Background: an optimization exercise with open tools, aiming at small area, a short achievable clock period and few clock cycles. Do not read the settings as production practice.
Where RTL was checked, it was by simulation tests only, not by an equivalence proof against the original.
Not every run is shown, and edits may drop behaviour that the tests do not exercise.
No functional check of the RTL was part of runs 2 to 5 and 8 to 11.
Power figures rest on the tool's default switching activity, not on a simulated workload.

### The worst timing path, run 1

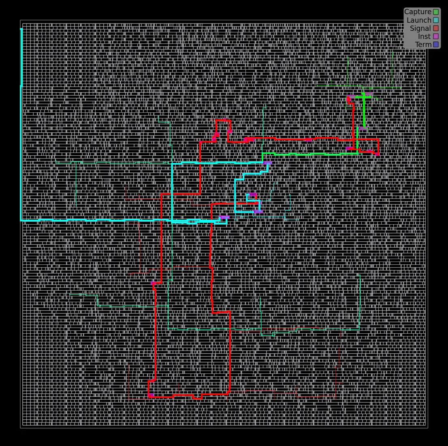
### Track usage over the die, run 1

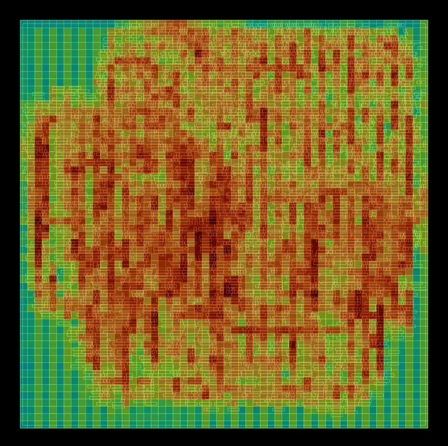
### Wiring by layer, run 1

(1.5 px per um)
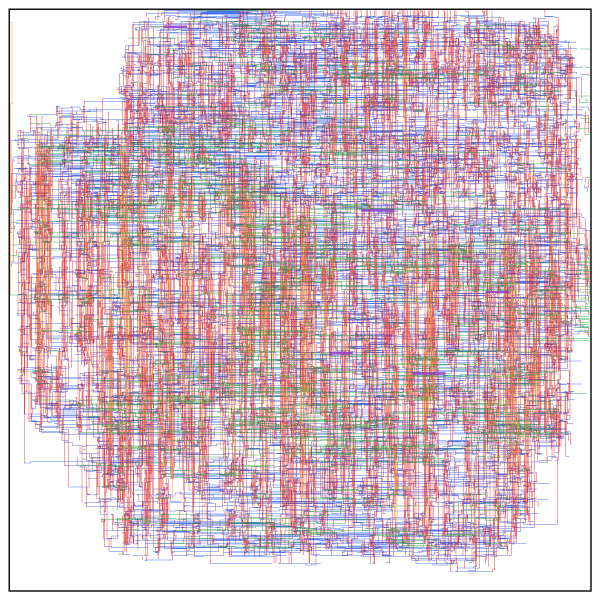
==> flow/design.v <==
`timescale 1ns/1ns
module RegReadAndOr(regs, sel, val);
    input [32*31-1:0] regs;    
    input [31:1] sel;
    output reg [31:0] val;
    integer i;
    always @(*) begin
        val = 32'd0;
        for (i = 1; i < 32; i = i + 1)
            val = val | (regs[32*(i-1) +: 32] & {32{sel[i]}});
    end
endmodule
module PrefixAdder(x, y, cin, s, cout);
    parameter N = 32;
    input [N-1:0] x, y;
    input cin;
    output reg [N-1:0] s;
    output reg cout;
    reg [N-1:0] g, p, gn, pn;
    integer k, j;
    always @(*) begin
        g = x & y;
        p = x ^ y;
        g[0] = g[0] | (p[0] & cin);
        for (k = 1; k < N; k = k * 2) begin
            gn = g;
            pn = p;
            for (j = 0; j < N; j = j + 1) begin
                if ((j / k) % 2 == 1) begin
                    gn[j] = g[j] | (p[j] & g[(j / k) * k - 1]);
                    pn[j] = p[j] & p[(j / k) * k - 1];
                end
            end
            g = gn;
            p = pn;
        end
        s = (x ^ y) ^ {g[N-2:0], cin};
        cout = g[N-1];
    end
endmodule
module IncDec(x, inc, dec);
    parameter N = 11;
    input [N-1:0] x;
    output [N-1:0] inc, dec;
    assign inc = x + 1'b1;
    assign dec = x - 1'b1;
endmodule
`timescale 1ns/1ns
module RISC_V_Pipeline(clk, rst, imem_addr, imem_rdata, dmem_addr, dmem_wdata, dmem_we, dmem_rdata);
    input clk, rst;
    output [31:0] imem_addr, dmem_addr, dmem_wdata;
    output dmem_we;
    input [31:0] imem_rdata, dmem_rdata;
    localparam OP_R    = 7'b0110011, OP_I    = 7'b0010011, OP_LOAD = 7'b0000011,
               OP_S    = 7'b0100011, OP_B    = 7'b1100011, OP_JALR = 7'b1100111,
               OP_JAL  = 7'b1101111, OP_LUI  = 7'b0110111;
    reg [31:0] pcF;
    reg        rdr;           
    reg [31:0] rdrT;
    reg [31:0] irX;
    reg        vX;
    reg [31:0] altX;          
    reg [31:1] selA, selB;    
    reg        fwdA, fwdB;    
    reg        fwdLA, fwdLB;  
    reg xLoad, xStore, xJalr, xImm, xWr;
    reg xAddB, xAddNB;        
    reg xEq, xNe, xLt, xGe;   
    reg rSum, rSlt, rSltu, rXor, rOr, rAnd, rLui, rLink;
    reg [31:0] mRes, mWdata;
    reg        mWe, mRegW, mLoad;
    reg [4:0]  mRd;
    reg [31:0] rf [1:31];
    wire [31:0] fa = rdr ? rdrT : pcF;
    assign imem_addr  = fa;
    assign dmem_addr  = mRes;
    assign dmem_wdata = mWdata;
    assign dmem_we    = mWe;
    wire [31:0] wbData = mLoad ? dmem_rdata : mRes;
    always @(posedge clk) begin
        if (mRegW)
            rf[mRd] <= wbData;
    end
    wire [4:0] rd = irX[11:7];
    wire [31:0] immI = {{20{irX[31]}}, irX[31:20]};
    wire [31:0] immS = {{20{irX[31]}}, irX[31:25], irX[11:7]};
    wire [31:0] immU = {irX[31:12], 12'b0};
    wire [31:0] imm = xStore ? immS : immI;
    wire [32*31-1:0] rfBits;
    genvar gi;
    generate
        for (gi = 1; gi < 32; gi = gi + 1) begin : rfb
            assign rfBits[32*(gi-1) +: 32] = rf[gi];
        end
    endgenerate
    wire [31:0] rdA, rdB;
    RegReadAndOr readA(.regs(rfBits), .sel(selA), .val(rdA));
    RegReadAndOr readB(.regs(rfBits), .sel(selB), .val(rdB));
    wire [31:0] aAdd = rdA | ({32{fwdA}} & mRes);
    wire [31:0] bAdd = rdB | ({32{fwdB}} & mRes);
    wire [31:0] a = aAdd | ({32{fwdLA}} & dmem_rdata);
    wire [31:0] b = bAdd | ({32{fwdLB}} & dmem_rdata);
    wire [31:0] opAdd = ({32{xImm}} & imm) | ({32{xAddB}} & bAdd) | ({32{xAddNB}} & ~bAdd);
    wire [31:0] sum;
    wire sumC;
    PrefixAdder #(32) adder(.x(aAdd), .y(opAdd), .cin(xAddNB), .s(sum), .cout(sumC));
    wire [31:0] opB = xImm ? imm : b;
    wire ltu = a < opB;
    wire lts = (a[31] ^ opB[31]) ? a[31] : ltu;
    wire [31:0] result = ({32{rSum}} & sum) |
                         ({32{rSlt}} & {31'd0, lts}) |
                         ({32{rSltu}} & {31'd0, ltu}) |
                         ({32{rXor}} & (a ^ opB)) |
                         ({32{rOr}} & (a | opB)) |
                         ({32{rAnd}} & (a & opB)) |
                         ({32{rLui}} & immU) |
                         ({32{rLink}} & altX);
    wire eqB = (a == b);
    wire ltB = (a[31] ^ b[31]) ? a[31] : (a < b);
    wire redirect = vX & (xJalr | (xEq & eqB) | (xNe & ~eqB) | (xLt & ltB) | (xGe & ~ltB));
    wire [31:0] target = xJalr ? sum : altX;
    wire [6:0] opcF = imem_rdata[6:0];
    wire [2:0] f3F  = imem_rdata[14:12];
    wire [4:0] rdF  = imem_rdata[11:7];
    wire [4:0] rs1F = imem_rdata[19:15];
    wire [4:0] rs2F = imem_rdata[24:20];
    wire fR = opcF == OP_R, fI = opcF == OP_I, fLoad = opcF == OP_LOAD, fS = opcF == OP_S,
         fB = opcF == OP_B, fJalr = opcF == OP_JALR, fJal = opcF == OP_JAL, fLui = opcF == OP_LUI;
    wire fAlu = fR | fI;
    wire fAdd = fAlu & (f3F == 3'd0);
    wire pJal = opcF[3];
    wire pB = opcF[6] & ~opcF[2];
    wire bwd = imem_rdata[31];
    wire predF = pJal | (pB & bwd);
    wire [20:0] offF = pJal ? {imem_rdata[31], imem_rdata[19:12], imem_rdata[20], imem_rdata[30:21], 1'b0}
                            : {{9{imem_rdata[31]}}, imem_rdata[7], imem_rdata[30:25], imem_rdata[11:8], 1'b0};
    wire [20:0] lowF;
    wire lowC;
    PrefixAdder #(21) tadder(.x(fa[20:0]), .y(offF), .cin(1'b0), .s(lowF), .cout(lowC));
    wire [10:0] hiInc, hiDec;
    IncDec #(11) hiIncDec(.x(fa[31:21]), .inc(hiInc), .dec(hiDec));
    wire [10:0] hiF = (lowC & ~bwd) ? hiInc :
                      (~lowC & bwd) ? hiDec : fa[31:21];
    wire [31:0] predTarget = {hiF, lowF};
    wire [31:0] fa4 = fa + 32'd4;
    wire xWrites = vX & xWr;
    wire matchA = xWrites & (rd == rs1F);
    wire matchB = xWrites & (rd == rs2F);
    wire hold = xLoad & ((matchA & (fAdd | fLoad | fS | fJalr)) | (matchB & fR & (f3F == 3'd0)));
    reg [31:1] selAF, selBF;
    integer k;
    always @(*) begin
        for (k = 1; k < 32; k = k + 1) begin
            selAF[k] = (rs1F == k) & ~matchA;
            selBF[k] = (rs2F == k) & ~matchB;
        end
    end
    always @(posedge clk or posedge rst) begin
        if (rst) begin
            pcF <= 32'd0;
            rdr <= 1'b0;
            vX <= 1'b0;
            mWe <= 1'b0;
            mRegW <= 1'b0;
            mLoad <= 1'b0;
        end else begin
            rdr <= redirect;
            vX <= ~redirect & ~hold;
            pcF <= hold ? fa : predF ? predTarget : fa4;
            mWe <= vX & xStore;
            mRegW <= xWrites;
            mLoad <= xWrites & xLoad;
        end
    end
    always @(posedge clk) begin
        irX <= imem_rdata;
        altX <= (pB & ~bwd) ? predTarget : fa4;
        selA <= selAF;
        selB <= selBF;
        fwdA <= matchA & ~xLoad;
        fwdB <= matchB & ~xLoad;
        fwdLA <= matchA & xLoad;
        fwdLB <= matchB & xLoad;
        xLoad <= fLoad;
        xStore <= fS;
        xJalr <= fJalr;
        xImm <= fI | fLoad | fS | fJalr;
        xAddB <= fR & ~imem_rdata[30];
        xAddNB <= fR & imem_rdata[30];
        xWr <= (fAlu | fLoad | fJalr | fJal | fLui) & (rdF != 5'd0);
        xEq <= fB & ((f3F == 3'd0) & ~bwd | (f3F == 3'd1) & bwd);
        xNe <= fB & ((f3F == 3'd1) & ~bwd | (f3F == 3'd0) & bwd);
        xLt <= fB & ((f3F == 3'd4) & ~bwd | (f3F == 3'd5) & bwd);
        xGe <= fB & ((f3F == 3'd5) & ~bwd | (f3F == 3'd4) & bwd);
        rSum <= fAdd | fLoad | fS;
        rSlt <= fAlu & (f3F == 3'd2);
        rSltu <= fAlu & (f3F == 3'd3);
        rXor <= fAlu & (f3F == 3'd4);
        rOr <= fAlu & (f3F == 3'd6);
        rAnd <= fAlu & (f3F == 3'd7);
        rLui <= fLui;
        rLink <= fJal | fJalr;
        rdrT <= target;
        mRes <= result;
        mWdata <= b;
        mRd <= rd;
    end
endmodule
==> flow/flow/run.sh <==
#!/bin/bash
set -euo pipefail
bash standard.sh SETUP_SLACK_MARGIN=7 'BUFFER_PORTS_ARGS=-buffer_cell sky130_fd_sc_hd__buf_2' finish > standard.log 2>&1
==> flow/standard.sh <==
#!/bin/bash
# synth_recipe.tcl (not shown) runs the flow's synth.tcl, then flattens the netlist and writes it again
# the make line also repeats each setting of config.mk as NAME=value (left out here)
make -C /OpenROAD-flow-scripts/flow DESIGN_CONFIG=/design/flow/config.mk WORK_HOME=/design/flow/orfs CLKGATE_MAP_FILE= SYNTH_SCRIPT=/design/flow/synth_recipe.tcl "${@:-finish}"
==> flow/config.mk <==
export PLATFORM = sky130hd
export DESIGN_NAME = RISC_V_Pipeline
export DESIGN_NICKNAME = RISC_V_Pipeline
export VERILOG_FILES = /design/flow/design.v
export SDC_FILE = /design/flow/constraint.sdc
export NUM_CORES = 4
export LEC_CHECK = 0
export CAP_MARGIN = 20
export CORE_MARGIN = 2
export CORE_UTILIZATION = 40
export PLACE_DENSITY = 0.5
export SETUP_SLACK_MARGIN = 5
export SLEW_MARGIN = 20
export SYNTH_HIERARCHICAL = 1
==> flow/constraint.sdc <==
create_clock -name core_clock -period 11.0 [get_ports {clk}]
set_input_delay 2.2000 -clock core_clock [delete_from_list [all_inputs] [get_ports {clk}]]
set_output_delay 2.2000 -clock core_clock [all_outputs]
set_load 0.01 [all_outputs]
==> flow_summary.yaml, run 1 <==
floorplanning:
  die_h_um: 387
  rows: 140
  io_pins: 163
  coreArea_sq_um: 146000
  die_area_sq_um: 150000
  die_w_um: 387
  initial_utilization_pct: 40.3
sta:
  finalMaxSlewViolations: 0
  fmax_ghz: 0.208
  finalSetupViolations: 0
  fin_crit_sh_pct: 43.7
  hold_viol: 0
  maxSlewHeadroom_pct: 27.3
  tightest_slew_ns: 1.09
  fin_skew_ns: 0.0286
  rsz0062_at_grt: "true"
  finalCriticalPeriod_ns: 4.80
  fin_setup_tns_ns: 0
finish:
  areaGrowthSynthToFinish_pct: 21.4
  multi_input_area_sq_um: 23500
  regArea_sq_um: 35700
  n_fill_cell: 12800
  final_common_cell: "edfxtp_1"
power:
  p_switching_uw: 3860
  p_seq_share_pct: 42.2
  power.share.clock_pct: 35.5
  ir_worst_vdd_uv: 120
  cellPowerDensity_nw_per_um2: 185
  total_power_uw: 13200
  p_leak_uw: 0.0258
  p_int_uw: 9290
global_route:
  grt_pass1_wl_um: 344000
  grt_overflow: 0
  grt_pass1_vias: 44000
  antenna_found_initial: 20
  grt_max_degree: 44
placed_design:
  dpl.hpwl_um: 156000
  dpl_worst_slack_ns: 5.31
  globalplace.congestion: 0.897
  placed_cells: 6495
  port_buffers: 162
synth:
  ys_warn_count: 10
  netlist_instances: 4589
  synth.cell_area_sq_um: 58600
  syn_avg_cell_area_sq_um: 12.8
worst_setup_path:
  cp_max_fo: 32
  reg2reg_slack_ns: 6.20
  r2r_cells: 16
  timing.rr.start: "selB[20]"
  cp.required_ns: 11.66
  cp.arrival_ns: 5.47
  startpoint_type: "register"
  path_class: "reg2reg"
  critPathCapture: "rdrT[31]"
  cpPeakStageDelay_ns: 0.67
  r2r-end: "rdrT[31]"
  slowest_stage: "or4_4"
run:
  drv_cap: 0
clocking:
  worstSkewPairLatency_ns: 0.80
  cts-buffers-inserted: 144
  cts_root_buffer: "clkbuf_16"
  cts.sinks: 1272
  htree_levels: 4
drt:
  vias_per_cell: 6.58
  drt_iter0_markers: 6710
  ant_nets: 0
  drcViolationCount: 0
  dr.pass1.iters: 10
status:
  status: "timing/DRC/antenna clean"
Testbench counts for the RTL of run 1, summed over its fixed seeds: cycles 18,798.
-- 'The worst timing path' (at the start) --
Cell Count, Final, Fillers Out: 6964
Final WS setup: 6.20 ns
final core utilization: 48.9%

-- 'Track usage over the die' (at the start) --
met2 usage: 49.6%
routed wire length per instance: 35.8 um
busiest grt layer: met2
M1 GR Usage: 43.4%

-- 'Wiring by layer' (at the start) --
- M4: orange (wire length 14800 um)
- M3: green (wire length 24.4 mm)
- M1: blue (wire length 100 mm)
- M2: red (wire length 110 mm)
- M5: purple (wire length 81.9 um)
DR vias: 45.8k
Routed WL: 249000 um
All-Layer GR Usage: 32.4%

==> run 1: worst max-delay path: cells and delay by family (launching register included) <==
kind,cells,cell delay (ns)
compound gates,6,1.80
fa+ha+maj,1,0.36
simple gates,5,1.19
flops,1,0.32
xor+xnor,1,0.18
mux,2,0.49
buf+inv,1,0.26
==> run 1: power groups by stage <==
stage / registers [uW] / logic [uW] / clock network (uW)
2_1_floorplan: 5540 / 1370 / 0
3_3_place_gp: 5610 / 2060 / 0
3_5_place_dp: 5610 / 2070 / 0
4_1_cts: 5540 / 2650 / 4730
5_1_grt: 5560 / 3120 / 4930
6_report: 5550 / 2930 / 4680
==> run 1: cell type report <==
| class | instances | area share [%] |
|---|---|---|
| flip-flops and latches | 1272 | 50.2 |
| multi-input cells | 2847 | 33.1 |
| repair buffers | 481 | 6.01 |
| clock buffers | 188 | 5.45 |
| well taps | 1917 | 3.37 |
| inverters | 180 | 1.02 |
| clock inverters | 75 | 0.885 |
| diodes | 4 | 0.0141 |
==> run 1: per-stage QoR <==
step,hold slack (ns),utilization (%)
after global placement,0.425,42.5
after detailed placement,0.421,42.5
after global routing,0.452,48.9
after floorplan,0.385,-
after CTS,0.430,48.2
final,0.436,48.9
==> run 1: per-layer routing <==
layer | up-vias | track usage [%] | routed length [um]
li1 | 19100 | - | -
met1 | 23300 | 43.4 | 100000
met2 | 2788 | 49.6 | 110000
met3 | 596 | 6.94 | 24400
met4 | 10 | 16.6 | 14800
met5 | - | 0 | 81
==> run 1: state kept, by name, summed over array words and instances (netlist names), 5 cells and up <==
name,count
rf,992
altX,32
mRes,32
mWdata,32
pcF,32
rdrT,32
selA,31
selB,31
irX,25
mRd,5
==> run 1: how the worst min path moves through the flow <==
stage                       from     end  slack [ns]
after floorplan           irX[7]  mRd[0]        0.39
after global placement    irX[7]  mRd[0]        0.43
after detailed placement  irX[7]  mRd[0]        0.42
after CTS                 irX[7]  mRd[0]        0.43
after global routing      irX[7]  mRd[0]        0.45
final                     irX[7]  mRd[0]        0.44
==> run 1: timing repair <==
item	CTS	global route
resized for setup	549	110
pin swaps	114	57
setup endpoints to repair	133	126
hold buffers	0	0
buffers inserted	129	60
cloned	11	1
==> run 1 -> run 2 <==
--- a/flow/design.v
+++ b/flow/design.v
@@ -118,3 +118,3 @@
     wire eqB = (a == b);
-    wire ltB = (a[31] ^ b[31]) ? a[31] : (a < b);
+    wire ltB = $signed(a) < $signed(b);
     wire redirect = vX & (xJalr | (xEq & eqB) | (xNe & ~eqB) | (xLt & ltB) | (xGe & ~ltB));
### The worst timing path, run 2

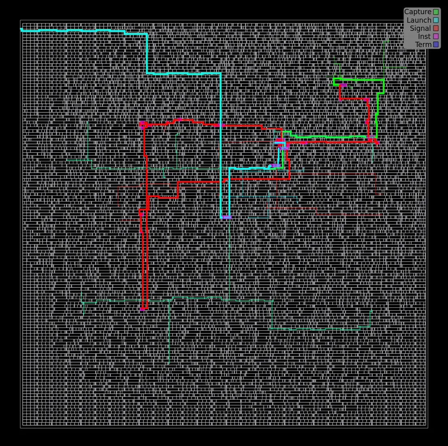
final core utilization: 48.4%
Post-Route Setup TNS: 0 ns

### Port wiring, run 2

(1 px per um)
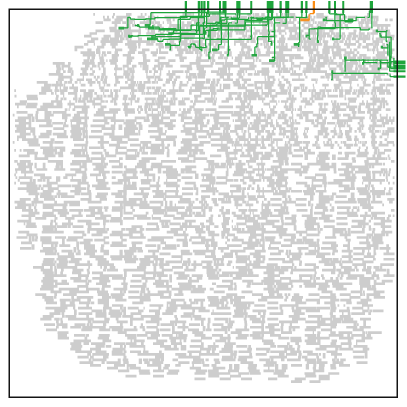
- imem_addr: green (bits 32; direction output; edge 25 top, 7 right; end cells 32; buffers 32; wire 2350 um)
- dmem_we: orange (bits 1; direction output; edge top; end cells 1; buffers 1; wire 12.8 um)
Port Buf Inserts: 162
IO Pins: 163

==> run 2 against run 1 <==
Net effect: hold slack better by 0.020 ns; final cell count down 0.63%; worst setup slack worse by 0.062 ns; sequential power about the same; largest cell class unchanged; synthesized area down 0.11%; fmax down 1.3%.
==> flow_summary.yaml, run 2 <==
clocking:
  cts_resized: 368
  worstSkewPairLatency_ns: 0.77
  clk_pin_slew_ns: 0.06
  cts_root_buffer: "clkbuf_16"
  htree_levels: 4
  cts.sinks: 1272
  ctsHoldBuffers: 0
  cts_tree: "built"
  clock_path_buffers: 3
  cts-buffers-inserted: 145
  cts_setup_buffers: 96
synth:
  synth.cell_area_sq_um: 58600
  ys_warn_count: 10
  netlist_instances: 4580
  syn_avg_cell_area_sq_um: 12.8
drt:
  vias_per_cell: 6.49
  post_drt_wl_per_cell_um: 34.3
  dr.pass1.iters: 8
  ant_nets: 0
  routed_wirelength_um: 238000
  drt_iter0_markers: 6068
  vias: 44900
  drcViolationCount: 0
min_path:
  hold_end: "mRd[0]"
  min_path_cells: 0
  min_from: "irX[7]"
  hold_class: "reg2reg"
floorplanning:
  die_h_um: 387
  initial_utilization_pct: 40.2
  die_area_sq_um: 149000
  rows: 140
  coreArea_sq_um: 146000
  die_w_um: 387
worst_setup_path:
  slowest_stage: "or4_4"
  r2r_cells: 18
  cp.required_ns: 11.64
  cp.arrival_ns: 5.50
  path_class: "reg2reg"
  cpPeakStageDelay_ns: 0.62
  r2r-end: "mRes[31]"
  cp_max_fo: 8
  timing.rr.start: "selB[18]"
  worstPathCellList: "buf_12 -> buf_6 -> a222oi_1 -> nand3_1 -> or4_4 -> a21oi_2 -> mux2i_1 -> nand2_1 -> ha_1 -> a21oi_1 -> o21ai_2 -> a2111oi_4 -> a21oi_4 -> a41o_1 -> a41o_1 -> xor2_1 -> a221oi_2 -> nand2_1"
  startpoint_type: "register"
  cp-end-kind: "register"
  reg2reg_slack_ns: 6.13
sta:
  hold_ws_ns: 0.456
  fmax_ghz: 0.205
  finalCriticalPeriod_ns: 4.87
  hold_viol: 0
  finalSetupViolations: 0
  tightest_slew_ns: 1.32
  fin_crit_sh_pct: 44.2
  finalMaxSlewViolations: 0
  rsz0062_at_grt: "true"
  fin_skew_ns: 0.0262
  maxSlewHeadroom_pct: 12.0
global_route:
  grt_overflow: 0
  grt_use_total_pct: 30.7
  antenna_found_initial: 11
  grt_pass1_vias: 42800
  grt_pass1_wl_um: 327000
  grt_max_degree: 40
placed_design:
  placed_cells: 6489
  globalplace.congestion: 0.887
  dpl.hpwl_um: 153000
finish:
  final_common_cell: "edfxtp_1"
  regMostFlops: "rf"
  nets: 5145
  largest_reg_flops: 992
  drive_gt1_share_pct: 24.3
  layout_common_cells: "edfxtp_1, a22oi_1, nand2_1"
  areaGrowthSynthToFinish_pct: 20.4
  finalNonFillerCells: 6920
power:
  p_leak_uw: 0.0256
  cellPowerDensity_nw_per_um2: 187
  ir_worst_vdd_uv: 121
status:
  status: "timing/DRC/antenna clean"
run:
  drv_cap: 0
[run 2: cell types whose count changed in the layout (fill, tap and decap cells not counted), sizes merged, moves of 4 or more]
cell and delta:
buf -37, clkinv -10, clkbuf +9, xor2 +7, a21oi -6, clkinvlp -6
xnor2 -6, a31oi +5, bufinv +5, mux2 +4, nand4 -4, nor3b +4
o211ai +4, o21ai -4
[run 2: critical path: cells and delay by family, from the launching register on]
family | cells | cell delay (ns)
AOI/OAI and AO/OA | 9 | 2.33
and+or+nand+nor | 4 | 1.01
DFF | 1 | 0.35
buffers and inverters | 2 | 0.34
adders and majority gates | 1 | 0.31
muxes | 1 | 0.21
xor gates and xnor gates | 1 | 0.18
[run 2: stage by stage]
stage / power [uW] / area (sq um) / setup WS (ns)
final: 13200 / 70500 / 6.13
after CTS: 13000 / 69000 / 6.27
after global placement: 7660 / 61800 / 5.11
after detailed placement: 7660 / 61800 / 5.17
after floorplan: 6900 / 58700 / 6.15
after global routing: 13600 / 70500 / 6.04
[run 2: metal layers]
| metal | up-vias | wire length, um | track usage (%) | part of all wire (%) |
|---|---|---|---|---|
| li1 | 19000 | - | - | - |
| met1 | 22900 | 97900 | 42.5 | 41 |
| met2 | 2573 | 105000 | 46.8 | 44 |
| met3 | 509 | 22600 | 5.66 | 9.5 |
| met4 | 0 | 12000 | 13.8 | 5.0 |
| met5 | - | 0 | 0 | 0 |
[run 2: power by group]
| group | switching, uW | internal (uW) | leakage, uW |
|---|---|---|---|
| clock | 2000 | 2830 | 0.00231 |
| sequential | 193 | 5360 | 0.0116 |
| combinational | 1570 | 1250 | 0.0117 |
| total | 3770 | 9440 | 0.0256 |
[run 2: final cells by class]
type / count / area, sq um
clock inverter: 67 / 679
sequential: 1272 / 35700
clock buffer: 194 / 4030
timing repair buffer: 447 / 3950
multi-input combinational: 2847 / 23100
antenna: 2 / 5.00
tap: 1917 / 2400
inverter: 174 / 684
fill: 12800 / 75100
[run 2: worst max-delay path by stage]
stage / start / end / slack (ns) / cells past startpoint
2_1_floorplan: imem_rdata[31] / pcF[21] / 6.15 / 19
3_3_place_gp: imem_rdata[31] / pcF[22] / 5.11 / 18
3_5_place_dp: imem_rdata[31] / pcF[22] / 5.17 / 18
4_1_cts: selB[2] / mRes[31] / 6.27 / 22
5_1_grt: selB[14] / mRes[23] / 6.04 / 23
6_report: selB[18] / mRes[31] / 6.13 / 18
==> run 2 -> run 3 <==
==> flow/design.v (replaced) <==
`timescale 1ns/1ns
module RISC_V_Pipeline(clk, rst, imem_addr, imem_rdata, dmem_addr, dmem_wdata, dmem_we, dmem_rdata);
    input clk, rst;
    output [31:0] imem_addr, dmem_addr, dmem_wdata;
    output dmem_we;
    input [31:0] imem_rdata, dmem_rdata;
    reg [31:0] pcF;
    reg [31:0] irX;
    reg        vX;
    reg [31:0] mRes, mWdata;
    reg        mWe, mRegW, mLoad;
    reg [4:0]  mRd;
    reg [31:0] rf [1:31];
    assign imem_addr  = pcF;
    assign dmem_addr  = mRes;
    assign dmem_wdata = mWdata;
    assign dmem_we    = mWe;
    wire [31:0] wbData = mLoad ? dmem_rdata : mRes;
    always @(posedge clk) begin
        if (mRegW)
            rf[mRd] <= wbData;
    end
    wire [6:0] opc = irX[6:0];
    wire [2:0] f3  = irX[14:12];
    wire [4:0] rs1 = irX[19:15];
    wire [4:0] rs2 = irX[24:20];
    wire [4:0] rd  = irX[11:7];
    wire isR    = (opc == 7'b0110011);
    wire isI    = (opc == 7'b0010011);
    wire isLoad = (opc == 7'b0000011);
    wire isStore= (opc == 7'b0100011);
    wire isBr   = (opc == 7'b1100011);
    wire isJalr = (opc == 7'b1100111);
    wire isJal  = (opc == 7'b1101111);
    wire isLui  = (opc == 7'b0110111);
    wire useRs1 = ~(isLui | isJal);
    wire useRs2 = isR | isStore | isBr;
    wire writesRd = isR | isI | isLoad | isJalr | isJal | isLui;
    wire [31:0] immI = {{20{irX[31]}}, irX[31:20]};
    wire [31:0] immS = {{20{irX[31]}}, irX[31:25], irX[11:7]};
    wire [31:0] immB = {{20{irX[31]}}, irX[7], irX[30:25], irX[11:8], 1'b0};
    wire [31:0] immJ = {{12{irX[31]}}, irX[19:12], irX[20], irX[30:21], 1'b0};
    wire [31:0] immU = {irX[31:12], 12'b0};
    wire fwdA = mRegW & (mRd == rs1);
    wire fwdB = mRegW & (mRd == rs2);
    wire [31:0] rfA = (rs1 == 5'd0) ? 32'd0 : rf[rs1];
    wire [31:0] rfB = (rs2 == 5'd0) ? 32'd0 : rf[rs2];
    wire [31:0] a = fwdA ? mRes : rfA;
    wire [31:0] b = fwdB ? mRes : rfB;
    wire stall = vX & mLoad & ((useRs1 & (mRd == rs1)) | (useRs2 & (mRd == rs2)));
    wire go = vX & ~stall;
    wire immOp = isI | isLoad | isStore | isJalr;
    wire [31:0] opB = isStore ? immS : (immOp ? immI : b);
    wire isSub = isR & irX[30];
    wire [31:0] sum = isSub ? (a - opB) : (a + opB);
    wire ltu = a < opB;
    wire lts = (a[31] ^ opB[31]) ? a[31] : ltu;
    wire eq  = (a == opB);
    reg [31:0] aluRes;
    always @(*) begin
        case (f3)
            3'd2: aluRes = {31'd0, lts};
            3'd3: aluRes = {31'd0, ltu};
            3'd4: aluRes = a ^ opB;
            3'd6: aluRes = a | opB;
            3'd7: aluRes = a & opB;
            default: aluRes = sum;
        endcase
    end
    wire [31:0] result = isLui ? immU :
                         (isJal | isJalr) ? pcF :
                         (isR | isI) ? aluRes : sum;
    reg cond;
    always @(*) begin
        case (f3)
            3'd0: cond = eq;
            3'd1: cond = ~eq;
            3'd4: cond = lts;
            3'd5: cond = ~lts;
            default: cond = 1'b0;
        endcase
    end
    wire taken = go & ((isBr & cond) | isJal | isJalr);
    wire [31:0] pcX = pcF - 32'd4;
    wire [31:0] brTarget = pcX + (isJal ? immJ : immB);
    wire [31:0] target = isJalr ? sum : brTarget;
    always @(posedge clk or posedge rst) begin
        if (rst) begin
            pcF <= 32'd0;
            vX <= 1'b0;
            mWe <= 1'b0;
            mRegW <= 1'b0;
            mLoad <= 1'b0;
        end else begin
            if (taken) begin
                pcF <= target;
                vX <= 1'b0;
            end else if (!stall) begin
                pcF <= pcF + 32'd4;
                vX <= 1'b1;
            end
            mWe <= go & isStore;
            mRegW <= go & writesRd & (rd != 5'd0);
            mLoad <= go & isLoad & (rd != 5'd0);
        end
    end
    always @(posedge clk) begin
        if (!stall)
            irX <= imem_rdata;
        mRes <= result;
        mWdata <= b;
        mRd <= rd;
    end
endmodule
==> flow/run.sh (new file) <==
#!/bin/bash
# synth_recipe.tcl (not shown) runs the flow's synth.tcl, then flattens the netlist and writes it again
# the make line also repeats each setting of config.mk as NAME=value (left out here)
make -C /OpenROAD-flow-scripts/flow DESIGN_CONFIG=/design/flow/config.mk WORK_HOME=/design/flow/orfs CLKGATE_MAP_FILE= SYNTH_SCRIPT=/design/flow/synth_recipe.tcl finish
--- a/flow/config.mk
+++ b/flow/config.mk
@@ -10,5 +10,2 @@
 export CORE_UTILIZATION = 40
-export PLACE_DENSITY = 0.5
-export SETUP_SLACK_MARGIN = 5
 export SLEW_MARGIN = 20
-export SYNTH_HIERARCHICAL = 1
removed: flow/flow/run.sh
removed: flow/standard.sh
### Port wiring, run 3

(1 px per um)
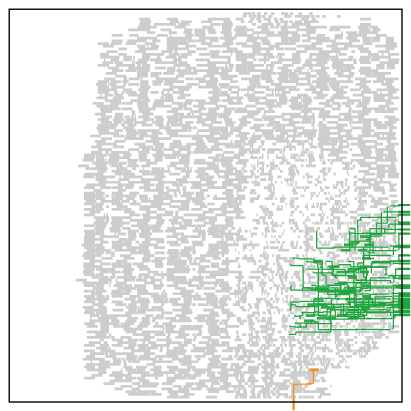
- imem_addr: green (bits 32; direction output; edge right; end cells 32; buffers 32; wire 3600 um)
- dmem_we: orange (bits 1; direction output; edge bottom; end cells 1; buffers 1; wire 58.5 um)

### The worst timing path, run 3

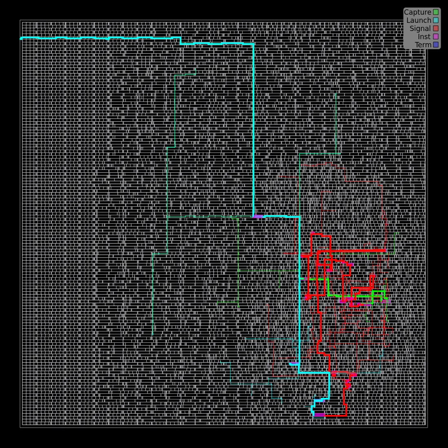
Final WS setup: 3.38 ns
final core utilization: 45.4%
fin crit period: 7.62 ns
Cell Count, Final, Fillers Out: 6155

==> run 3 against run 2 <==
Net effect: register-to-register slack lost 2.8 ns; via count shrank 14%; sequential share of layout area shrank 1.5 points; power shrank 2.1%; critical endpoint is now pcF[8]; hold slack gained 0.030 ns; still clean; critical path depth grew 4; largest cell class unchanged; sequential power grew 3.8%; synthesized area grew 2.4%.
==> flow_summary.yaml, run 3 <==
status:
  status: "timing/DRC/antenna clean"
drt:
  ant_nets: 0
  drt_iter0_markers: 4349
  dr.pass1.iters: 5
  routed_wirelength_um: 202000
  vias: 38800
  drcViolationCount: 0
  post_drt_wl_per_cell_um: 32.8
  vias_per_cell: 6.30
global_route:
  antenna_found_initial: 5
  grt_use_total_pct: 26.2
  grt_pass1_vias: 37900
  grt_max_degree: 101
  grt_pass1_wl_um: 284000
  grt_overflow: 0
worst_setup_path:
  cp.arrival_ns: 8.26
  cpPeakStageDelay_ns: 0.73
  r2r_cells: 22
  cp-end-kind: "register"
  cp_common_cell: "buf_4"
  path_class: "reg2reg"
  slowest_stage: "nor2_1"
  cp.required_ns: 11.64
  startpoint_type: "register"
  worstSetupPathDepth: 22
  worstPathCellList: "nor2b_1 -> nand3_1 -> buf_4 -> nor2_2 -> buf_4 -> nor2_1 -> o21ai_2 -> buf_4 -> nand2_1 -> o21ai_0 -> ha_1 -> nor4_1 -> and4_1 -> and3_1 -> a211oi_1 -> a21boi_1 -> a2bb2oi_2 -> mux2_4 -> nor2_8 -> inv_2 -> a31o_1 -> a22o_1"
  crit_family: "simple AND/OR/NAND/NOR gates"
  cp_max_fo: 45
  crit_buf_inv: 4
floorplanning:
  die_h_um: 391
  coreArea_sq_um: 149000
  die_w_um: 391
  die_area_sq_um: 153000
  initial_utilization_pct: 40.1
  io_pins: 163
  rows: 142
synth:
  synth_edf_count: 1024
  syn_avg_cell_area_sq_um: 15.2
  synth.distinct_cells: 93
  yosys.area.top_type: "edfxtp_1"
  synth_top_area_share_pct: 51.3
  seq_area_frac_synth_pct: 55.4
  synth-seq-cells: 1139
  synth.cell_area_sq_um: 60000
  ys_warn_count: 1
  async_flop_share_pct: 3.16
  netlist_instances: 3958
  ys.flop_type: "edfxtp_1"
  ys_top_cells_by_area: "edfxtp_1, mux4_2, ha_1"
  synth_commonest_cells: "edfxtp_1, mux4_2, nor2_1, inv_1, a21oi_1"
  synth_most_common_cell: "edfxtp_1"
clocking:
  ctsHoldBuffers: 0
  cts-buffers-inserted: 116
  clock_path_buffers: 3
  cts_setup_buffers: 0
  cts_tree: "built"
  clk_pin_slew_ns: 0.07
  worstSkewPairLatency_ns: 0.76
  cts.sinks: 1139
  cts_resized: 0
  cts_root_buffer: "clkbuf_16"
  htree_levels: 3
sta:
  rsz0062_at_grt: "false"
  hold_viol: 0
  finalMaxSlewViolations: 0
  finalSetupViolations: 0
  fin_crit_sh_pct: 69.3
  fin_skew_ns: 0.0352
  fmax_ghz: 0.131
  tightest_slew_ns: 1.08
  maxSlewHeadroom_pct: 27.3
  fin_setup_tns_ns: 0
power:
  p_leak_uw: 0.0229
  cellPowerDensity_nw_per_um2: 191
  ir_worst_vdd_uv: 128
run:
  drv_cap: 0
placed_design:
  placed_cells: 5940
  dpl.hpwl_um: 124000
  port_buffers: 162
  globalplace.congestion: 1.00
finish:
  drive_gt1_share_pct: 22.6
  areaGrowthSynthToFinish_pct: 13.1
  layout_common_cells: "edfxtp_1, mux4_2, nor2_1"
  multi_input_area_sq_um: 25100
  regArea_sq_um: 33300
  largest_reg_flops: 992
  n_fill_cell: 12900
  nets: 4267
  regMostFlops: "rf"
  final_common_cell: "edfxtp_1"
min_path:
  min_path_cells: 0
  hold_class: "reg2reg"
## run 3: metrics by stage
step	total power, uW	instance area (sq um)	worst slack [ns]	hold WS [ns]
global route	13400	67800	3.03	0.505
detailed placement	8930	64000	3.54	0.468
finish	12900	67800	3.38	0.486
CTS	12900	67800	3.52	0.488
global placement	8920	64000	3.65	0.464
floorplan	7550	60000	5.27	0.379
## run 3: path summary, 6_finish.rpt
path / start / end / slack [ns]
min reg2reg: irX[9] / mRd[2] / 0.49
max reg2reg: irX[5] / pcF[8] / 3.38
max: irX[5] / pcF[8] / 3.38
min in group asynchronous: rst / pcF[15] / 1.90
min: irX[9] / mRd[2] / 0.49
max in group asynchronous: rst / mLoad / 8.69
## run 3: where the power goes
part	switching (uW)	leakage [uW]	internal [uW]	total, uW
clock network	1760	0.00185	2260	4020
registers	362	0.0104	5400	5760
logic	2000	0.0106	1140	3140
total	4130	0.0229	8800	12900
## run 3: layer usage
layer | track usage, % | vias to the layer above | wire, um
li1 | - | 16100 | -
met1 | 34.9 | 20200 | 78800
met2 | 42.5 | 2036 | 97000
met3 | 3.83 | 424 | 16600
met4 | 11.8 | 0 | 9650
met5 | 0 | - | 0
## run 3: layout make-up
type	count	area share [%]
timing repair buffer	243	3.49
multi-input combinational	2335	36.9
antenna	1	0.00369
clock buffer	135	4.42
inverter	207	1.15
sequential	1139	49.1
clock inverter	79	1.21
tap	2016	3.72
## run 3: logic make-up (layout without fill, tap and decap cells)
kind of cell / Yosys count / in the layout / share of synthesized area (%)
other cells: 0 / 1 / 0
buf+inv: 484 / 664 / 3.26
simple gates: 598 / 598 / 4.59
flops: 1139 / 1139 / 55.4
xor+xnor: 79 / 79 / 1.15
compound gates: 760 / 760 / 8.34
fa+ha+maj: 159 / 159 / 3.35
mux: 739 / 739 / 23.9
--- run 4 (changed files replaced; the others as in run 3) ---
removed: flow/run.sh
==> flow/design.v <==
`timescale 1ns/1ns
module G_INV(a, y);            input a;          output y; assign y = ~a; endmodule
module G_NAND2(a, b, y);       input a, b;       output y; assign y = ~(a & b); endmodule
module G_NAND3(a, b, c, y);    input a, b, c;    output y; assign y = ~(a & b & c); endmodule
module G_NAND4(a, b, c, d, y); input a, b, c, d; output y; assign y = ~(a & b & c & d); endmodule
module G_NOR2(a, b, y);        input a, b;       output y; assign y = ~(a | b); endmodule
module G_AOI21(a, b, c, y);    input a, b, c;    output y; assign y = ~((a & b) | c); endmodule
module G_OAI21(a, b, c, y);    input a, b, c;    output y; assign y = ~((a | b) & c); endmodule
module G_AOI22(a, b, c, d, y); input a, b, c, d; output y; assign y = ~((a & b) | (c & d)); endmodule
module G_AO21(a, b, c, y);     input a, b, c;    output y; assign y = (a & b) | c; endmodule
module G_XOR2(a, b, y);        input a, b;       output y; assign y = a ^ b; endmodule
module G_XNOR2(a, b, y);       input a, b;       output y; assign y = ~(a ^ b); endmodule
module G_ANDN(a, bn, y);       input a, bn;      output y; assign y = a & ~bn; endmodule
module G_MUX2I(a0, a1, s, y);  input a0, a1, s;  output y; assign y = ~(s ? a1 : a0); endmodule
module G_MUX2(a0, a1, s, y);   input a0, a1, s;  output y; assign y = s ? a1 : a0; endmodule
module G_NOR3(a, b, c, y);     input a, b, c;    output y; assign y = ~(a | b | c); endmodule
module ReadBit(r, s, n0, n1);
    input [30:0] r, s;
    output n0, n1;
    wire [30:0] m = r & s;
    assign n0 = ~(|m[15:0]);
    assign n1 = ~(|m[30:16]);
endmodule
module Inc4(x, y);
    input [31:0] x;
    output [31:0] y;
    assign y = x + 32'd4;
endmodule
module KSAdder(x, ny, cin, s, ncout, eq);
    parameter N = 32;    
    localparam L = 5;
    input [N-1:0] x, ny;
    input cin;
    output [N-1:0] s;
    output ncout, eq;
    wire [N-1:0] g [0:L];
    wire [N-1:0] p [0:L];
    wire [N-1:0] p0;
    genvar i, l;
    generate
        for (i = 0; i < N; i = i + 1) begin : pg
            G_XNOR2 px(.a(x[i]), .b(ny[i]), .y(p0[i]));
            if (i == 0) begin : c0
                wire gx;
                G_ANDN gn(.a(x[i]), .bn(ny[i]), .y(gx));
                G_AO21 gc(.a(p0[i]), .b(cin), .c(gx), .y(g[0][i]));
            end else begin : cn
                G_ANDN gn(.a(x[i]), .bn(ny[i]), .y(g[0][i]));
            end
            assign p[0][i] = p0[i];
        end
        for (l = 1; l <= L; l = l + 1) begin : lv
            for (i = 0; i < N; i = i + 1) begin : b
                if (i >= (1 << (l - 1))) begin : m
                    if (l % 2 == 1) begin : odd    
                        G_AOI21 gc(.a(p[l-1][i]), .b(g[l-1][i - (1 << (l - 1))]), .c(g[l-1][i]), .y(g[l][i]));
                        if (i >= (1 << l)) begin : pp
                            G_NAND2 pc(.a(p[l-1][i]), .b(p[l-1][i - (1 << (l - 1))]), .y(p[l][i]));
                        end else begin : pz
                            assign p[l][i] = 1'b1;
                        end
                    end else begin : even          
                        G_OAI21 gc(.a(p[l-1][i]), .b(g[l-1][i - (1 << (l - 1))]), .c(g[l-1][i]), .y(g[l][i]));
                        if (i >= (1 << l)) begin : pp
                            G_NOR2 pc(.a(p[l-1][i]), .b(p[l-1][i - (1 << (l - 1))]), .y(p[l][i]));
                        end else begin : pz
                            assign p[l][i] = 1'b0;
                        end
                    end
                end else begin : t
                    G_INV gc(.a(g[l-1][i]), .y(g[l][i]));
                    assign p[l][i] = (l % 2 == 1) ? 1'b1 : 1'b0;
                end
            end
        end
        for (i = 0; i < N; i = i + 1) begin : sm
            if (i == 0) begin : s0
                G_XOR2 sx(.a(p0[0]), .b(cin), .y(s[0]));
            end else begin : so
                G_XNOR2 sx(.a(p0[i]), .b(g[L][i-1]), .y(s[i]));
            end
        end
        wire [7:0] e1;
        wire [3:0] e2;
        wire ne;
        for (i = 0; i < 8; i = i + 1) begin : eq1
            G_NAND4 e(.a(p0[4*i]), .b(p0[4*i+1]), .c(p0[4*i+2]), .d(p0[4*i+3]), .y(e1[i]));
        end
        for (i = 0; i < 4; i = i + 1) begin : eq2
            G_NOR2 e(.a(e1[2*i]), .b(e1[2*i+1]), .y(e2[i]));
        end
        G_NAND4 eq3(.a(e2[0]), .b(e2[1]), .c(e2[2]), .d(e2[3]), .y(ne));
        G_INV eq4(.a(ne), .y(eq));
    endgenerate
    assign ncout = g[L][N-1];
endmodule
`timescale 1ns/1ns
module RISC_V_Pipeline(clk, rst, imem_addr, imem_rdata, dmem_addr, dmem_wdata, dmem_we, dmem_rdata);
    input clk, rst;
    output [31:0] imem_addr, dmem_addr, dmem_wdata;
    output dmem_we;
    input [31:0] imem_rdata, dmem_rdata;
    localparam OP_R    = 7'b0110011, OP_I    = 7'b0010011, OP_LOAD = 7'b0000011,
               OP_S    = 7'b0100011, OP_B    = 7'b1100011, OP_JALR = 7'b1100111,
               OP_JAL  = 7'b1101111, OP_LUI  = 7'b0110111;
    reg [31:0] pcF;
    reg        rdr;           
    reg        holdR;         
    reg [31:0] rdrT;
    reg [31:0] irX, pcX;
    reg        vX;
    reg [31:1] selA, selB;    
    reg        fwdA, fwdB;    
    reg        fwdSD;         
    reg xLoad, xStore, xJal, xJalr, xJmp, xImm, xWr;
    reg xAddB, xAddNB;        
    reg xAddNI;               
    reg xCin;                 
    reg xBeq, xBne, xBlt, xBge;
    reg rSum, rSlt, rSltu, rXor, rOr, rAnd, rLui, rLink;
    reg [31:0] mRes, mWdata;
    reg        mWe, mRegW, mLoad;
    reg [4:0]  mRd;
    reg [31:0] rf [1:31];
    wire [31:0] fa = rdr ? rdrT : holdR ? pcX : pcF;
    wire [31:0] fa4;
    Inc4 faInc(.x(fa), .y(fa4));
    assign imem_addr  = fa;
    assign dmem_addr  = mRes;
    assign dmem_wdata = mWdata;
    assign dmem_we    = mWe;
    wire [31:0] wbData = mLoad ? dmem_rdata : mRes;
    always @(posedge clk) begin
        if (mRegW)
            rf[mRd] <= wbData;
    end
    wire [4:0] rd = irX[11:7];
    wire [31:0] immI = {{20{irX[31]}}, irX[31:20]};
    wire [31:0] immS = {{20{irX[31]}}, irX[31:25], irX[11:7]};
    wire [31:0] immB = {{20{irX[31]}}, irX[7], irX[30:25], irX[11:8], 1'b0};
    wire [31:0] immJ = {{12{irX[31]}}, irX[19:12], irX[20], irX[30:21], 1'b0};
    wire [31:0] immU = {irX[31:12], 12'b0};
    wire [31:0] imm = xStore ? immS : immI;
    wire [31:0] a, b;
    genvar j, r;
    generate
        for (j = 0; j < 32; j = j + 1) begin : rdbit
            wire [30:0] col;
            for (r = 1; r < 32; r = r + 1) begin : c
                assign col[r-1] = rf[r][j];
            end
            wire a0, a1, b0, b1, fa_n, fb_n;
            ReadBit ra(.r(col), .s(selA), .n0(a0), .n1(a1));
            ReadBit rb(.r(col), .s(selB), .n0(b0), .n1(b1));
            G_NAND2 fan(.a(fwdA), .b(mRes[j]), .y(fa_n));
            G_NAND2 fbn(.a(fwdB), .b(mRes[j]), .y(fb_n));
            G_NAND3 ao(.a(a0), .b(a1), .c(fa_n), .y(a[j]));
            G_NAND3 bo(.a(b0), .b(b1), .c(fb_n), .y(b[j]));
        end
    endgenerate
    wire [31:0] tImm = ({32{xImm}} & imm) | ({32{xAddNI}} & ~imm);
    wire [31:0] uOp = tImm | {32{xAddB}};
    wire [31:0] vOp = tImm | {32{xAddNB}};
    wire [31:0] nOpAdd;
    wire [31:0] sum;
    wire nCout, eqB;
    generate
        for (j = 0; j < 32; j = j + 1) begin : opm
            G_MUX2I m(.a0(vOp[j]), .a1(uOp[j]), .s(b[j]), .y(nOpAdd[j]));
        end
    endgenerate
    KSAdder #(32) adder(.x(a), .ny(nOpAdd), .cin(xCin), .s(sum), .ncout(nCout), .eq(eqB));
    wire [31:0] opB = (xImm | xAddNI) ? imm : b;
    wire ltu = nCout;
    wire lts = (a[31] ^ opB[31]) ? a[31] : ltu;
    wire [31:0] pcX4 = pcX + 32'd4;
    wire [31:0] result = ({32{rSum}} & sum) |
                         ({32{rSlt}} & {31'd0, lts}) |
                         ({32{rSltu}} & {31'd0, ltu}) |
                         ({32{rXor}} & (a ^ opB)) |
                         ({32{rOr}} & (a | opB)) |
                         ({32{rAnd}} & (a & opB)) |
                         ({32{rLui}} & immU) |
                         ({32{rLink}} & pcX4);
    wire sgnDiff = a[31] ^ opB[31];
    wire ltIfC = sgnDiff ? (a[31] ? xBlt : xBge) : xBlt;    
    wire ltIfNC = sgnDiff ? (a[31] ? xBlt : xBge) : xBge;   
    wire tLt, tEq, nTaken;
    G_MUX2 mlt(.a0(ltIfNC), .a1(ltIfC), .s(nCout), .y(tLt));
    G_MUX2 meq(.a0(xBne), .a1(xBeq), .s(eqB), .y(tEq));
    G_NOR3 tk(.a(tLt), .b(tEq), .c(xJmp), .y(nTaken));
    wire taken = vX & ~nTaken;
    wire [31:0] brTarget = pcX + (xJal ? immJ : immB);
    wire [31:0] target = xJalr ? sum : brTarget;
    wire [6:0] opcF = imem_rdata[6:0];
    wire [2:0] f3F  = imem_rdata[14:12];
    wire [4:0] rdF  = imem_rdata[11:7];
    wire [4:0] rs1F = imem_rdata[19:15];
    wire [4:0] rs2F = imem_rdata[24:20];
    wire fR = opcF == OP_R, fI = opcF == OP_I, fLoad = opcF == OP_LOAD, fS = opcF == OP_S,
         fB = opcF == OP_B, fJalr = opcF == OP_JALR, fJal = opcF == OP_JAL, fLui = opcF == OP_LUI;
    wire fAlu = fR | fI;
    wire useRs1F = fAlu | fLoad | fS | fB | fJalr;
    wire useRs2F = fR | fB;            
    wire xWrites = vX & xWr;
    wire matchA = xWrites & (rd == rs1F);
    wire matchB = xWrites & (rd == rs2F);
    wire hold = xLoad & ((matchA & useRs1F) | (matchB & useRs2F));
    reg [31:1] selAF, selBF;
    integer k;
    always @(*) begin
        for (k = 1; k < 32; k = k + 1) begin
            selAF[k] = (rs1F == k) & ~matchA;
            selBF[k] = (rs2F == k) & ~matchB;
        end
    end
    always @(posedge clk or posedge rst) begin
        if (rst) begin
            pcF <= 32'd0;
            rdr <= 1'b0;
            holdR <= 1'b0;
            vX <= 1'b0;
            mWe <= 1'b0;
            mRegW <= 1'b0;
            mLoad <= 1'b0;
        end else begin
            rdr <= taken;
            vX <= ~taken & ~hold;
            holdR <= hold;
            pcF <= fa4;
            mWe <= vX & xStore;
            mRegW <= xWrites;
            mLoad <= xWrites & xLoad;
        end
    end
    always @(posedge clk) begin
        irX <= imem_rdata;
        pcX <= fa;
        selA <= selAF;
        selB <= selBF;
        fwdA <= matchA & ~xLoad;
        fwdB <= matchB & ~xLoad;
        fwdSD <= matchB & xLoad;
        xLoad <= fLoad;
        xStore <= fS;
        xJal <= fJal;
        xJalr <= fJalr;
        xJmp <= fJal | fJalr;
        xImm <= (fI & ~f3F[1]) | fLoad | fS | fJalr;
        xAddNI <= fI & f3F[1];
        xAddB <= fR & ~imem_rdata[30] & ~f3F[1];
        xAddNB <= (fR & (imem_rdata[30] | f3F[1])) | fB;
        xCin <= (fR & (imem_rdata[30] | f3F[1])) | (fI & f3F[1]) | fB;
        xWr <= (fAlu | fLoad | fJalr | fJal | fLui) & (rdF != 5'd0);
        xBeq <= fB & (f3F == 3'd0);
        xBne <= fB & (f3F == 3'd1);
        xBlt <= fB & (f3F == 3'd4);
        xBge <= fB & (f3F == 3'd5);
        rSum <= (fAlu & (f3F == 3'd0)) | fLoad | fS;
        rSlt <= fAlu & (f3F == 3'd2);
        rSltu <= fAlu & (f3F == 3'd3);
        rXor <= fAlu & (f3F == 3'd4);
        rOr <= fAlu & (f3F == 3'd6);
        rAnd <= fAlu & (f3F == 3'd7);
        rLui <= fLui;
        rLink <= fJal | fJalr;
        rdrT <= target;
        mRes <= result;
        mWdata <= fwdSD ? dmem_rdata : b;
        mRd <= rd;
    end
endmodule
==> flow/flow/run.sh <==
#!/bin/bash
set -euo pipefail
bash standard.sh SETUP_SLACK_MARGIN=7 'BUFFER_PORTS_ARGS=-buffer_cell sky130_fd_sc_hd__buf_2' finish > standard.log 2>&1
==> flow/standard.sh <==
#!/bin/bash
# synth_recipe.tcl (not shown) runs the flow's synth.tcl, then flattens the netlist and writes it again
# the make line also repeats each setting of config.mk as NAME=value (left out here)
make -C /OpenROAD-flow-scripts/flow DESIGN_CONFIG=/design/flow/config.mk WORK_HOME=/design/flow/orfs CLKGATE_MAP_FILE= SYNTH_SCRIPT=/design/flow/synth_recipe.tcl "${@:-finish}"
==> flow/config.mk <==
export PLATFORM = sky130hd
export DESIGN_NAME = RISC_V_Pipeline
export DESIGN_NICKNAME = RISC_V_Pipeline
export VERILOG_FILES = /design/flow/design.v
export SDC_FILE = /design/flow/constraint.sdc
export NUM_CORES = 4
export LEC_CHECK = 0
export CAP_MARGIN = 20
export CORE_MARGIN = 2
export CORE_UTILIZATION = 40
export PLACE_DENSITY = 0.5
export SETUP_SLACK_MARGIN = 5
export SLEW_MARGIN = 20
export SYNTH_HIERARCHICAL = 1
### Port wiring, run 4

(1 px per um)
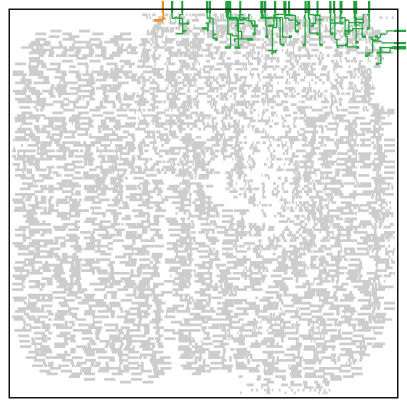
- dmem_we: orange (bits 1; direction output; edge top; end cells 1; buffers 1; wire 15.2 um)
- imem_addr: green (bits 32; direction output; edge 28 top, 4 right; end cells 32; buffers 33; wire 1370 um)

### Sequential cells grouped by signal name, run 4

(1.5 px per um)
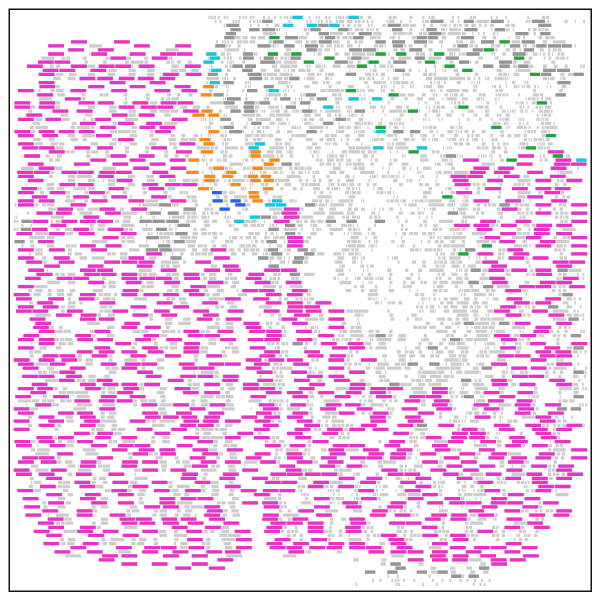
- rdrT: green (sequential cells 32)
- rf: magenta (sequential cells 992; where widely spread)
- selA: orange (sequential cells 31)
- mRd: blue (sequential cells 5)
- irX: cyan (sequential cells 25; where top middle)
seq pwr: 5540 uW
fraction of area in registers: 50.3%
register area: 35700 sq um
final core utilization: 48.8%

==> run 4 against run 3 <==
Net effect: flip-flop and latch count grew 136; utilization grew 3.4 points; combinational power shrank about 40%; critical path depth shrank 18; via count grew 15%; register-to-register slack gained 3.7 ns; largest cell class unchanged; clock skew is essentially flat; first-iteration DRC count grew 35%; synthesized area shrank 2.1%.
==> flow_summary.yaml, run 4 <==
status:
  status: "timing/DRC/antenna clean"
worst_setup_path:
  cp.arrival_ns: 2.11
  cp.required_ns: 8.80
  startpoint_type: "register"
  reg2reg_slack_ns: 7.06
  path_class: "reg2out"
  crit_buf_inv: 2
  cp_max_fo: 8
  worstPathCellList: "clkbuf_16 -> mux2i_1 -> o21ai_2 -> buf_2"
synth:
  async_flop_share_pct: 2.98
  synth_top_family_by_area: "compound AO/OA/AOI/OAI gates"
  netlist_instances: 4320
  synthMuxAreaShare_pct: 2.93
  synth_compound_area_share_pct: 21.5
  synth_commonest_cells: "edfxtp_1, a22oi_1, nand2_1, nor2_1, a22o_1"
  ys_top_cells_by_area: "edfxtp_1, dfxtp_1, a221oi_2"
  yosys.area_share.adder_pct: 2.08
  synth_xor_area_share_pct: 2.13
  synth.cell_area_sq_um: 58700
  synth_simple_gate_area_share_pct: 9.27
  synth-seq-cells: 1275
  synth.distinct_cells: 84
finish:
  n_fill_cell: 12800
  antenna_cells: 0
  drive_gt1_share_pct: 29.4
  final_common_cell: "edfxtp_1"
  nets: 4936
  layout_common_cells: "edfxtp_1, a22oi_1, nand2_1"
drt:
  routed_wirelength_um: 250000
  highest_layer: "met5"
  route.met3.wl_um: 23800
  dr.pass1.iters: 10
  drt_iter0_markers: 5859
  vias: 44700
sta:
  maxSlewHeadroom_pct: 33.8
  fin_crit_sh_pct: 39.2
  rsz0062_at_grt: "true"
  hold_viol: 0
  finalCriticalPeriod_ns: 4.31
global_route:
  grt_pass1_vias: 43000
  grt_max_degree: 57
  antenna_found_initial: 20
  grt_overflow: 0
  grt_use_total_pct: 32.2
clocking:
  cts_resized: 372
  clock_path_buffers: 3
  htree_levels: 4
  cts_tree: "built"
power:
  switching_share_pct: 26.9
  cellPowerDensity_nw_per_um2: 175
  p_seq_share_pct: 44.5
  p_comb_uw: 1880
  pwr.group.clock_uw: 5040
  total_power_uw: 12500
run:
  drv_cap: 0
floorplanning:
  die_w_um: 387
  io_pins: 163
  coreArea_sq_um: 146000
min_path:
  min_from: "xLoad"
==> run 4: cell count changes after synthesis, moves of 81 or more <==
cell      delta
nand2_1    +123
mux4_2     -549
nand4_1     +81
a21oi_1    -137
a221oi_2   +254
clkbuf_1    -99
a211oi_1    -94
a22oi_1    +367
dfxtp_1    +166
nand3_1    +147
o21ai_0     -83
a22o_1     +250
==> run 4: area by class of cell <==
class / count / area, sq um / share of cell area (%)
Tap cell: 1917 / 2400 / 3.37
Inverter: 128 / 480 / 0.676
Clock buffer: 198 / 3980 / 5.60
Sequential cell: 1275 / 35700 / 50.3
Timing Repair Buffer: 384 / 2890 / 4.06
Multi-Input combinational cell: 2841 / 24700 / 34.7
Clock inverter: 67 / 923 / 1.30
==> run 4: Yosys stat by module (local to each module, per instance), excerpt <==
module | flops+latches | cells inside | times used | area, sq um
G_ANDN | 0 | 1 | 32 | 13.8
G_AO21 | 0 | 1 | 1 | 7.51
G_MUX2 | 0 | 1 | 2 | 15.0
G_MUX2I | 0 | 1 | 32 | 10.0
G_NAND2 | 0 | 1 | 118 | 3.75
G_NOR2 | 0 | 1 | 48 | 3.75
G_XNOR2 | 0 | 1 | 63 | 8.76
G_XOR2 | 0 | 1 | 1 | 8.76
Inc4 | 0 | 83 | 1 | 579
RISC_V_Pipeline | 1275 | 2489 | 1 | 43600
ReadBit | 0 | 19 | 64 | 174
==> run 4: worst register-to-register path, cell delays in order (launching register included) <==
cell and delay, ns:
dfxtp_1 0.32, buf_6 0.44, a22oi_1 0.20, nand4_1 0.26
nor2_4 0.08, nand3_4 0.11, mux2i_4 0.37, xnor2_4 0.16
a21o_1 0.24, a21oi_2 0.24, o21ai_2 0.12, a21oi_2 0.21
o21ai_2 0.11, a21oi_4 0.26, mux2_4 0.36, nor3_4 0.22
nor2b_2 0.07, nor2_1 0.09
==> run 4: worst max-delay path by stage <==
stage	depth (start not counted)	endpoint	slack, ns
floorplan	4	imem_addr[4]	7.01
detailed placement	16	mRes[22]	5.68
global route	4	imem_addr[22]	6.63
global placement	16	mRes[22]	5.53
finish	4	imem_addr[22]	6.69
CTS	5	imem_addr[10]	6.70
==> run 4: layer usage <==
| layer | global-route usage (%) | vias to the layer above |
|---|---|---|
| met2 | 50.4 | 2527 |
| met5 | 0 | - |
| met4 | 14.1 | 12 |
| li1 | - | 18700 |
| met3 | 7.97 | 545 |
| met1 | 42.5 | 23000 |
==> run 4 -> run 5 <==
==> flow/flow/run.sh (replaced) <==
#!/bin/bash
set -euo pipefail
ARGS=(SETUP_SLACK_MARGIN=7 'BUFFER_PORTS_ARGS=-buffer_cell sky130_fd_sc_hd__buf_2')
bash standard.sh "${ARGS[@]}" synth > synth.log 2>&1
SYNTH_ODB=orfs/results/$FLOW_PLATFORM/RISC_V_Pipeline/base/1_synth.odb openroad -no_init -exit flow/downsize.tcl > downsize.log 2>&1
bash standard.sh "${ARGS[@]}" finish > standard.log 2>&1
==> flow/flow/downsize.tcl (new file) <==
# Set every combinational cell of the synthesized netlist to its drive
# strength 1 (where the library has one); placement and timing repair then
# size up only the cells that need it. Flip-flops are left as synthesized.
read_db $::env(SYNTH_ODB)
set db [ord::get_db]
set n 0
foreach inst [[ord::get_db_block] getInsts] {
    set name [[$inst getMaster] getName]
    if {[regexp {^sky130_fd_sc_hd__([a-z0-9]+)_([0-9]+)$} $name -> base drv]} {
        if {$drv > 1 && ![regexp {^(df|edf|sdf|dl|conb|tap|fill|decap|clk)} $base]} {
            set m [$db findMaster "sky130_fd_sc_hd__${base}_1"]
            if {$m ne "NULL"} {
                $inst swapMaster $m
                incr n
            }
        }
    }
}
puts "downsized $n cells"
write_db $::env(SYNTH_ODB)
### Track usage over the die, run 5

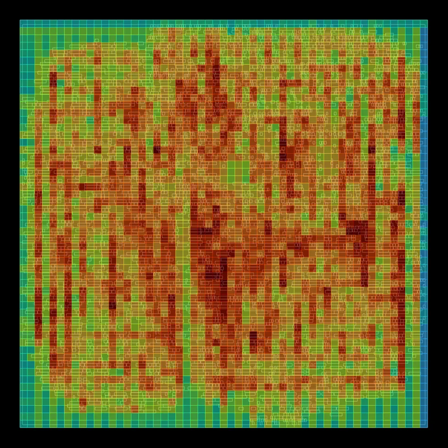
met2 usage: 49.9%
M1 GR Usage: 43.0%

### The worst timing path, run 5

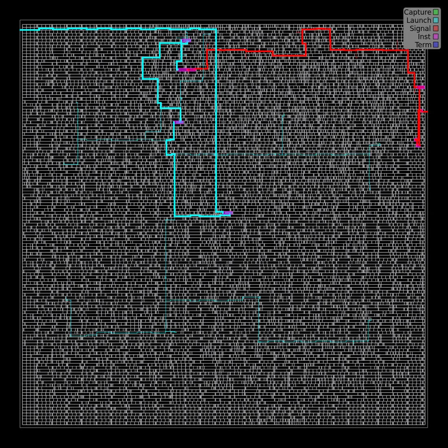
Final WS setup: 6.77 ns
fin crit period: 4.23 ns
Cell Count, Final, Fillers Out: 6775

==> run 5 against run 4 <==
Net effect: synthesized cell count is the same; register-to-register slack is essentially flat; critical path depth grew 1; final cell count shrank 0.51%; fmax grew 1.9%; flip-flop and latch count is the same.
==> flow_summary.yaml, run 5 <==
sta:
  hold_viol: 0
  finalMaxSlewViolations: 0
  fin_setup_tns_ns: 0
  tightest_slew_ns: 1.17
  rsz0062_at_grt: "true"
  maxSlewHeadroom_pct: 22.1
  finalSetupViolations: 0
  fin_skew_ns: 0.0231
  fmax_ghz: 0.236
  fin_crit_sh_pct: 38.5
global_route:
  grt_pass1_vias: 42900
  grt_pass1_wl_um: 330000
  grt_max_degree: 65
  antenna_found_initial: 20
  grt_use_total_pct: 32.5
  grt_overflow: 0
power:
  cellPowerDensity_nw_per_um2: 177
  p_leak_uw: 0.0242
  ir_worst_vdd_uv: 131
worst_setup_path:
  worstPathCellList: "buf_12 -> buf_12 -> mux2i_1 -> o21ai_2 -> buf_2"
  cpPeakStageDelay_ns: 0.43
  startpoint_type: "register"
  cp_common_cell: "buf_12"
  slowest_stage: "dfrtp_2"
  cp.arrival_ns: 2.03
  path_class: "reg2out"
  cp.required_ns: 8.80
  cp_max_fo: 15
  cp-end-kind: "output port"
clocking:
  worstSkewPairLatency_ns: 0.80
  cts_root_buffer: "clkbuf_16"
  cts.sinks: 1275
  clk_pin_slew_ns: 0.06
  htree_levels: 4
  cts-buffers-inserted: 145
  clock_path_buffers: 3
  cts_tree: "built"
drt:
  drt_iter0_markers: 6388
  drcViolationCount: 0
  vias: 44700
  routed_wirelength_um: 244000
  ant_nets: 0
  dr.pass1.iters: 9
  vias_per_cell: 6.60
  post_drt_wl_per_cell_um: 36.0
finish:
  final_common_cell: "edfxtp_1"
  areaGrowthSynthToFinish_pct: 21.7
  largest_reg_flops: 992
  regMostFlops: "rf"
  drive_gt1_share_pct: 21.2
  layout_common_cells: "edfxtp_1, a22oi_1, nand2_1"
  nets: 4941
  n_fill_cell: 12400
placed_design:
  port_buffers: 162
  globalplace.congestion: 0.932
  dpl.hpwl_um: 152000
  placed_cells: 6418
synth:
  synth.cell_area_sq_um: 56400
  netlist_instances: 4320
  ys_warn_count: 8
  syn_avg_cell_area_sq_um: 13.1
floorplanning:
  die_area_sq_um: 144000
  die_h_um: 380
  die_w_um: 380
  rows: 137
  initial_utilization_pct: 40.4
  coreArea_sq_um: 140000
  io_pins: 163
status:
  status: "timing/DRC/antenna clean"
run:
  drv_cap: 0
min_path:
  hold_class: "reg2reg"
## run 5: what timing repair did
action / in CTS / in global routing
setup endpoints to repair: 96 / 74
buffers inserted: 50 / 32
hold buffers: 0 / 0
resized for setup: 336 / 265
gates cloned: 2 / 4
pin swaps: 56 / 82
## run 5: worst paths after layout
| path | to | depth (start not counted) | slack, ns | start |
|---|---|---|---|---|
| setup / recovery | imem_addr[27] | 5 | 6.77 | holdR |
| hold / removal | fwdB | 1 | 0.44 | xLoad |
| min in group asynchronous | pcF[20] | 3 | 1.57 | rst |
| setup reg to reg | vX | 16 | 7.07 | selB[7] |
| max in group asynchronous | mLoad | 3 | 8.92 | rst |
| hold reg to reg | fwdB | 1 | 0.44 | xLoad |
## run 5: final cells by class
class / count / area (sq um) / area share, %
Antenna cell: 2 / 5.00 / 0.00729
Clock buffer: 202 / 4070 / 5.93
Clock inverter: 64 / 657 / 0.957
Inverter: 128 / 480 / 0.700
Multi-Input combinational cell: 2842 / 22500 / 32.8
Sequential cell: 1275 / 35700 / 52.0
Tap cell: 1876 / 2350 / 3.42
Timing Repair Buffer: 386 / 2840 / 4.14
## run 5: power breakdown
| group | switching (uW) | total [uW] | internal, uW |
|---|---|---|---|
| combinational | 1080 | 1770 | 691 |
| clock | 2040 | 4870 | 2830 |
| sequential | 186 | 5530 | 5340 |
| total | 3300 | 12200 | 8870 |
## run 5: through the flow
stage	area [sq um]	power [uW]	setup WS [ns]	utilization, %	hold WS (ns)
after detailed placement	60600	7100	6.06	43.4	0.423
after global placement	60600	7100	5.98	43.4	0.430
final	68700	12200	6.77	49.2	0.436
after CTS	67100	12100	6.71	48.0	0.434
after global routing	68700	12500	6.69	49.2	0.453
after floorplan	56400	6450	7.04	-	0.393
## run 5: routing by layer
| layer | share of wire (%) | up-vias | global-route usage, % |
|---|---|---|---|
| li1 | - | 18700 | - |
| met1 | 40 | 22800 | 43.0 |
| met2 | 45 | 2655 | 49.9 |
| met3 | 10 | 595 | 7.85 |
| met4 | 5.3 | 8 | 16.2 |
| met5 | 0.023 | - | 0 |
## run 5: critical path: cells and delay by family, from the launching register on
| family | cells | cell delay [ns] |
|---|---|---|
| buffers and inverters | 3 | 0.48 |
| AO/OA/AOI/OAI | 1 | 0.17 |
| flip-flops | 1 | 0.43 |
| multiplexers | 1 | 0.12 |
==> run 5 -> run 6 <==
--- a/flow/design.v
+++ b/flow/design.v
@@ -22,2 +22,9 @@
     assign n1 = ~(|m[30:16]);
+endmodule
+module IncDec(x, inc, dec);
+    parameter N = 11;
+    input [N-1:0] x;
+    output [N-1:0] inc, dec;
+    assign inc = x + 1'b1;
+    assign dec = x - 1'b1;
 endmodule
@@ -82,2 +89,3 @@
         end
+        if (N == 32) begin : eqt
         wire [7:0] e1;
@@ -93,2 +101,5 @@
         G_INV eq4(.a(ne), .y(eq));
+        end else begin : noeq
+            assign eq = 1'b0;
+        end
     endgenerate
@@ -106,7 +117,7 @@
     reg [31:0] pcF;
-    reg        rdr;           
-    reg        holdR;         
+    reg        rdr, rdrO;     
     reg [31:0] rdrT;
-    reg [31:0] irX, pcX;
+    reg [31:0] irX;
     reg        vX;
+    reg [31:0] altX;          
     reg [31:1] selA, selB;    
@@ -114,3 +125,3 @@
     reg        fwdSD;         
-    reg xLoad, xStore, xJal, xJalr, xJmp, xImm, xWr;
+    reg xLoad, xStore, xJalr, xImm, xWr;
     reg xAddB, xAddNB;        
@@ -118,3 +129,3 @@
     reg xCin;                 
-    reg xBeq, xBne, xBlt, xBge;
+    reg xEq, xNe, xLt, xGe;   
     reg rSum, rSlt, rSltu, rXor, rOr, rAnd, rLui, rLink;
@@ -124,6 +135,11 @@
     reg [31:0] rf [1:31];
-    wire [31:0] fa = rdr ? rdrT : holdR ? pcX : pcF;
+    wire [31:0] fa = rdr ? rdrT : pcF;
     wire [31:0] fa4;
     Inc4 faInc(.x(fa), .y(fa4));
-    assign imem_addr  = fa;
+    genvar j, r;
+    generate
+        for (j = 0; j < 32; j = j + 1) begin : fo
+            G_MUX2 m(.a0(pcF[j]), .a1(rdrT[j]), .s(rdrO), .y(imem_addr[j]));
+        end
+    endgenerate
     assign dmem_addr  = mRes;
@@ -139,4 +155,2 @@
     wire [31:0] immS = {{20{irX[31]}}, irX[31:25], irX[11:7]};
-    wire [31:0] immB = {{20{irX[31]}}, irX[7], irX[30:25], irX[11:8], 1'b0};
-    wire [31:0] immJ = {{12{irX[31]}}, irX[19:12], irX[20], irX[30:21], 1'b0};
     wire [31:0] immU = {irX[31:12], 12'b0};
@@ -144,3 +158,2 @@
     wire [31:0] a, b;
-    genvar j, r;
     generate
@@ -175,3 +188,2 @@
     wire lts = (a[31] ^ opB[31]) ? a[31] : ltu;
-    wire [31:0] pcX4 = pcX + 32'd4;
     wire [31:0] result = ({32{rSum}} & sum) |
@@ -183,13 +195,14 @@
                          ({32{rLui}} & immU) |
-                         ({32{rLink}} & pcX4);
+                         ({32{rLink}} & altX);
     wire sgnDiff = a[31] ^ opB[31];
-    wire ltIfC = sgnDiff ? (a[31] ? xBlt : xBge) : xBlt;    
-    wire ltIfNC = sgnDiff ? (a[31] ? xBlt : xBge) : xBge;   
-    wire tLt, tEq, nTaken;
+    wire ltIfC = sgnDiff ? (a[31] ? xLt : xGe) : xLt;     
+    wire ltIfNC = sgnDiff ? (a[31] ? xLt : xGe) : xGe;    
+    wire tLt, tEq, nRedir;
     G_MUX2 mlt(.a0(ltIfNC), .a1(ltIfC), .s(nCout), .y(tLt));
-    G_MUX2 meq(.a0(xBne), .a1(xBeq), .s(eqB), .y(tEq));
-    G_NOR3 tk(.a(tLt), .b(tEq), .c(xJmp), .y(nTaken));
-    wire taken = vX & ~nTaken;
-    wire [31:0] brTarget = pcX + (xJal ? immJ : immB);
-    wire [31:0] target = xJalr ? sum : brTarget;
+    G_MUX2 meq(.a0(xNe), .a1(xEq), .s(eqB), .y(tEq));
+    G_NOR3 rd3(.a(tLt), .b(tEq), .c(xJalr), .y(nRedir));
+    wire redirect, redirectO;
+    G_ANDN rda(.a(vX), .bn(nRedir), .y(redirect));
+    G_ANDN rdb(.a(vX), .bn(nRedir), .y(redirectO));
+    wire [31:0] target = xJalr ? sum : altX;
     wire [6:0] opcF = imem_rdata[6:0];
@@ -204,2 +217,22 @@
     wire useRs2F = fR | fB;            
+    wire pJal = opcF[3];
+    wire pB = opcF[6] & ~opcF[2];
+    wire bwd = imem_rdata[31];
+    wire predF = pJal | (pB & bwd);
+    wire [20:0] offF = pJal ? {imem_rdata[31], imem_rdata[19:12], imem_rdata[20], imem_rdata[30:21], 1'b0}
+                            : {{9{imem_rdata[31]}}, imem_rdata[7], imem_rdata[30:25], imem_rdata[11:8], 1'b0};
+    wire [20:0] lowF;
+    wire lowNC;
+    KSAdder #(21) tadder(.x(fa[20:0]), .ny(~offF), .cin(1'b0), .s(lowF), .ncout(lowNC), .eq());
+    wire [10:0] hiInc, hiDec;
+    IncDec #(11) hiIncDec(.x(fa[31:21]), .inc(hiInc), .dec(hiDec));
+    wire [10:0] hiIfC = bwd ? fa[31:21] : hiInc;
+    wire [10:0] hiIfNC = bwd ? hiDec : fa[31:21];
+    wire [10:0] hiF;
+    generate
+        for (j = 0; j < 11; j = j + 1) begin : hs
+            G_MUX2 m(.a0(hiIfC[j]), .a1(hiIfNC[j]), .s(lowNC), .y(hiF[j]));
+        end
+    endgenerate
+    wire [31:0] predTarget = {hiF, lowF};
     wire xWrites = vX & xWr;
@@ -216,2 +249,10 @@
     end
+    wire takeP = ~hold & predF;
+    wire [31:0] seqNext = hold ? fa : fa4;
+    wire [31:0] pcNext;
+    generate
+        for (j = 0; j < 32; j = j + 1) begin : pn
+            G_MUX2 m(.a0(seqNext[j]), .a1(predTarget[j]), .s(takeP), .y(pcNext[j]));
+        end
+    endgenerate
     always @(posedge clk or posedge rst) begin
@@ -220,3 +261,3 @@
             rdr <= 1'b0;
-            holdR <= 1'b0;
+            rdrO <= 1'b0;
             vX <= 1'b0;
@@ -226,6 +267,6 @@
         end else begin
-            rdr <= taken;
-            vX <= ~taken & ~hold;
-            holdR <= hold;
-            pcF <= fa4;
+            rdr <= redirect;
+            rdrO <= redirectO;
+            vX <= ~redirect & ~hold;
+            pcF <= pcNext;
             mWe <= vX & xStore;
@@ -237,3 +278,3 @@
         irX <= imem_rdata;
-        pcX <= fa;
+        altX <= (pB & ~bwd) ? predTarget : fa4;
         selA <= selAF;
@@ -245,5 +286,3 @@
         xStore <= fS;
-        xJal <= fJal;
         xJalr <= fJalr;
-        xJmp <= fJal | fJalr;
         xImm <= (fI & ~f3F[1]) | fLoad | fS | fJalr;
@@ -254,6 +293,6 @@
         xWr <= (fAlu | fLoad | fJalr | fJal | fLui) & (rdF != 5'd0);
-        xBeq <= fB & (f3F == 3'd0);
-        xBne <= fB & (f3F == 3'd1);
-        xBlt <= fB & (f3F == 3'd4);
-        xBge <= fB & (f3F == 3'd5);
+        xEq <= fB & ((f3F == 3'd0) & ~bwd | (f3F == 3'd1) & bwd);
+        xNe <= fB & ((f3F == 3'd1) & ~bwd | (f3F == 3'd0) & bwd);
+        xLt <= fB & ((f3F == 3'd4) & ~bwd | (f3F == 3'd5) & bwd);
+        xGe <= fB & ((f3F == 3'd5) & ~bwd | (f3F == 3'd4) & bwd);
         rSum <= (fAlu & (f3F == 3'd0)) | fLoad | fS;
--- a/flow/config.mk
+++ b/flow/config.mk
@@ -10,2 +10,4 @@
 export CORE_UTILIZATION = 40
+export CTS_CLUSTER_DIAMETER = 70
+export CTS_CLUSTER_SIZE = 26
 export PLACE_DENSITY = 0.5
### Track usage over the die, run 6

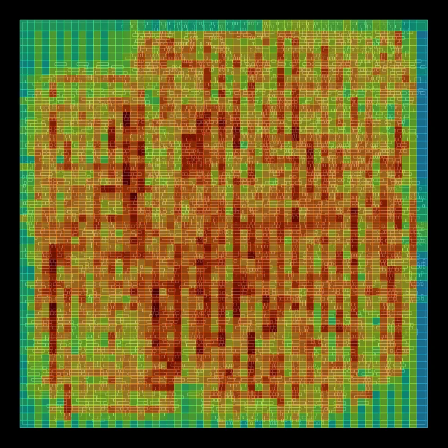
All-Layer GR Usage: 32.6%
routed wire length per instance: 36.3 um

### The worst timing path, run 6

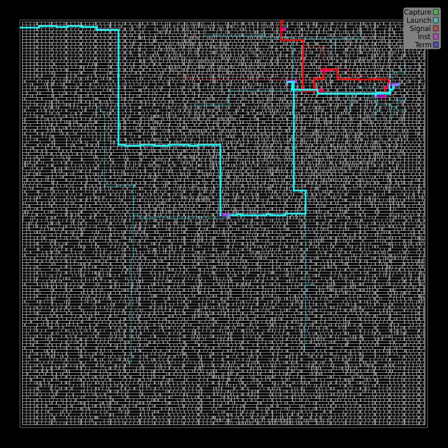
Final WS setup: 6.81 ns
fin crit period: 4.19 ns
final core utilization: 48.2%
Cell Count, Final, Fillers Out: 6751

==> run 6 against run 5 <==
Net effect: global-route usage increased by 0.070 points; flip-flop and latch count shrank 1; power increased by 2.0%; die area rose by 1.7%.
==> flow_summary.yaml, run 6 <==
clocking:
  clock_path_buffers: 3
  cts_root_buffer: "clkbuf_16"
  ctsHoldBuffers: 0
  clk_pin_slew_ns: 0.10
  cts_tree: "built"
  htree_levels: 3
  cts.sinks: 1274
  worstSkewPairLatency_ns: 0.78
  cts-buffers-inserted: 99
global_route:
  grt_overflow: 0
  grt_pass1_wl_um: 334000
  grt_max_degree: 39
  grt_pass1_vias: 42200
  antenna_found_initial: 18
finish:
  fin_area_sq_um: 68900
  final_common_cell: "edfxtp_1"
  nets: 4892
  regMostFlops: "rf"
  areaGrowthSynthToFinish_pct: 20.0
  layout_common_cells: "edfxtp_1, a22oi_1, a22o_1"
  drive_gt1_share_pct: 22.0
  n_fill_cell: 12800
  largest_reg_flops: 992
  regArea_sq_um: 35700
  multi_input_area_sq_um: 23600
floorplanning:
  die_area_sq_um: 147000
  die_h_um: 383
  die_w_um: 383
  rows: 139
  initial_utilization_pct: 40.2
  io_pins: 163
  coreArea_sq_um: 143000
synth:
  ys_warn_count: 9
  syn_avg_cell_area_sq_um: 13.1
  netlist_instances: 4368
  synth.cell_area_sq_um: 57400
drt:
  routed_wirelength_um: 245000
  drcViolationCount: 0
  vias: 44400
  ant_nets: 0
  vias_per_cell: 6.58
  dr.pass1.iters: 7
  drt_iter0_markers: 6225
min_path:
  hold_class: "reg2reg"
  min_from: "altX[1]"
run:
  drv_cap: 0
sta:
  fin_setup_tns_ns: 0
  finalMaxSlewViolations: 0
  hold_ws_ns: 0.471
  fin_crit_sh_pct: 38.1
  rsz0062_at_grt: "true"
  hold_viol: 0
  tightest_slew_ns: 1.09
  fin_skew_ns: 0.0672
  maxSlewHeadroom_pct: 27.3
  finalSetupViolations: 0
  fmax_ghz: 0.239
worst_setup_path:
  cp_max_fo: 8
  slowest_stage: "dfrtp_2"
  cpPeakStageDelay_ns: 0.44
  cp.arrival_ns: 1.99
  path_class: "reg2out"
  cp-end-kind: "output port"
  crit_buf_inv: 3
  cp_common_cell: "buf_6"
  startpoint_type: "register"
  cp.required_ns: 8.80
  timing.rr.start: "selB[20]"
  worstPathCellList: "buf_6 -> buf_16 -> mux2_4 -> buf_6"
  crit_family: "flip-flops"
  critPathLaunch: "rdrO"
placed_design:
  port_buffers: 162
  placed_cell_area_sq_um: 61900
  dpl.hpwl_um: 148000
  globalplace.congestion: 0.971
power:
  cellPowerDensity_nw_per_um2: 180
  ir_worst_vdd_uv: 140
  p_leak_uw: 0.0241
status:
  status: "timing/DRC/antenna clean"
Testbench counts for the RTL of run 6, summed over its fixed seeds: cycles 19,810.
[run 6: worst register-to-register path: stages (launching register included)]
cell and delay (ns):
dfxtp_1 0.33, buf_8 0.19, a222oi_1 0.48, nand3_1 0.20
nor2_4 0.28, nand3_4 0.13, mux2i_4 0.21, xnor2_2 0.28
buf_4 0.18, nand2_1 0.13, o21ai_1 0.27, a21oi_2 0.08
inv_1 0.19, inv_1 0.09, xnor2_1 0.23, a222oi_1 0.41
o211ai_1 0.15
[run 6: timing repair]
action	in CTS	in global routing
gates cloned	5	1
buffers inserted	32	31
resized for setup	378	230
pin swaps	34	67
endpoints found under the setup margin	152	113
hold endpoints to repair	0	0
[run 6: final timing paths]
path	endpoint	slack [ns]	depth (start not counted)
worst max register to register	mRes[8]	6.99	16
worst min register to register	rdrT[1]	0.47	1
min in group asynchronous	pcF[30]	1.60	3
worst max-delay path	imem_addr[13]	6.81	4
worst min-delay path	rdrT[1]	0.47	1
max in group asynchronous	mLoad	8.87	3
[run 6: layout make-up]
cell class                      count  share of cell area [%]
Multi-Input combinational cell   2872                    34.3
Sequential cell                  1274                    51.8
Clock inverter                     84                    1.80
Timing Repair Buffer              364                    4.13
Inverter                          147                   0.806
Clock buffer                      104                    3.73
Antenna cell                        2                 0.00726
Timing Repair inverter              1                 0.00726
Tap cell                         1903                    3.46
[run 6: power by group]
part	internal, uW	switching, uW
Sequential	5370	179
Combinational	1140	1570
Clock	1920	2230
Total	8440	3980
[run 6: metrics by stage]
step / worst slack [ns] / power (uW) / instances
6_report: 6.81 / 12400 / 6751
5_1_grt: 6.77 / 12800 / 6750
4_1_cts: 6.77 / 12300 / 6717
3_5_place_dp: 5.23 / 7910 / 6492
3_3_place_gp: 5.22 / 7910 / 6492
2_1_floorplan: 6.65 / 7020 / 4370
[run 6: per-layer routing]
metal,global-route usage (%),vias up,wire length (um)
li1,-,18600,-
met1,44.4,22800,100000
met2,49.3,2539,107000
met3,8.23,487,26000
met4,13.6,6,11100
met5,0,-,41
==> run 6 -> run 7 <==
==> flow/flow/run.sh (replaced) <==
#!/bin/bash
set -euo pipefail
bash standard.sh SETUP_SLACK_MARGIN=7 'BUFFER_PORTS_ARGS=-buffer_cell sky130_fd_sc_hd__buf_2' finish > standard.log 2>&1
--- a/flow/config.mk
+++ b/flow/config.mk
@@ -10,4 +10,2 @@
 export CORE_UTILIZATION = 40
-export CTS_CLUSTER_DIAMETER = 70
-export CTS_CLUSTER_SIZE = 26
 export PLACE_DENSITY = 0.5
removed: flow/flow/downsize.tcl
### Track usage over the die, run 7

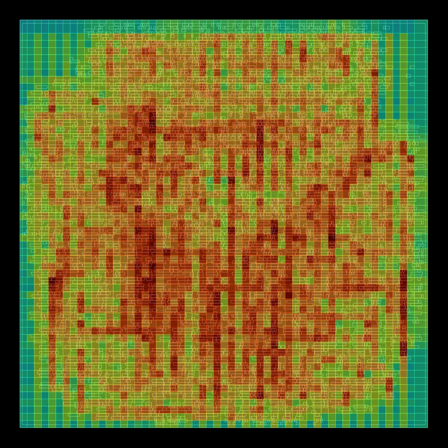
M1 GR Usage: 45.0%
All-Layer GR Usage: 32.1%

### Wiring by layer, run 7

(1.5 px per um)
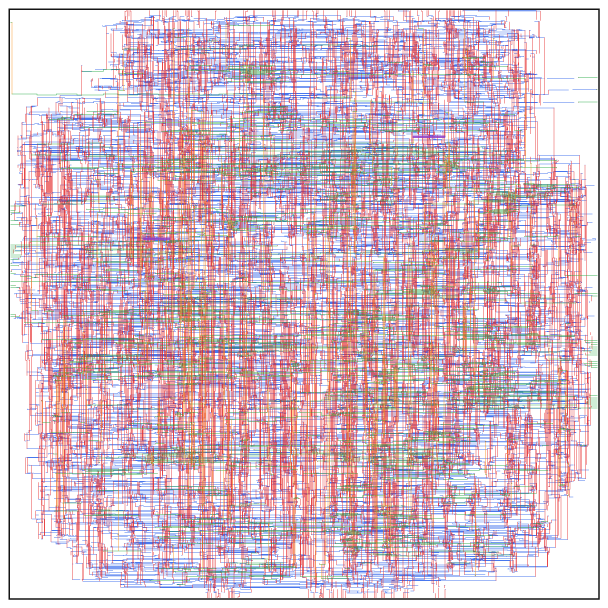
- M5: purple (wire length 36.8 um)
- M2: red (wire length 110 mm)
- M3: green (wire length 23.2 mm)
- M4: orange (wire length 11900 um)
- M1: blue (wire length 107 mm)
routed wire length per instance: 36.5 um
Routed WL: 252000 um

==> run 7 against run 6 <==
Net effect: die area rose by 5.0%; non-clock buffer count shrank 37; critical path depth fell by 1; clock-buffer cell count rose by 97; sequential share of layout area down 2.1 points; flip-flop and latch count did not move; clock power increased by 14%; fmax is 0.14% higher; final area is 4.4% higher; still clean; critical path type unchanged; sequential power about the same; global-route usage shrank 0.42 points.
==> flow_summary.yaml, run 7 <==
finish:
  areaGrowthSynthToFinish_pct: 19.4
  finalNonFillerCells: 6906
  nets: 4901
  drive_gt1_share_pct: 33.1
  layout_common_cells: "edfxtp_1, a22oi_1, a221oi_2, a22o_1, nand2_1"
  regMostFlops: "rf"
  largest_reg_flops: 992
  final_common_cell: "edfxtp_1"
sta:
  fin_skew_ns: 0.0330
  rsz0062_at_grt: "true"
  finalSetupViolations: 0
  finalMaxSlewViolations: 0
  fin_crit_sh_pct: 38.0
  fmax_ghz: 0.239
  maxSlewHeadroom_pct: 33.8
  finalCriticalPeriod_ns: 4.18
  hold_ws_ns: 0.443
  hold_viol: 0
  worst_slack_ns: 6.82
  tightest_slew_ns: 0.990
  fin_setup_tns_ns: 0
drt:
  ant_nets: 0
  dr.pass1.iters: 9
  drt_iter0_markers: 5732
  drcViolationCount: 0
  vias: 44500
  vias_per_cell: 6.44
synth:
  synth.cell_area_sq_um: 60300
  syn_avg_cell_area_sq_um: 13.8
  netlist_instances: 4368
  ys_warn_count: 9
floorplanning:
  initial_utilization_pct: 40.2
  io_pins: 163
  coreArea_sq_um: 150000
  die_h_um: 392
  die_w_um: 392
  rows: 142
  die_area_sq_um: 154000
clocking:
  clk_pin_slew_ns: 0.06
  clock_path_buffers: 3
  cts.sinks: 1274
  cts-buffers-inserted: 144
  cts_tree: "built"
  htree_levels: 4
  cts_root_buffer: "clkbuf_16"
  ctsHoldBuffers: 0
  worstSkewPairLatency_ns: 0.78
worst_setup_path:
  slowest_stage: "dfrtp_2"
  path_class: "reg2out"
  worstPathCellList: "buf_12 -> mux2_4 -> buf_2"
  crit_family: "flip-flops"
  cpPeakStageDelay_ns: 0.41
  crit_buf_inv: 2
  cp.required_ns: 8.80
  cp-end-kind: "output port"
  cp_max_fo: 16
  startpoint_type: "register"
  cp.arrival_ns: 1.98
status:
  status: "timing/DRC/antenna clean"
run:
  drv_cap: 0
global_route:
  grt_max_degree: 39
  grt_overflow: 0
  antenna_found_initial: 12
  grt_pass1_vias: 42900
  grt_pass1_wl_um: 343000
power:
  pwr-share-comb_pct: 21.3
  p_switching_uw: 3760
  p_seq_share_pct: 42.4
  ir_worst_vdd_uv: 152
  p_leak_uw: 0.0251
  p_int_uw: 9340
  switching_share_pct: 28.7
  power.share.clock_pct: 36.2
  cellPowerDensity_nw_per_um2: 182
placed_design:
  dpl.hpwl_um: 155000
  placed_cells: 6582
  port_buffers: 162
  globalplace.congestion: 0.986
  dpl_worst_slack_ns: 5.48
min_path:
  hold_class: "reg2reg"
==> run 7: cell types whose count changed in the layout (fill, tap and decap cells not counted), moves of 38 or more <==
cell / change
a21oi_1: -76
a21oi_2: +75
a221oi_1: -227
a221oi_2: +226
buf_4: -41
clkbuf_1: +38
clkbuf_16: +46
mux2_1: -187
mux2_2: +171
nor2b_1: -53
nor2b_4: +55
==> run 7: final timing paths <==
kind,from,end,slack (ns),cells past startpoint
worst min register to register,irX[8],mRd[1],0.44,0
worst max-delay path,rdrO,imem_addr[0],6.82,3
min in group asynchronous,rst,pcF[28],1.62,3
worst max register to register,selB[1],vX,6.92,16
max in group asynchronous,rst,mLoad,8.87,3
worst min-delay path,irX[8],mRd[1],0.44,0
==> run 7: power groups by stage <==
stage                     Combinational [uW]  Clock [uW]  Sequential, uW
after floorplan                         1760           0            5600
after global placement                  2510           0            5670
after detailed placement                2510           0            5670
after CTS                               2680        4810            5570
after global routing                    2970        4990            5580
final                                   2800        4750            5560
==> run 7: stage by stage <==
stage	total power (uW)	utilization, %	cell area [sq um]
3_3_place_gp	8180	43.2	64700
6_report	13100	48.1	72000
3_5_place_dp	8180	43.2	64700
2_1_floorplan	7350	-	60600
4_1_cts	13100	47.5	71200
5_1_grt	13500	48.0	72000
==> run 7: what timing repair did <==
action / 4_1_cts / 5_1_grt
setup endpoints to repair: 151 / 111
resized for setup: 309 / 132
pin swaps: 33 / 31
endpoints found under the hold margin: 0 / 0
gates cloned: 2 / 3
buffers inserted: 30 / 21
==> run 7: worst reg2reg max path: cells and delay by family, from the launching register on <==
kind / cells / cell delay (ns)
multiplexers: 2 / 0.65
flip-flops: 1 / 0.43
XOR/XNOR: 1 / 0.24
buffers and inverters: 1 / 0.25
AND/OR/NAND/NOR: 8 / 1.72
AO/OA/AOI/OAI: 4 / 0.72
==> run 7: metal layers <==
layer	wire (um)	part of all wire [%]	GRT usage (%)	vias to the layer above
li1	-	-	-	18600
met1	107000	42	45.0	23000
met2	110000	44	48.2	2376
met3	23200	9.2	6.84	479
met4	11900	4.7	13.6	4
met5	36	0.014	0	-
==> run 7: cell type report <==
type	instances	area (sq um)
clock buffers	201	4040
multi-input cells	2874	26100
flip-flops and latches	1274	35700
well taps	2016	2520
clock inverters	63	562
repair buffers	327	2470
inverters	147	564
diodes	4	10.0
fillers	13200	77800
==> run 7 -> run 8 <==
--- a/flow/design.v
+++ b/flow/design.v
@@ -19,5 +19,17 @@
     output n0, n1;
-    wire [30:0] m = r & s;
-    assign n0 = ~(|m[15:0]);
-    assign n1 = ~(|m[30:16]);
+    wire [15:0] t;    
+    wire [3:0] q;     
+    genvar i;
+    generate
+        for (i = 0; i < 15; i = i + 1) begin : pr
+            G_AOI22 g(.a(r[2*i]), .b(s[2*i]), .c(r[2*i+1]), .d(s[2*i+1]), .y(t[i]));
+        end
+    endgenerate
+    G_NAND2 last(.a(r[30]), .b(s[30]), .y(t[15]));
+    G_NAND4 q0(.a(t[0]),  .b(t[1]),  .c(t[2]),  .d(t[3]),  .y(q[0]));
+    G_NAND4 q1(.a(t[4]),  .b(t[5]),  .c(t[6]),  .d(t[7]),  .y(q[1]));
+    G_NAND4 q2(.a(t[8]),  .b(t[9]),  .c(t[10]), .d(t[11]), .y(q[2]));
+    G_NAND4 q3(.a(t[12]), .b(t[13]), .c(t[14]), .d(t[15]), .y(q[3]));
+    G_NOR2 h0(.a(q[0]), .b(q[1]), .y(n0));
+    G_NOR2 h1(.a(q[2]), .b(q[3]), .y(n1));
 endmodule
@@ -188,4 +200,3 @@
     wire lts = (a[31] ^ opB[31]) ? a[31] : ltu;
-    wire [31:0] result = ({32{rSum}} & sum) |
-                         ({32{rSlt}} & {31'd0, lts}) |
+    wire [31:0] resOther = ({32{rSlt}} & {31'd0, lts}) |
                          ({32{rSltu}} & {31'd0, ltu}) |
@@ -196,2 +207,8 @@
                          ({32{rLink}} & altX);
+    wire [31:0] result;
+    generate
+        for (j = 0; j < 32; j = j + 1) begin : rs
+            G_AO21 m(.a(sum[j]), .b(rSum), .c(resOther[j]), .y(result[j]));
+        end
+    endgenerate
     wire sgnDiff = a[31] ^ opB[31];
@@ -206,3 +223,8 @@
     G_ANDN rdb(.a(vX), .bn(nRedir), .y(redirectO));
-    wire [31:0] target = xJalr ? sum : altX;
+    wire [31:0] target;
+    generate
+        for (j = 0; j < 32; j = j + 1) begin : tg
+            G_MUX2 m(.a0(altX[j]), .a1(sum[j]), .s(xJalr), .y(target[j]));
+        end
+    endgenerate
     wire [6:0] opcF = imem_rdata[6:0];
==> flow/flow/run.sh (replaced) <==
#!/bin/bash
set -euo pipefail
ARGS=(SETUP_SLACK_MARGIN=7 'BUFFER_PORTS_ARGS=-buffer_cell sky130_fd_sc_hd__buf_2')
bash standard.sh "${ARGS[@]}" synth > synth.log 2>&1
SYNTH_ODB=orfs/results/$FLOW_PLATFORM/RISC_V_Pipeline/base/1_synth.odb openroad -no_init -exit flow/downsize.tcl > downsize.log 2>&1
bash standard.sh "${ARGS[@]}" finish > standard.log 2>&1
==> flow/flow/downsize.tcl (new file) <==
# Set every combinational cell of the synthesized netlist to its drive
# strength 1 (where the library has one); placement and timing repair then
# size up only the cells that need it. Flip-flops are left as synthesized.
read_db $::env(SYNTH_ODB)
set db [ord::get_db]
set n 0
foreach inst [[ord::get_db_block] getInsts] {
    set name [[$inst getMaster] getName]
    if {[regexp {^sky130_fd_sc_hd__([a-z0-9]+)_([0-9]+)$} $name -> base drv]} {
        if {$drv > 1 && ![regexp {^(df|edf|sdf|dl|conb|tap|fill|decap|clk)} $base]} {
            set m [$db findMaster "sky130_fd_sc_hd__${base}_1"]
            if {$m ne "NULL"} {
                $inst swapMaster $m
                incr n
            }
        }
    }
}
puts "downsized $n cells"
write_db $::env(SYNTH_ODB)
--- a/flow/config.mk
+++ b/flow/config.mk
@@ -10,2 +10,4 @@
 export CORE_UTILIZATION = 40
+export CTS_CLUSTER_DIAMETER = 70
+export CTS_CLUSTER_SIZE = 26
 export PLACE_DENSITY = 0.5
### Cell area per tile, run 8

(1 px per um) 38 x 38 tiles, from white (low) to dark blue (high), 0 to 100% covered.
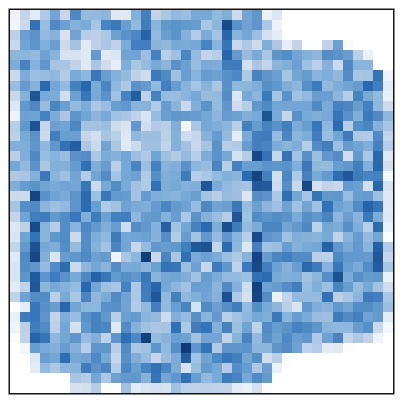
- tiles over 75% full: 4.6%
- fullest tile: 96%
- mean over tiles: 45%
Initial Util: 40.1%
final core utilization: 47.3%
Core Region: 143000 sq um

### Port wiring, run 8

(1 px per um)
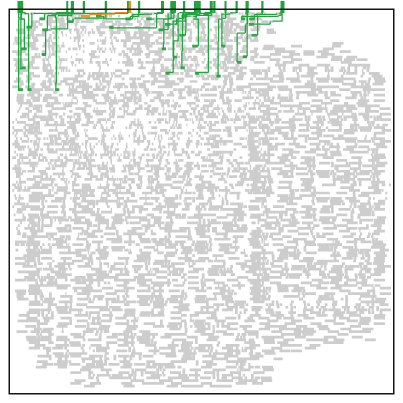
- dmem_we: orange (bits 1; direction output; edge top; end cells 1; buffers 1; wire 43.0 um)
- imem_addr: green (bits 32; direction output; edge top; end cells 32; buffers 32; wire 1780 um)

==> run 8 against run 7 <==
Net effect: clock power down 15%; clock-buffer cell count down 97; highest routed layer unchanged; flip-flop and latch count unchanged; power down 8.0%; worst setup slack worse by 0.011 ns; global-route usage up 0.32 points; final cell count down 0.12%; utilization down 0.74 points; still clean on timing, DRC and antenna; sequential power about the same; final area down 5.9%; via count up 1.4%; register-to-register slack worse by 0.06 ns.
==> flow_summary.yaml, run 8 <==
status:
  status: "timing/DRC/antenna clean"
clocking:
  clk_pin_slew_ns: 0.09
  ctsHoldBuffers: 0
  cts_root_buffer: "clkbuf_16"
  cts.sinks: 1274
  clock_path_buffers: 3
  htree_levels: 3
  worstSkewPairLatency_ns: 0.77
  cts_tree: "built"
  cts-buffers-inserted: 100
global_route:
  grt_use_total_pct: 32.5
  antenna_found_initial: 25
  grt_pass1_vias: 42800
  grt_overflow: 0
  grt_pass1_wl_um: 334000
  grt_max_degree: 39
sta:
  hold_viol: 0
  tightest_slew_ns: 1.11
  fin_setup_tns_ns: 0
  fmax_ghz: 0.239
  fin_skew_ns: 0.0442
  finalMaxSlewViolations: 0
  fin_crit_sh_pct: 38.1
  finalSetupViolations: 0
  hold_ws_ns: 0.440
  maxSlewHeadroom_pct: 26.2
  worst_slack_ns: 6.81
  finalCriticalPeriod_ns: 4.19
  rsz0062_at_grt: "true"
power:
  ir_worst_vdd_uv: 148
  p_leak_uw: 0.0235
  cellPowerDensity_nw_per_um2: 178
drt:
  drt_iter0_markers: 6225
  routed_wirelength_um: 245000
  drcViolationCount: 0
  dr.pass1.iters: 8
  vias: 45100
  post_drt_wl_per_cell_um: 35.6
  ant_nets: 0
  vias_per_cell: 6.54
worst_setup_path:
  r2r_cells: 13
  slowest_stage: "dfrtp_2"
  cp_max_fo: 8
  cpPeakStageDelay_ns: 0.45
  cp.required_ns: 8.80
  cp.arrival_ns: 1.99
  cp-end-kind: "output port"
  timing.rr.start: "selA[25]"
  reg2reg_slack_ns: 6.86
  crit_buf_inv: 3
  crit_family: "flip-flops"
  r2r-end: "rdrT[28]"
  worstPathCellList: "buf_12 -> buf_16 -> mux2_4 -> buf_6"
  path_class: "reg2out"
  startpoint_type: "register"
placed_design:
  port_buffers: 162
  placed_cell_area_sq_um: 61900
  dpl_worst_slack_ns: 5.61
  globalplace.congestion: 0.991
  placed_cells: 6672
  dpl.hpwl_um: 151000
floorplanning:
  die_h_um: 383
  die_w_um: 383
  rows: 139
  die_area_sq_um: 147000
  io_pins: 163
finish:
  drive_gt1_share_pct: 17.5
  fin_area_sq_um: 67700
  n_fill_cell: 12800
  regMostFlops: "rf"
  nets: 5025
  layout_common_cells: "edfxtp_1, a22oi_1, nand2_1"
  finalNonFillerCells: 6898
  areaGrowthSynthToFinish_pct: 17.9
  largest_reg_flops: 992
  final_common_cell: "edfxtp_1"
run:
  drv_cap: 0
min_path:
  min_from: "xWr"
  hold_end: "mLoad"
  min_path_cells: 2
  hold_class: "reg2reg"
synth:
  syn_avg_cell_area_sq_um: 12.7
  synth.cell_area_sq_um: 57400
  netlist_instances: 4540
  ys_warn_count: 9
run 8: changes by cell type in the layout (fill, tap and decap cells not counted), sizes merged, moves of 31 or more:
cell	change
a21o	+31
a221oi	-270
a222oi	-55
a22o	-256
a22oi	+549
and4	-64
clkbuf	-96
inv	+32
nand2	+33
nand3	-64
nand4	+192
nor2	+64
run 8: stage by stage:
stage               power [uW]  util (%)
floorplan                 7010         -
global placement          7850      43.3
detailed placement        7850      43.3
CTS                      12000      46.5
global route             12500      47.3
finish                   12100      47.3
run 8: worst max-delay path by stage:
stage	slack, ns	start	endpoint	depth (start not counted)
4_1_cts	6.78	rdrO	imem_addr[0]	4
3_3_place_gp	5.60	imem_rdata[3]	pcF[26]	10
2_1_floorplan	6.65	imem_rdata[31]	pcF[22]	11
6_report	6.81	rdrO	imem_addr[6]	4
5_1_grt	6.77	rdrO	imem_addr[0]	4
3_5_place_dp	5.61	imem_rdata[3]	pcF[26]	10
run 8: worst min-delay path, stage by stage (launching register included):
cell,delay (ns)
dfxtp_1,0.31
nand2_1,0.07
nor2_1,0.04
run 8: what timing repair did:
item	in CTS	in global routing
pin swaps	5	35
buffers inserted	7	11
gates cloned	2	1
gates resized for setup	197	206
setup endpoints to repair	144	129
run 8: report_power, final:
group | total, uW | internal, uW | switching, uW
clock network | 4040 | 1960 | 2070
registers | 5560 | 5370 | 186
logic | 2460 | 993 | 1460
run 8: layout make-up:
cell class	count	area (sq um)	share of cell area (%)
antenna	15	37.5	0.0554
sequential	1274	35600	52.6
inverter	147	553	0.817
multi-input combinational	3051	23200	34.3
clock inverter	86	1100	1.62
clock buffer	104	2540	3.75
tap	1903	2380	3.52
timing repair buffer	318	2260	3.34
run 8: routing by layer:
metal	part of all wire, %	vias to the layer above	GRT usage, %
li1	-	18900	-
met1	41	22900	44.3
met2	44	2794	49.1
met3	11	535	8.48
met4	4.4	10	13.0
met5	0.060	-	0.595
==> run 8 -> run 9 <==
--- a/flow/design.v
+++ b/flow/design.v
@@ -129,3 +129,4 @@
     reg [31:0] pcF;
-    reg        rdr, rdrO;     
+    reg        rdr;           
+    reg [3:0]  rdrO;          
     reg [31:0] rdrT;
@@ -153,3 +154,3 @@
         for (j = 0; j < 32; j = j + 1) begin : fo
-            G_MUX2 m(.a0(pcF[j]), .a1(rdrT[j]), .s(rdrO), .y(imem_addr[j]));
+            G_MUX2 m(.a0(pcF[j]), .a1(rdrT[j]), .s(rdrO[j / 8]), .y(imem_addr[j]));
         end
@@ -220,5 +221,10 @@
     G_NOR3 rd3(.a(tLt), .b(tEq), .c(xJalr), .y(nRedir));
-    wire redirect, redirectO;
+    wire redirect;
+    wire [3:0] redirectO;
     G_ANDN rda(.a(vX), .bn(nRedir), .y(redirect));
-    G_ANDN rdb(.a(vX), .bn(nRedir), .y(redirectO));
+    generate
+        for (j = 0; j < 4; j = j + 1) begin : rdo
+            G_ANDN rdb(.a(vX), .bn(nRedir), .y(redirectO[j]));
+        end
+    endgenerate
     wire [31:0] target;
@@ -252,9 +258,2 @@
     wire [10:0] hiIfNC = bwd ? hiDec : fa[31:21];
-    wire [10:0] hiF;
-    generate
-        for (j = 0; j < 11; j = j + 1) begin : hs
-            G_MUX2 m(.a0(hiIfC[j]), .a1(hiIfNC[j]), .s(lowNC), .y(hiF[j]));
-        end
-    endgenerate
-    wire [31:0] predTarget = {hiF, lowF};
     wire xWrites = vX & xWr;
@@ -272,7 +271,17 @@
     wire takeP = ~hold & predF;
+    wire takeA = pB & ~bwd;
     wire [31:0] seqNext = hold ? fa : fa4;
-    wire [31:0] pcNext;
-    generate
-        for (j = 0; j < 32; j = j + 1) begin : pn
-            G_MUX2 m(.a0(seqNext[j]), .a1(predTarget[j]), .s(takeP), .y(pcNext[j]));
+    wire [10:0] pcHiC = takeP ? hiIfC : seqNext[31:21];
+    wire [10:0] pcHiNC = takeP ? hiIfNC : seqNext[31:21];
+    wire [10:0] altHiC = takeA ? hiIfC : fa4[31:21];
+    wire [10:0] altHiNC = takeA ? hiIfNC : fa4[31:21];
+    wire [31:0] pcNext, altNext;
+    generate
+        for (j = 0; j < 21; j = j + 1) begin : pn
+            G_MUX2 m(.a0(seqNext[j]), .a1(lowF[j]), .s(takeP), .y(pcNext[j]));
+            G_MUX2 n(.a0(fa4[j]), .a1(lowF[j]), .s(takeA), .y(altNext[j]));
+        end
+        for (j = 21; j < 32; j = j + 1) begin : ph
+            G_MUX2 m(.a0(pcHiC[j-21]), .a1(pcHiNC[j-21]), .s(lowNC), .y(pcNext[j]));
+            G_MUX2 n(.a0(altHiC[j-21]), .a1(altHiNC[j-21]), .s(lowNC), .y(altNext[j]));
         end
@@ -283,3 +292,3 @@
             rdr <= 1'b0;
-            rdrO <= 1'b0;
+            rdrO <= 4'd0;
             vX <= 1'b0;
@@ -300,3 +309,3 @@
         irX <= imem_rdata;
-        altX <= (pB & ~bwd) ? predTarget : fa4;
+        altX <= altNext;
         selA <= selAF;
### The worst timing path, run 9

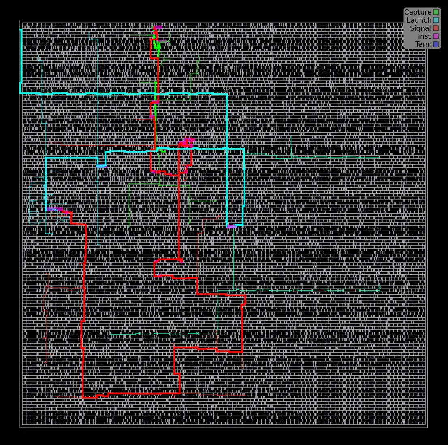
Cell Count, Final, Fillers Out: 6955
final core utilization: 47.7%
fin crit period: 4.10 ns
Final WS setup: 6.90 ns

### Port wiring, run 9

(1 px per um)
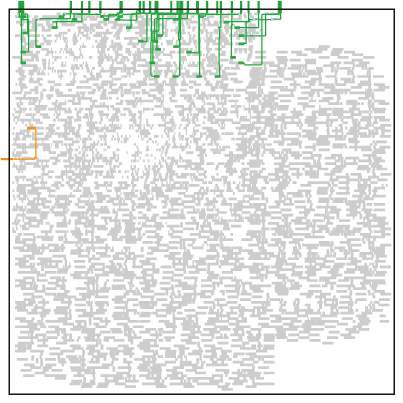
- dmem_we: orange (bits 1; direction output; edge left; end cells 1; buffers 1; wire 55.5 um)
- imem_addr: green (bits 32; direction output; edge top; end cells 32; buffers 32; wire 1600 um)

==> run 9 against run 8 <==
Net effect: still clean on timing, DRC and antenna; global-route usage rose by 0.088 points; synthesized cell count rose by 0.97%; via count rose by 1.2%; hold slack improved by 0.093 ns; power rose by 0.41%; fmax rose by 2.3%; first-iteration DRC count rose by 2.8%; final cell count rose by 0.83%; critical path depth rose by 12; critical path type is now reg2reg; highest routed layer unchanged.
==> flow_summary.yaml, run 9 <==
power:
  switching_share_pct: 31.3
  p_switching_uw: 3780
  ir_worst_vdd_uv: 159
  p_leak_uw: 0.0238
  power.share.clock_pct: 33.0
  p_seq_share_pct: 46.1
  pwr-share-comb_pct: 20.9
  cellPowerDensity_nw_per_um2: 177
drt:
  vias: 45700
  drcViolationCount: 0
  routed_wirelength_um: 247000
  ant_nets: 0
  drt_iter0_markers: 6402
  post_drt_wl_per_cell_um: 35.5
  dr.pass1.iters: 8
  vias_per_cell: 6.57
clocking:
  ctsHoldBuffers: 0
  cts.sinks: 1277
  cts_tree: "built"
  clk_pin_slew_ns: 0.10
  worstSkewPairLatency_ns: 0.79
  cts_root_buffer: "clkbuf_16"
  clock_path_buffers: 3
  cts-buffers-inserted: 97
  htree_levels: 3
synth:
  ys_warn_count: 9
  netlist_instances: 4584
  syn_avg_cell_area_sq_um: 12.6
  synth.cell_area_sq_um: 57600
sta:
  fin_setup_tns_ns: 0
  hold_viol: 0
  fin_crit_sh_pct: 37.3
  finalMaxSlewViolations: 0
  tightest_slew_ns: 1.09
  fmax_ghz: 0.244
  fin_skew_ns: 0.0774
  hold_ws_ns: 0.533
  maxSlewHeadroom_pct: 27.6
  finalSetupViolations: 0
  rsz0062_at_grt: "true"
global_route:
  grt_pass1_vias: 43000
  antenna_found_initial: 17
  grt_max_degree: 42
  grt_use_total_pct: 32.5
  grt_overflow: 0
worst_setup_path:
  cp-end-kind: "register"
  cpPeakStageDelay_ns: 0.40
  path_class: "reg2reg"
  worstPathCellList: "buf_6 -> a22oi_1 -> nand4_1 -> nor2_2 -> nand3_4 -> mux2i_4 -> xnor2_4 -> a21oi_1 -> o21ai_2 -> a21oi_1 -> o21ai_1 -> a21oi_2 -> mux2_2 -> nor3_4 -> nor2b_1 -> nor2_1"
  cp.arrival_ns: 4.77
  startpoint_type: "register"
  slowest_stage: "mux2_2"
floorplanning:
  die_w_um: 383
  io_pins: 163
  coreArea_sq_um: 143000
  rows: 139
  die_area_sq_um: 147000
  die_h_um: 383
finish:
  layout_common_cells: "edfxtp_1, a22oi_1, nand2_1"
  drive_gt1_share_pct: 18.8
  regMostFlops: "rf"
  areaGrowthSynthToFinish_pct: 18.8
  fin_area_sq_um: 68400
  nets: 5088
  final_common_cell: "edfxtp_1"
  multi_input_area_sq_um: 23600
  regArea_sq_um: 35700
  n_fill_cell: 12800
  largest_reg_flops: 992
status:
  status: "timing/DRC/antenna clean"
placed_design:
  port_buffers: 162
  globalplace.congestion: 1.00
  dpl.hpwl_um: 153000
  placed_cell_area_sq_um: 62000
min_path:
  hold_class: "reg2reg"
run:
  drv_cap: 0
-- run 9: per-stage QoR --
step / power [uW] / worst slack [ns] / utilization [%]
6_report: 12100 / 6.90 / 47.7
5_1_grt: 12500 / 6.90 / 47.7
4_1_cts: 12000 / 6.92 / 46.8
3_5_place_dp: 7840 / 5.69 / 43.3
3_3_place_gp: 7840 / 5.76 / 43.3
2_1_floorplan: 7010 / 6.71 / -
-- run 9: final cells by class --
cell class	instances	area share, %
Sequential cell	1277	52.2
Multi-Input combinational cell	3080	34.4
Timing Repair Buffer	344	3.69
Clock buffer	107	3.65
Tap cell	1903	3.48
Clock inverter	77	1.64
Inverter	155	0.850
Antenna cell	12	0.0439
-- run 9: critical path: cells and delay by family, from the launching register on --
kind / cells / cell delay [ns]
compound gates: 6 / 1.24
xor+xnor: 1 / 0.21
buf+inv: 1 / 0.21
flops: 1 / 0.32
mux: 2 / 0.67
simple gates: 6 / 1.23
-- run 9: metal layers --
metal,track usage (%),up-vias,part of all wire [%]
met5,0,-,0.091
met4,12.9,4,4.4
met3,10.2,505,11
met2,49.3,2833,44
met1,43.4,23200,40
li1,-,19100,-
-- run 9: final timing paths --
| kind | startpoint | endpoint | slack [ns] | cells after the start |
|---|---|---|---|---|
| max | selB[1] | vX | 6.90 | 16 |
| min | altX[25] | rdrT[25] | 0.53 | 1 |
| max reg2reg | selB[1] | vX | 6.90 | 16 |
| min reg2reg | altX[25] | rdrT[25] | 0.53 | 1 |
| max in group asynchronous | rst | rdrO[2] | 8.86 | 3 |
| min in group asynchronous | rst | mWe | 1.59 | 3 |
-- run 9: what timing repair did --
| action | 4_1_cts | 5_1_grt |
|---|---|---|
| resized for setup | 312 | 209 |
| pin swaps | 16 | 78 |
| endpoints found under the setup margin | 140 | 112 |
| buffers inserted | 9 | 34 |
| gates cloned | 1 | 0 |
-- run 9: power by group through the flow --
stage | Sequential [uW] | Combinational (uW) | Clock (uW)
2_1_floorplan | 5580 | 1430 | 0
3_3_place_gp | 5680 | 2160 | 0
3_5_place_dp | 5680 | 2160 | 0
4_1_cts | 5580 | 2340 | 4050
5_1_grt | 5590 | 2690 | 4220
6_report | 5580 | 2530 | 4000
==> run 9 -> run 10 <==
--- a/flow/design.v
+++ b/flow/design.v
@@ -136,2 +136,3 @@
     reg [31:1] selA, selB;    
+    reg [31:1] selA2, selB2;  
     reg        fwdA, fwdB;    
@@ -178,4 +179,4 @@
             wire a0, a1, b0, b1, fa_n, fb_n;
-            ReadBit ra(.r(col), .s(selA), .n0(a0), .n1(a1));
-            ReadBit rb(.r(col), .s(selB), .n0(b0), .n1(b1));
+            ReadBit ra(.r(col), .s(j < 16 ? selA : selA2), .n0(a0), .n1(a1));
+            ReadBit rb(.r(col), .s(j < 16 ? selB : selB2), .n0(b0), .n1(b1));
             G_NAND2 fan(.a(fwdA), .b(mRes[j]), .y(fa_n));
@@ -262,3 +263,3 @@
     wire hold = xLoad & ((matchA & useRs1F) | (matchB & useRs2F));
-    reg [31:1] selAF, selBF;
+    reg [31:1] selAF, selBF, decA, decB;
     integer k;
@@ -266,6 +267,15 @@
         for (k = 1; k < 32; k = k + 1) begin
-            selAF[k] = (rs1F == k) & ~matchA;
-            selBF[k] = (rs2F == k) & ~matchB;
+            decA[k] = (rs1F == k);
+            decB[k] = (rs2F == k);
+            selAF[k] = decA[k] & ~matchA;
+            selBF[k] = decB[k] & ~matchB;
         end
     end
+    wire [31:1] selAF2, selBF2;
+    generate
+        for (j = 1; j < 32; j = j + 1) begin : sd
+            G_ANDN ga(.a(decA[j]), .bn(matchA), .y(selAF2[j]));
+            G_ANDN gb(.a(decB[j]), .bn(matchB), .y(selBF2[j]));
+        end
+    endgenerate
     wire takeP = ~hold & predF;
@@ -312,2 +322,4 @@
         selB <= selBF;
+        selA2 <= selAF2;
+        selB2 <= selBF2;
         fwdA <= matchA & ~xLoad;
### Port wiring, run 10

(1 px per um)
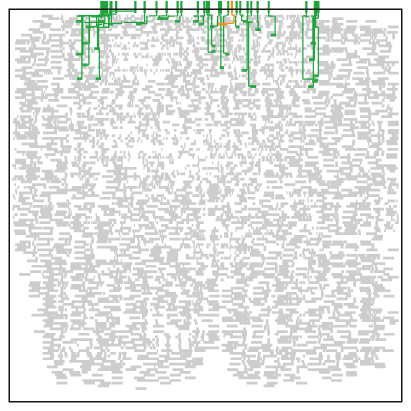
- dmem_we: orange (bits 1; direction output; edge top; end cells 1; buffers 1; wire 21.3 um)
- imem_addr: green (bits 32; direction output; edge top; end cells 32; buffers 32; wire 1470 um)

### Sequential cells grouped by signal name, run 10

(1.5 px per um)
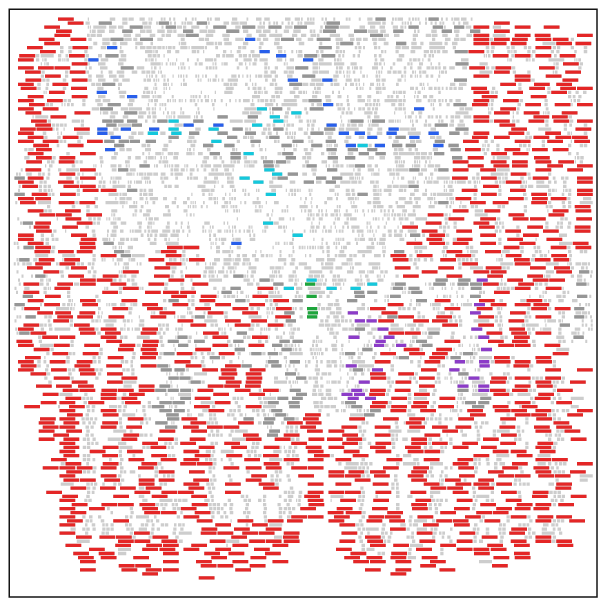
- altX: blue (sequential cells 32)
- mRd: green (sequential cells 5; where middle)
- irX: cyan (sequential cells 25; where top middle)
- rf: red (sequential cells 992; where widely spread)
- selA2: purple (sequential cells 31)
fraction of area in registers: 53.0%
final core utilization: 47.2%

==> run 10 against run 9 <==
Net effect: still clean; clock skew fell by 0.029 ns; synthesized cell count rose by 6.0%; non-clock buffer count fell by 39; power rose by 3.8%; critical path depth fell by 1; register-to-register slack improved by 0.06 ns; global-route usage fell by 1.2 points; largest cell class unchanged; largest power group unchanged; highest routed layer unchanged.
==> flow_summary.yaml, run 10 <==
status:
  status: "timing/DRC/antenna clean"
clocking:
  cts.sinks: 1339
  clk_pin_slew_ns: 0.09
  clock_path_buffers: 3
  htree_levels: 3
  cts-buffers-inserted: 104
  cts_root_buffer: "clkbuf_16"
  worstSkewPairLatency_ns: 0.77
power:
  cellPowerDensity_nw_per_um2: 179
  p_switching_uw: 3870
  switching_share_pct: 30.9
  total_power_uw: 12600
  p_seq_share_pct: 46.4
  pwr-share-comb_pct: 18.9
  p_leak_uw: 0.0248
  power.share.clock_pct: 34.8
  ir_worst_vdd_uv: 123
finish:
  areaGrowthSynthToFinish_pct: 16.9
  nets: 5313
  final_common_cell: "edfxtp_1"
  regMostFlops: "rf"
  layout_common_cells: "edfxtp_1, a22oi_1, nand2_1"
  drive_gt1_share_pct: 17.4
  largest_reg_flops: 992
  antenna_cells: 0
  n_fill_cell: 13500
synth:
  synth.cell_area_sq_um: 59900
  ys_warn_count: 9
  netlist_instances: 4861
drt:
  vias: 46700
  post_drt_wl_per_cell_um: 34.3
  routed_wirelength_um: 247000
  vias_per_cell: 6.48
  drt_iter0_markers: 6961
  ant_nets: 0
  drcViolationCount: 0
  dr.pass1.iters: 7
worst_setup_path:
  crit_buf_inv: 1
  cp.arrival_ns: 4.69
  slowest_stage: "dfxtp_2"
  startpoint_type: "register"
  path_class: "reg2reg"
  worstPathCellList: "a22oi_1 -> nand4_1 -> nor2_2 -> nand3_2 -> mux2i_2 -> xnor2_2 -> nand2_1 -> nor2_2 -> nand2_1 -> nor2_1 -> a21oi_4 -> mux2_1 -> nor3_4 -> buf_4 -> nor2b_1"
  crit_family: "simple AND/OR/NAND/NOR gates"
run:
  drv_cap: 0
sta:
  hold_ws_ns: 0.480
  fin_setup_tns_ns: 0
  maxSlewHeadroom_pct: 27.3
  finalMaxSlewViolations: 0
  fmax_ghz: 0.248
  finalSetupViolations: 0
  fin_skew_ns: 0.0481
  tightest_slew_ns: 1.09
  fin_crit_sh_pct: 36.7
  rsz0062_at_grt: "true"
  finalCriticalPeriod_ns: 4.04
floorplanning:
  io_pins: 163
  die_h_um: 391
  die_w_um: 391
  rows: 141
  die_area_sq_um: 153000
  coreArea_sq_um: 148000
placed_design:
  dpl.hpwl_um: 165000
  globalplace.congestion: 0.990
global_route:
  grt_use_total_pct: 31.3
  antenna_found_initial: 13
  grt_max_degree: 42
  grt_pass1_vias: 43300
  grt_overflow: 0
min_path:
  hold_class: "reg2reg"
run 10: per-stage QoR:
step | setup slack (ns) | cell area, sq um | std cells
5_1_grt | 6.93 | 70000 | 7202
4_1_cts | 6.94 | 69300 | 7186
2_1_floorplan | 6.51 | 60200 | 4863
3_3_place_gp | 5.48 | 64000 | 6972
6_report | 6.96 | 70000 | 7202
3_5_place_dp | 5.42 | 64000 | 6972
run 10: layout make-up:
cell class | instances | area, sq um | share of cell area [%]
clock buffer | 114 | 2750 | 3.92
clock inverter | 84 | 1290 | 1.85
inverter | 157 | 598 | 0.855
multi-input combinational | 3273 | 23700 | 33.8
sequential | 1339 | 37100 | 53.0
tap | 1930 | 2410 | 3.45
timing repair buffer | 305 | 2150 | 3.08
run 10: per-layer routing:
layer	wire [um]	up-vias	track usage [%]
met4	11600	18	12.8
li1	-	19800	-
met3	22900	447	5.80
met1	102000	23700	43.8
met5	106	-	0
met2	110000	2747	48.0
run 10: power groups by stage:
stage / combinational [uW] / clock (uW) / sequential, uW
final: 2370 / 4370 / 5820
after global routing: 2530 / 4610 / 5840
after CTS: 2250 / 4420 / 5830
after detailed placement: 2060 / 0 / 5940
after global placement: 2050 / 0 / 5940
after floorplan: 1380 / 0 / 5810
run 10: timing repair:
action                     CTS  global route
setup endpoints to repair  150           112
resized for setup          304           120
pin swaps                   19            30
hold buffers                 0             0
gates cloned                 2             1
buffers inserted            14            15
run 10: path summary, 6_finish.rpt:
| kind | from | to | slack [ns] | depth (start not counted) |
|---|---|---|---|---|
| hold / removal | altX[10] | rdrT[10] | 0.48 | 1 |
| hold reg to reg | altX[10] | rdrT[10] | 0.48 | 1 |
| max in group asynchronous | rst | mLoad | 8.93 | 3 |
| min in group asynchronous | rst | pcF[8] | 1.59 | 3 |
| setup reg to reg | selB2[27] | rdrO[3] | 6.96 | 15 |
| setup / recovery | selB2[27] | rdrO[3] | 6.96 | 15 |
==> run 10 -> run 11 <==
--- a/flow/design.v
+++ b/flow/design.v
@@ -218,12 +218,11 @@
     wire ltIfNC = sgnDiff ? (a[31] ? xLt : xGe) : xGe;    
-    wire tLt, tEq, nRedir;
-    G_MUX2 mlt(.a0(ltIfNC), .a1(ltIfC), .s(nCout), .y(tLt));
-    G_MUX2 meq(.a0(xNe), .a1(xEq), .s(eqB), .y(tEq));
-    G_NOR3 rd3(.a(tLt), .b(tEq), .c(xJalr), .y(nRedir));
-    wire redirect;
-    wire [3:0] redirectO;
-    G_ANDN rda(.a(vX), .bn(nRedir), .y(redirect));
+    wire tEq = eqB ? xEq : xNe;
+    wire redirIfC = vX & (xJalr | tEq | ltIfC);
+    wire redirIfNC = vX & (xJalr | tEq | ltIfNC);
+    wire rdrNext;
+    wire [3:0] rdrONext;
+    G_MUX2I rda(.a0(~redirIfNC), .a1(~redirIfC), .s(nCout), .y(rdrNext));
     generate
         for (j = 0; j < 4; j = j + 1) begin : rdo
-            G_ANDN rdb(.a(vX), .bn(nRedir), .y(redirectO[j]));
+            G_MUX2I rdb(.a0(~redirIfNC), .a1(~redirIfC), .s(nCout), .y(rdrONext[j]));
         end
@@ -298,2 +297,4 @@
     endgenerate
+    wire vXNext;
+    G_MUX2I mvx(.a0(redirIfNC | hold), .a1(redirIfC | hold), .s(nCout), .y(vXNext));
     always @(posedge clk or posedge rst) begin
@@ -308,5 +309,5 @@
         end else begin
-            rdr <= redirect;
-            rdrO <= redirectO;
-            vX <= ~redirect & ~hold;
+            rdr <= rdrNext;
+            rdrO <= rdrONext;
+            vX <= vXNext;
             pcF <= pcNext;
--- a/flow/config.mk
+++ b/flow/config.mk
@@ -9,6 +9,6 @@
 export CORE_MARGIN = 2
-export CORE_UTILIZATION = 40
+export CORE_UTILIZATION = 45
 export CTS_CLUSTER_DIAMETER = 70
 export CTS_CLUSTER_SIZE = 26
-export PLACE_DENSITY = 0.5
+export PLACE_DENSITY = 0.62
 export SETUP_SLACK_MARGIN = 5
### Port wiring, run 11

(1 px per um)
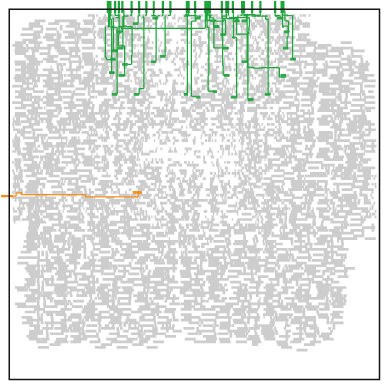
- imem_addr: green (bits 32; direction output; edge top; end cells 32; buffers 32; wire 2010 um)
- dmem_we: orange (bits 1; direction output; edge left; end cells 1; buffers 1; wire 144 um)

### The worst timing path, run 11

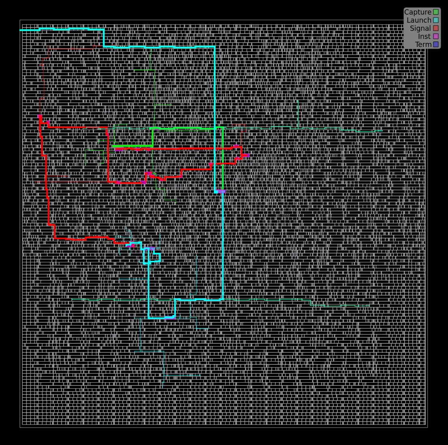
fin crit period: 4.07 ns
Cell Count, Final, Fillers Out: 6966
Final WS setup: 6.93 ns
final core utilization: 52.2%

==> run 11 against run 10 <==
Net effect: largest cell class unchanged; clock skew is 0.0091 ns lower; fmax down 0.80%; non-clock buffer count decreased by 26; die area decreased by 11%; hold slack got worse by 0.052 ns; global-route usage is 0.64 points higher; critical endpoint is now mRes[0]; synthesized area about the same; sequential share of layout area increased by 0.98 points; first-iteration DRC count down 9.6%; flip-flop and latch count is the same; synthesized cell count shrank 0.10%.
==> flow_summary.yaml, run 11 <==
worst_setup_path:
  cp_max_fo: 16
  cp-end-kind: "register"
  reg2reg_slack_ns: 6.93
  cpPeakStageDelay_ns: 0.33
  cp.arrival_ns: 4.69
  startpoint_type: "register"
  r2r_cells: 17
  timing.rr.start: "selB[21]"
  slowest_stage: "mux2_1"
  worstPathCellList: "buf_4 -> a22oi_1 -> nand4_1 -> nor2_1 -> nand3_2 -> mux2i_2 -> xnor2_2 -> a21o_1 -> a21oi_1 -> o21ai_1 -> a21oi_1 -> o21ai_1 -> a21oi_4 -> mux2_1 -> nand2_1 -> o2111ai_1 -> a21o_1"
  cp.required_ns: 11.62
  r2r-end: "mRes[0]"
  path_class: "reg2reg"
  crit_family: "compound AO/OA/AOI/OAI gates"
  crit_buf_inv: 1
  critPathLaunch: "selB[21]"
clocking:
  htree_levels: 3
  cts_tree: "built"
  clk_pin_slew_ns: 0.10
  worstSkewPairLatency_ns: 0.76
  cts-buffers-inserted: 86
  cts.sinks: 1339
  clock_path_buffers: 3
  ctsHoldBuffers: 0
  cts_root_buffer: "clkbuf_16"
power:
  pwr-share-comb_pct: 20.3
  p_leak_uw: 0.0240
  p_seq_share_pct: 49.0
  p_int_uw: 8290
  p_switching_uw: 3670
  cellPowerDensity_nw_per_um2: 174
  switching_share_pct: 30.7
  power.share.clock_pct: 30.7
  ir_worst_vdd_uv: 139
global_route:
  grt_max_degree: 65
  grt.busiest_layer: "met2"
  grt_use_met3_pct: 7.53
  use_met2_pct: 48.9
  grt_pass1_wl_um: 314000
  grt_pass1_vias: 43300
  grt_use_total_pct: 32.0
  grt_util_met1_pct: 43.4
  grt_overflow: 0
  antenna_found_initial: 16
drt:
  ant_nets: 0
  drcViolationCount: 0
  dr.pass1.iters: 9
  post_drt_wl_per_cell_um: 32.3
  vias_per_cell: 6.66
  drt_iter0_markers: 6290
  vias: 46400
  routed_wirelength_um: 225000
synth:
  ys_warn_count: 9
  synth.cell_area_sq_um: 59800
  netlist_instances: 4856
  syn_avg_cell_area_sq_um: 12.3
finish:
  largest_reg_flops: 992
  nets: 5269
  fin_area_sq_um: 68800
  n_fill_cell: 11400
  regMostFlops: "rf"
  drive_gt1_share_pct: 16.7
  layout_common_cells: "edfxtp_1, a22oi_1, nand2_1"
  areaGrowthSynthToFinish_pct: 14.9
  multi_input_area_sq_um: 23700
  regArea_sq_um: 37100
  final_common_cell: "edfxtp_1"
placed_design:
  port_buffers: 162
  placed_cell_area_sq_um: 63400
  dpl_worst_slack_ns: 5.06
  dpl.hpwl_um: 150000
  globalplace.congestion: 0.991
status:
  status: "timing/DRC/antenna clean"
run:
  drv_cap: 0
floorplanning:
  die_h_um: 369
  rows: 133
  initial_utilization_pct: 45.4
  die_w_um: 369
  die_area_sq_um: 136000
  coreArea_sq_um: 132000
  io_pins: 163
min_path:
  min_from: "irX[9]"
  min_path_cells: 0
  hold_end: "mRd[2]"
  hold_class: "reg2reg"
sta:
  fmax_ghz: 0.246
  tightest_slew_ns: 1.17
  finalSetupViolations: 0
  fin_crit_sh_pct: 37.0
  fin_setup_tns_ns: 0
  hold_viol: 0
  maxSlewHeadroom_pct: 21.9
  finalMaxSlewViolations: 0
  rsz0062_at_grt: "true"
  fin_skew_ns: 0.0390
-- run 11: timing repair --
item	CTS	global route
resized for setup	282	186
pin swaps	6	61
endpoints found under the setup margin	156	95
setup buffers	19	33
cloned	4	1
-- run 11: worst max path at each step --
| stage | endpoint | slack (ns) | depth (start not counted) |
|---|---|---|---|
| final | mRes[0] | 6.93 | 17 |
| after global routing | mRes[0] | 6.81 | 17 |
| after CTS | imem_addr[31] | 6.90 | 3 |
| after detailed placement | altX[22] | 5.06 | 11 |
| after global placement | altX[23] | 5.12 | 11 |
| after floorplan | pcF[26] | 6.61 | 11 |
-- run 11: power by group through the flow --
stage / Combinational [uW] / Sequential (uW) / Clock, uW
floorplan: 1420 / 5820 / 0
global placement: 2030 / 5960 / 0
detailed placement: 2050 / 5960 / 0
CTS: 2270 / 5850 / 3690
global route: 2600 / 5860 / 3880
finish: 2430 / 5850 / 3670
-- run 11: stage by stage --
step / utilization, % / instances / hold WS (ns) / power (uW)
after floorplan: - / 4858 / 0.385 / 7240
after global placement: 48.1 / 6746 / 0.438 / 7990
after detailed placement: 48.1 / 6746 / 0.440 / 8020
after CTS: 51.4 / 6931 / 0.422 / 11800
after global routing: 52.2 / 6965 / 0.425 / 12300
final: 52.2 / 6966 / 0.427 / 12000
-- run 11: per-layer routing --
| layer | up-vias | routed length, um | part of all wire, % |
|---|---|---|---|
| met2 | 2980 | 99100 | 44 |
| li1 | 19700 | - | - |
| met3 | 479 | 25200 | 11 |
| met1 | 23200 | 88500 | 39 |
| met4 | 26 | 12100 | 5.4 |
| met5 | - | 161 | 0.072 |
-- run 11: cell type report --
cell class                 count  area share, %
sequential                  1339           54.0
tap                         1755           3.19
multi-input combinational   3273           34.5
antenna                        1        0.00364
clock inverter                65           1.26
timing repair buffer         279           2.93
timing repair inverter         1        0.00728
inverter                     156          0.863
clock buffer                  97           3.28
==> run 11 -> run 12 <==
--- a/flow/design.v
+++ b/flow/design.v
@@ -200,7 +200,4 @@
     wire [31:0] opB = (xImm | xAddNI) ? imm : b;
-    wire ltu = nCout;
-    wire lts = (a[31] ^ opB[31]) ? a[31] : ltu;
-    wire [31:0] resOther = ({32{rSlt}} & {31'd0, lts}) |
-                         ({32{rSltu}} & {31'd0, ltu}) |
-                         ({32{rXor}} & (a ^ opB)) |
+    wire sgnDiff = a[31] ^ opB[31];
+    wire [31:0] resOther = ({32{rXor}} & (a ^ opB)) |
                          ({32{rOr}} & (a | opB)) |
@@ -211,3 +208,3 @@
     generate
-        for (j = 0; j < 32; j = j + 1) begin : rs
+        for (j = 1; j < 32; j = j + 1) begin : rs
             G_AO21 m(.a(sum[j]), .b(rSum), .c(resOther[j]), .y(result[j]));
@@ -215,3 +212,5 @@
     endgenerate
-    wire sgnDiff = a[31] ^ opB[31];
+    wire res0Base = (rSum & sum[0]) | resOther[0] | (rSlt & sgnDiff & a[31]);
+    wire res0IfC = res0Base | (rSlt & ~sgnDiff) | rSltu;    
+    G_MUX2 mr0(.a0(res0Base), .a1(res0IfC), .s(nCout), .y(result[0]));
     wire ltIfC = sgnDiff ? (a[31] ? xLt : xGe) : xLt;     
### Sequential cells grouped by signal name, run 12

(2 px per um)
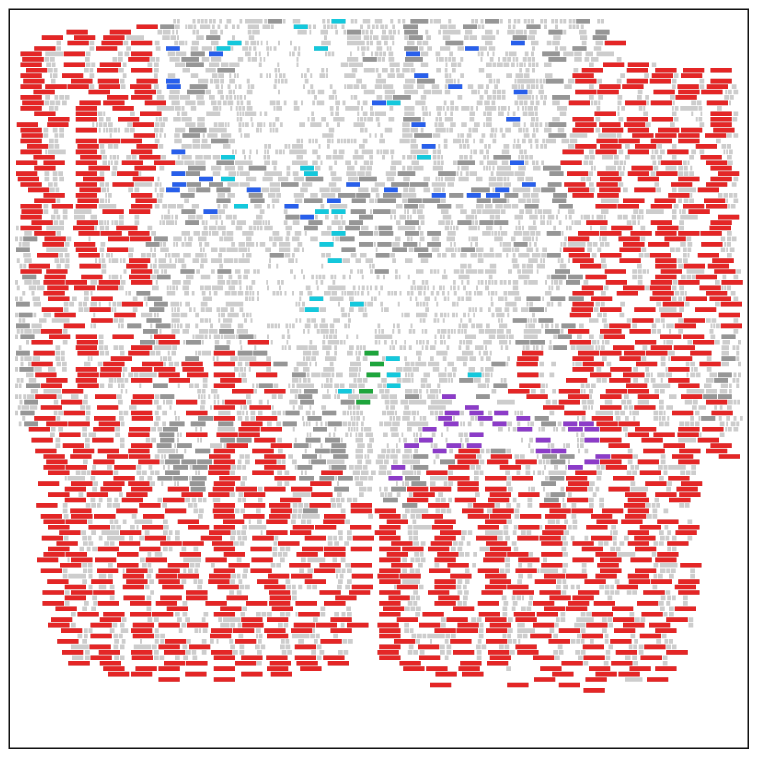
- altX: blue (sequential cells 32)
- irX: cyan (sequential cells 25)
- selA2: purple (sequential cells 31)
- mRd: green (sequential cells 5; where middle)
- rf: red (sequential cells 992; where widely spread)
- not coloured: 254
final core utilization: 51.5%
seq pwr: 5840 uW
fraction of area in registers: 54.6%

### Cell area per tile, run 12

(1 px per um) 37 x 37 tiles, from white (low) to dark blue (high), 0 to 100% covered.
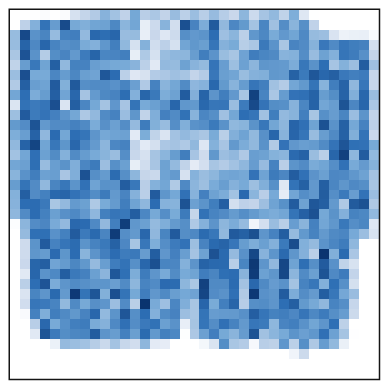
- nearly empty tiles: 13%
- mean over tiles: 48%
- fullest tile: 99%
- tiles over 75% full: 12%
Core Region: 132000 sq um
Initial Util: 45.4%

==> run 12 against run 11 <==
Net effect: die area hardly changed; sequential power hardly changed; critical endpoint is now rdrT[10]; critical path type unchanged; highest routed layer unchanged; first-iteration DRC count is 10% higher; clock-buffer cell count is 8 higher.
==> flow_summary.yaml, run 12 <==
status:
  status: "timing/DRC/antenna clean"
finish:
  layout_common_cells: "edfxtp_1, a22oi_1, nand2_1"
  largest_reg_flops: 992
  nets: 5249
  multi_input_area_sq_um: 23400
  regMostFlops: "rf"
  regArea_sq_um: 37100
  n_fill_cell: 11500
  final_common_cell: "edfxtp_1"
  drive_gt1_share_pct: 15.4
  areaGrowthSynthToFinish_pct: 13.3
floorplanning:
  rows: 133
  die_h_um: 369
  io_pins: 163
  die_w_um: 369
  die_area_sq_um: 136000
placed_design:
  dpl_worst_slack_ns: 5.26
  dpl.hpwl_um: 152000
  globalplace.congestion: 1.00
  port_buffers: 162
worst_setup_path:
  timing.rr.start: "selB[15]"
  cp.required_ns: 11.59
  path_class: "reg2reg"
  reg2reg_slack_ns: 6.91
  r2r-end: "rdrT[10]"
  cp.arrival_ns: 4.68
  cp-end-kind: "register"
  cp_max_fo: 16
  startpoint_type: "register"
  r2r_cells: 13
drt:
  highest_layer: "met5"
  route.met3.wl_um: 25400
  vias_per_cell: 6.67
  post_drt_wl_per_cell_um: 32.6
  wl_met2_um: 100000
  dr.pass1.iters: 9
  drt_iter0_markers: 6927
  drcViolationCount: 0
  m1WireLength_um: 87800
  ant_nets: 0
  vias: 46300
  routed_wirelength_um: 226000
synth:
  syn_avg_cell_area_sq_um: 12.3
  netlist_instances: 4870
  ys_warn_count: 9
  synth.cell_area_sq_um: 59900
sta:
  rsz0062_at_grt: "true"
  worst_slack_ns: 6.91
  fin_skew_ns: 0.0443
  maxSlewHeadroom_pct: 23.1
  finalMaxSlewViolations: 0
  fin_setup_tns_ns: 0
  fin_crit_sh_pct: 37.2
  tightest_slew_ns: 1.15
  finalCriticalPeriod_ns: 4.09
  fmax_ghz: 0.244
  finalSetupViolations: 0
  hold_viol: 0
global_route:
  grt_overflow: 0
  grt_max_degree: 42
  grt_pass1_wl_um: 315000
  grt_pass1_vias: 43200
  grt_use_total_pct: 32.1
  antenna_found_initial: 8
min_path:
  min_path_cells: 1
  hold_class: "reg2reg"
  min_from: "altX[22]"
  hold_end: "rdrT[22]"
clocking:
  ctsHoldBuffers: 0
  cts-buffers-inserted: 83
  clk_pin_slew_ns: 0.10
  cts_root_buffer: "clkbuf_16"
  cts.sinks: 1339
  worstSkewPairLatency_ns: 0.74
  clock_path_buffers: 3
  htree_levels: 3
  cts_tree: "built"
run:
  drv_cap: 0
power:
  p_leak_uw: 0.0240
  ir_worst_vdd_uv: 118
  cellPowerDensity_nw_per_um2: 172
Testbench counts for the RTL of run 12, summed over its fixed seeds: cycles 19,810.
-- run 12: worst max-delay path: stages (launching register included) --
cell     delay (ns)
dfxtp_2        0.49
a22oi_1        0.26
nand4_1        0.26
nor2_2         0.34
nand3_2        0.25
mux2i_2        0.24
xnor2_2        0.31
nand2_1        0.17
nor2_1         0.29
nand2_1        0.17
o21ai_1        0.47
inv_1          0.17
xnor2_1        0.21
mux2_1         0.31
-- run 12: how the worst max path moves through the flow --
stage / depth (start not counted) / startpoint / end
floorplan: 11 / imem_rdata[3] / pcF[21]
global placement: 6 / imem_rdata[3] / pcF[0]
detailed placement: 6 / imem_rdata[3] / pcF[7]
CTS: 2 / rdrO[0] / imem_addr[1]
global route: 13 / selB2[1] / rdrT[25]
finish: 13 / selB[15] / rdrT[10]
-- run 12: area by class of cell --
type,instances,share of cell area (%)
sequential,1339,54.6
multi-input combinational,3280,34.5
clock buffer,105,3.32
tap,1755,3.24
timing repair buffer,253,2.44
clock inverter,48,0.988
inverter,159,0.883
antenna,4,0.0148
-- run 12: timing repair --
action                                  4_1_cts  5_1_grt
cloned                                        2        1
pin swaps                                     3       22
buffers inserted                              5       15
gates resized for setup                     205      137
endpoints found under the setup margin      141      110
-- run 12: metal layers --
layer | up-vias | global-route usage (%)
met2 | 3090 | 49.1
met1 | 23000 | 43.3
li1 | 19700 | -
met4 | 6 | 15.3
met5 | - | 0
met3 | 479 | 7.37
-- run 12: report_power, final --
| group | switching (uW) | internal [uW] |
|---|---|---|
| Combinational | 1350 | 947 |
| Clock | 1940 | 1600 |
| Sequential | 242 | 5600 |
| Total | 3530 | 8150 |
-- run 12: metrics by stage --
stage	hold slack [ns]	cells	power (uW)	instance area, sq um
finish	0.478	6943	11700	67800
detailed placement	0.464	6762	8000	63600
global placement	0.460	6761	7990	63500
CTS	0.483	6922	11600	67200
floorplan	0.386	4872	7230	60300
global route	0.503	6939	12000	67800

## separate check: timing with driven ports
The results above use ideal ports. As a check the final layouts listed here were re-extracted and re-timed, cells and wires unchanged. Step 1 assumes that a clkbuf_16 drives the clock port and a buf_2 every other input. Step 2 times the ports against the registers' clock, not the clock port: input delays grow and output delays shrink by t, the midpoint of the rising clock arrivals with the driver on. Slacks: ideal / step 1 / step 2; pairs: ideal / step 1.
run | shift t [ns] | setup slack, ns
run 1 | 0.859 | 6.195 / 6.195 / 5.752
run 2 | 0.839 | 6.133 / 6.133 / 5.843
run 3 | 0.827 | 3.382 / 3.382 / 3.382
run 4 | 0.863 | 6.690 / 6.606 / 6.882
run 5 | 0.867 | 6.770 / 6.686 / 6.562
run 6 | 0.822 | 6.814 / 6.736 / 6.161
run 7 | 0.843 | 6.820 / 6.740 / 6.260
run 8 | 0.829 | 6.809 / 6.735 / 6.248
run 9 | 0.831 | 6.902 / 6.902 / 6.274
run 10 | 0.826 | 6.962 / 6.909 / 6.279
run 11 | 0.808 | 6.930 / 6.862 / 6.175
run 12 | 0.793 | 6.909 / 6.909 / 6.212
After both steps setup and hold are still met in every run listed.
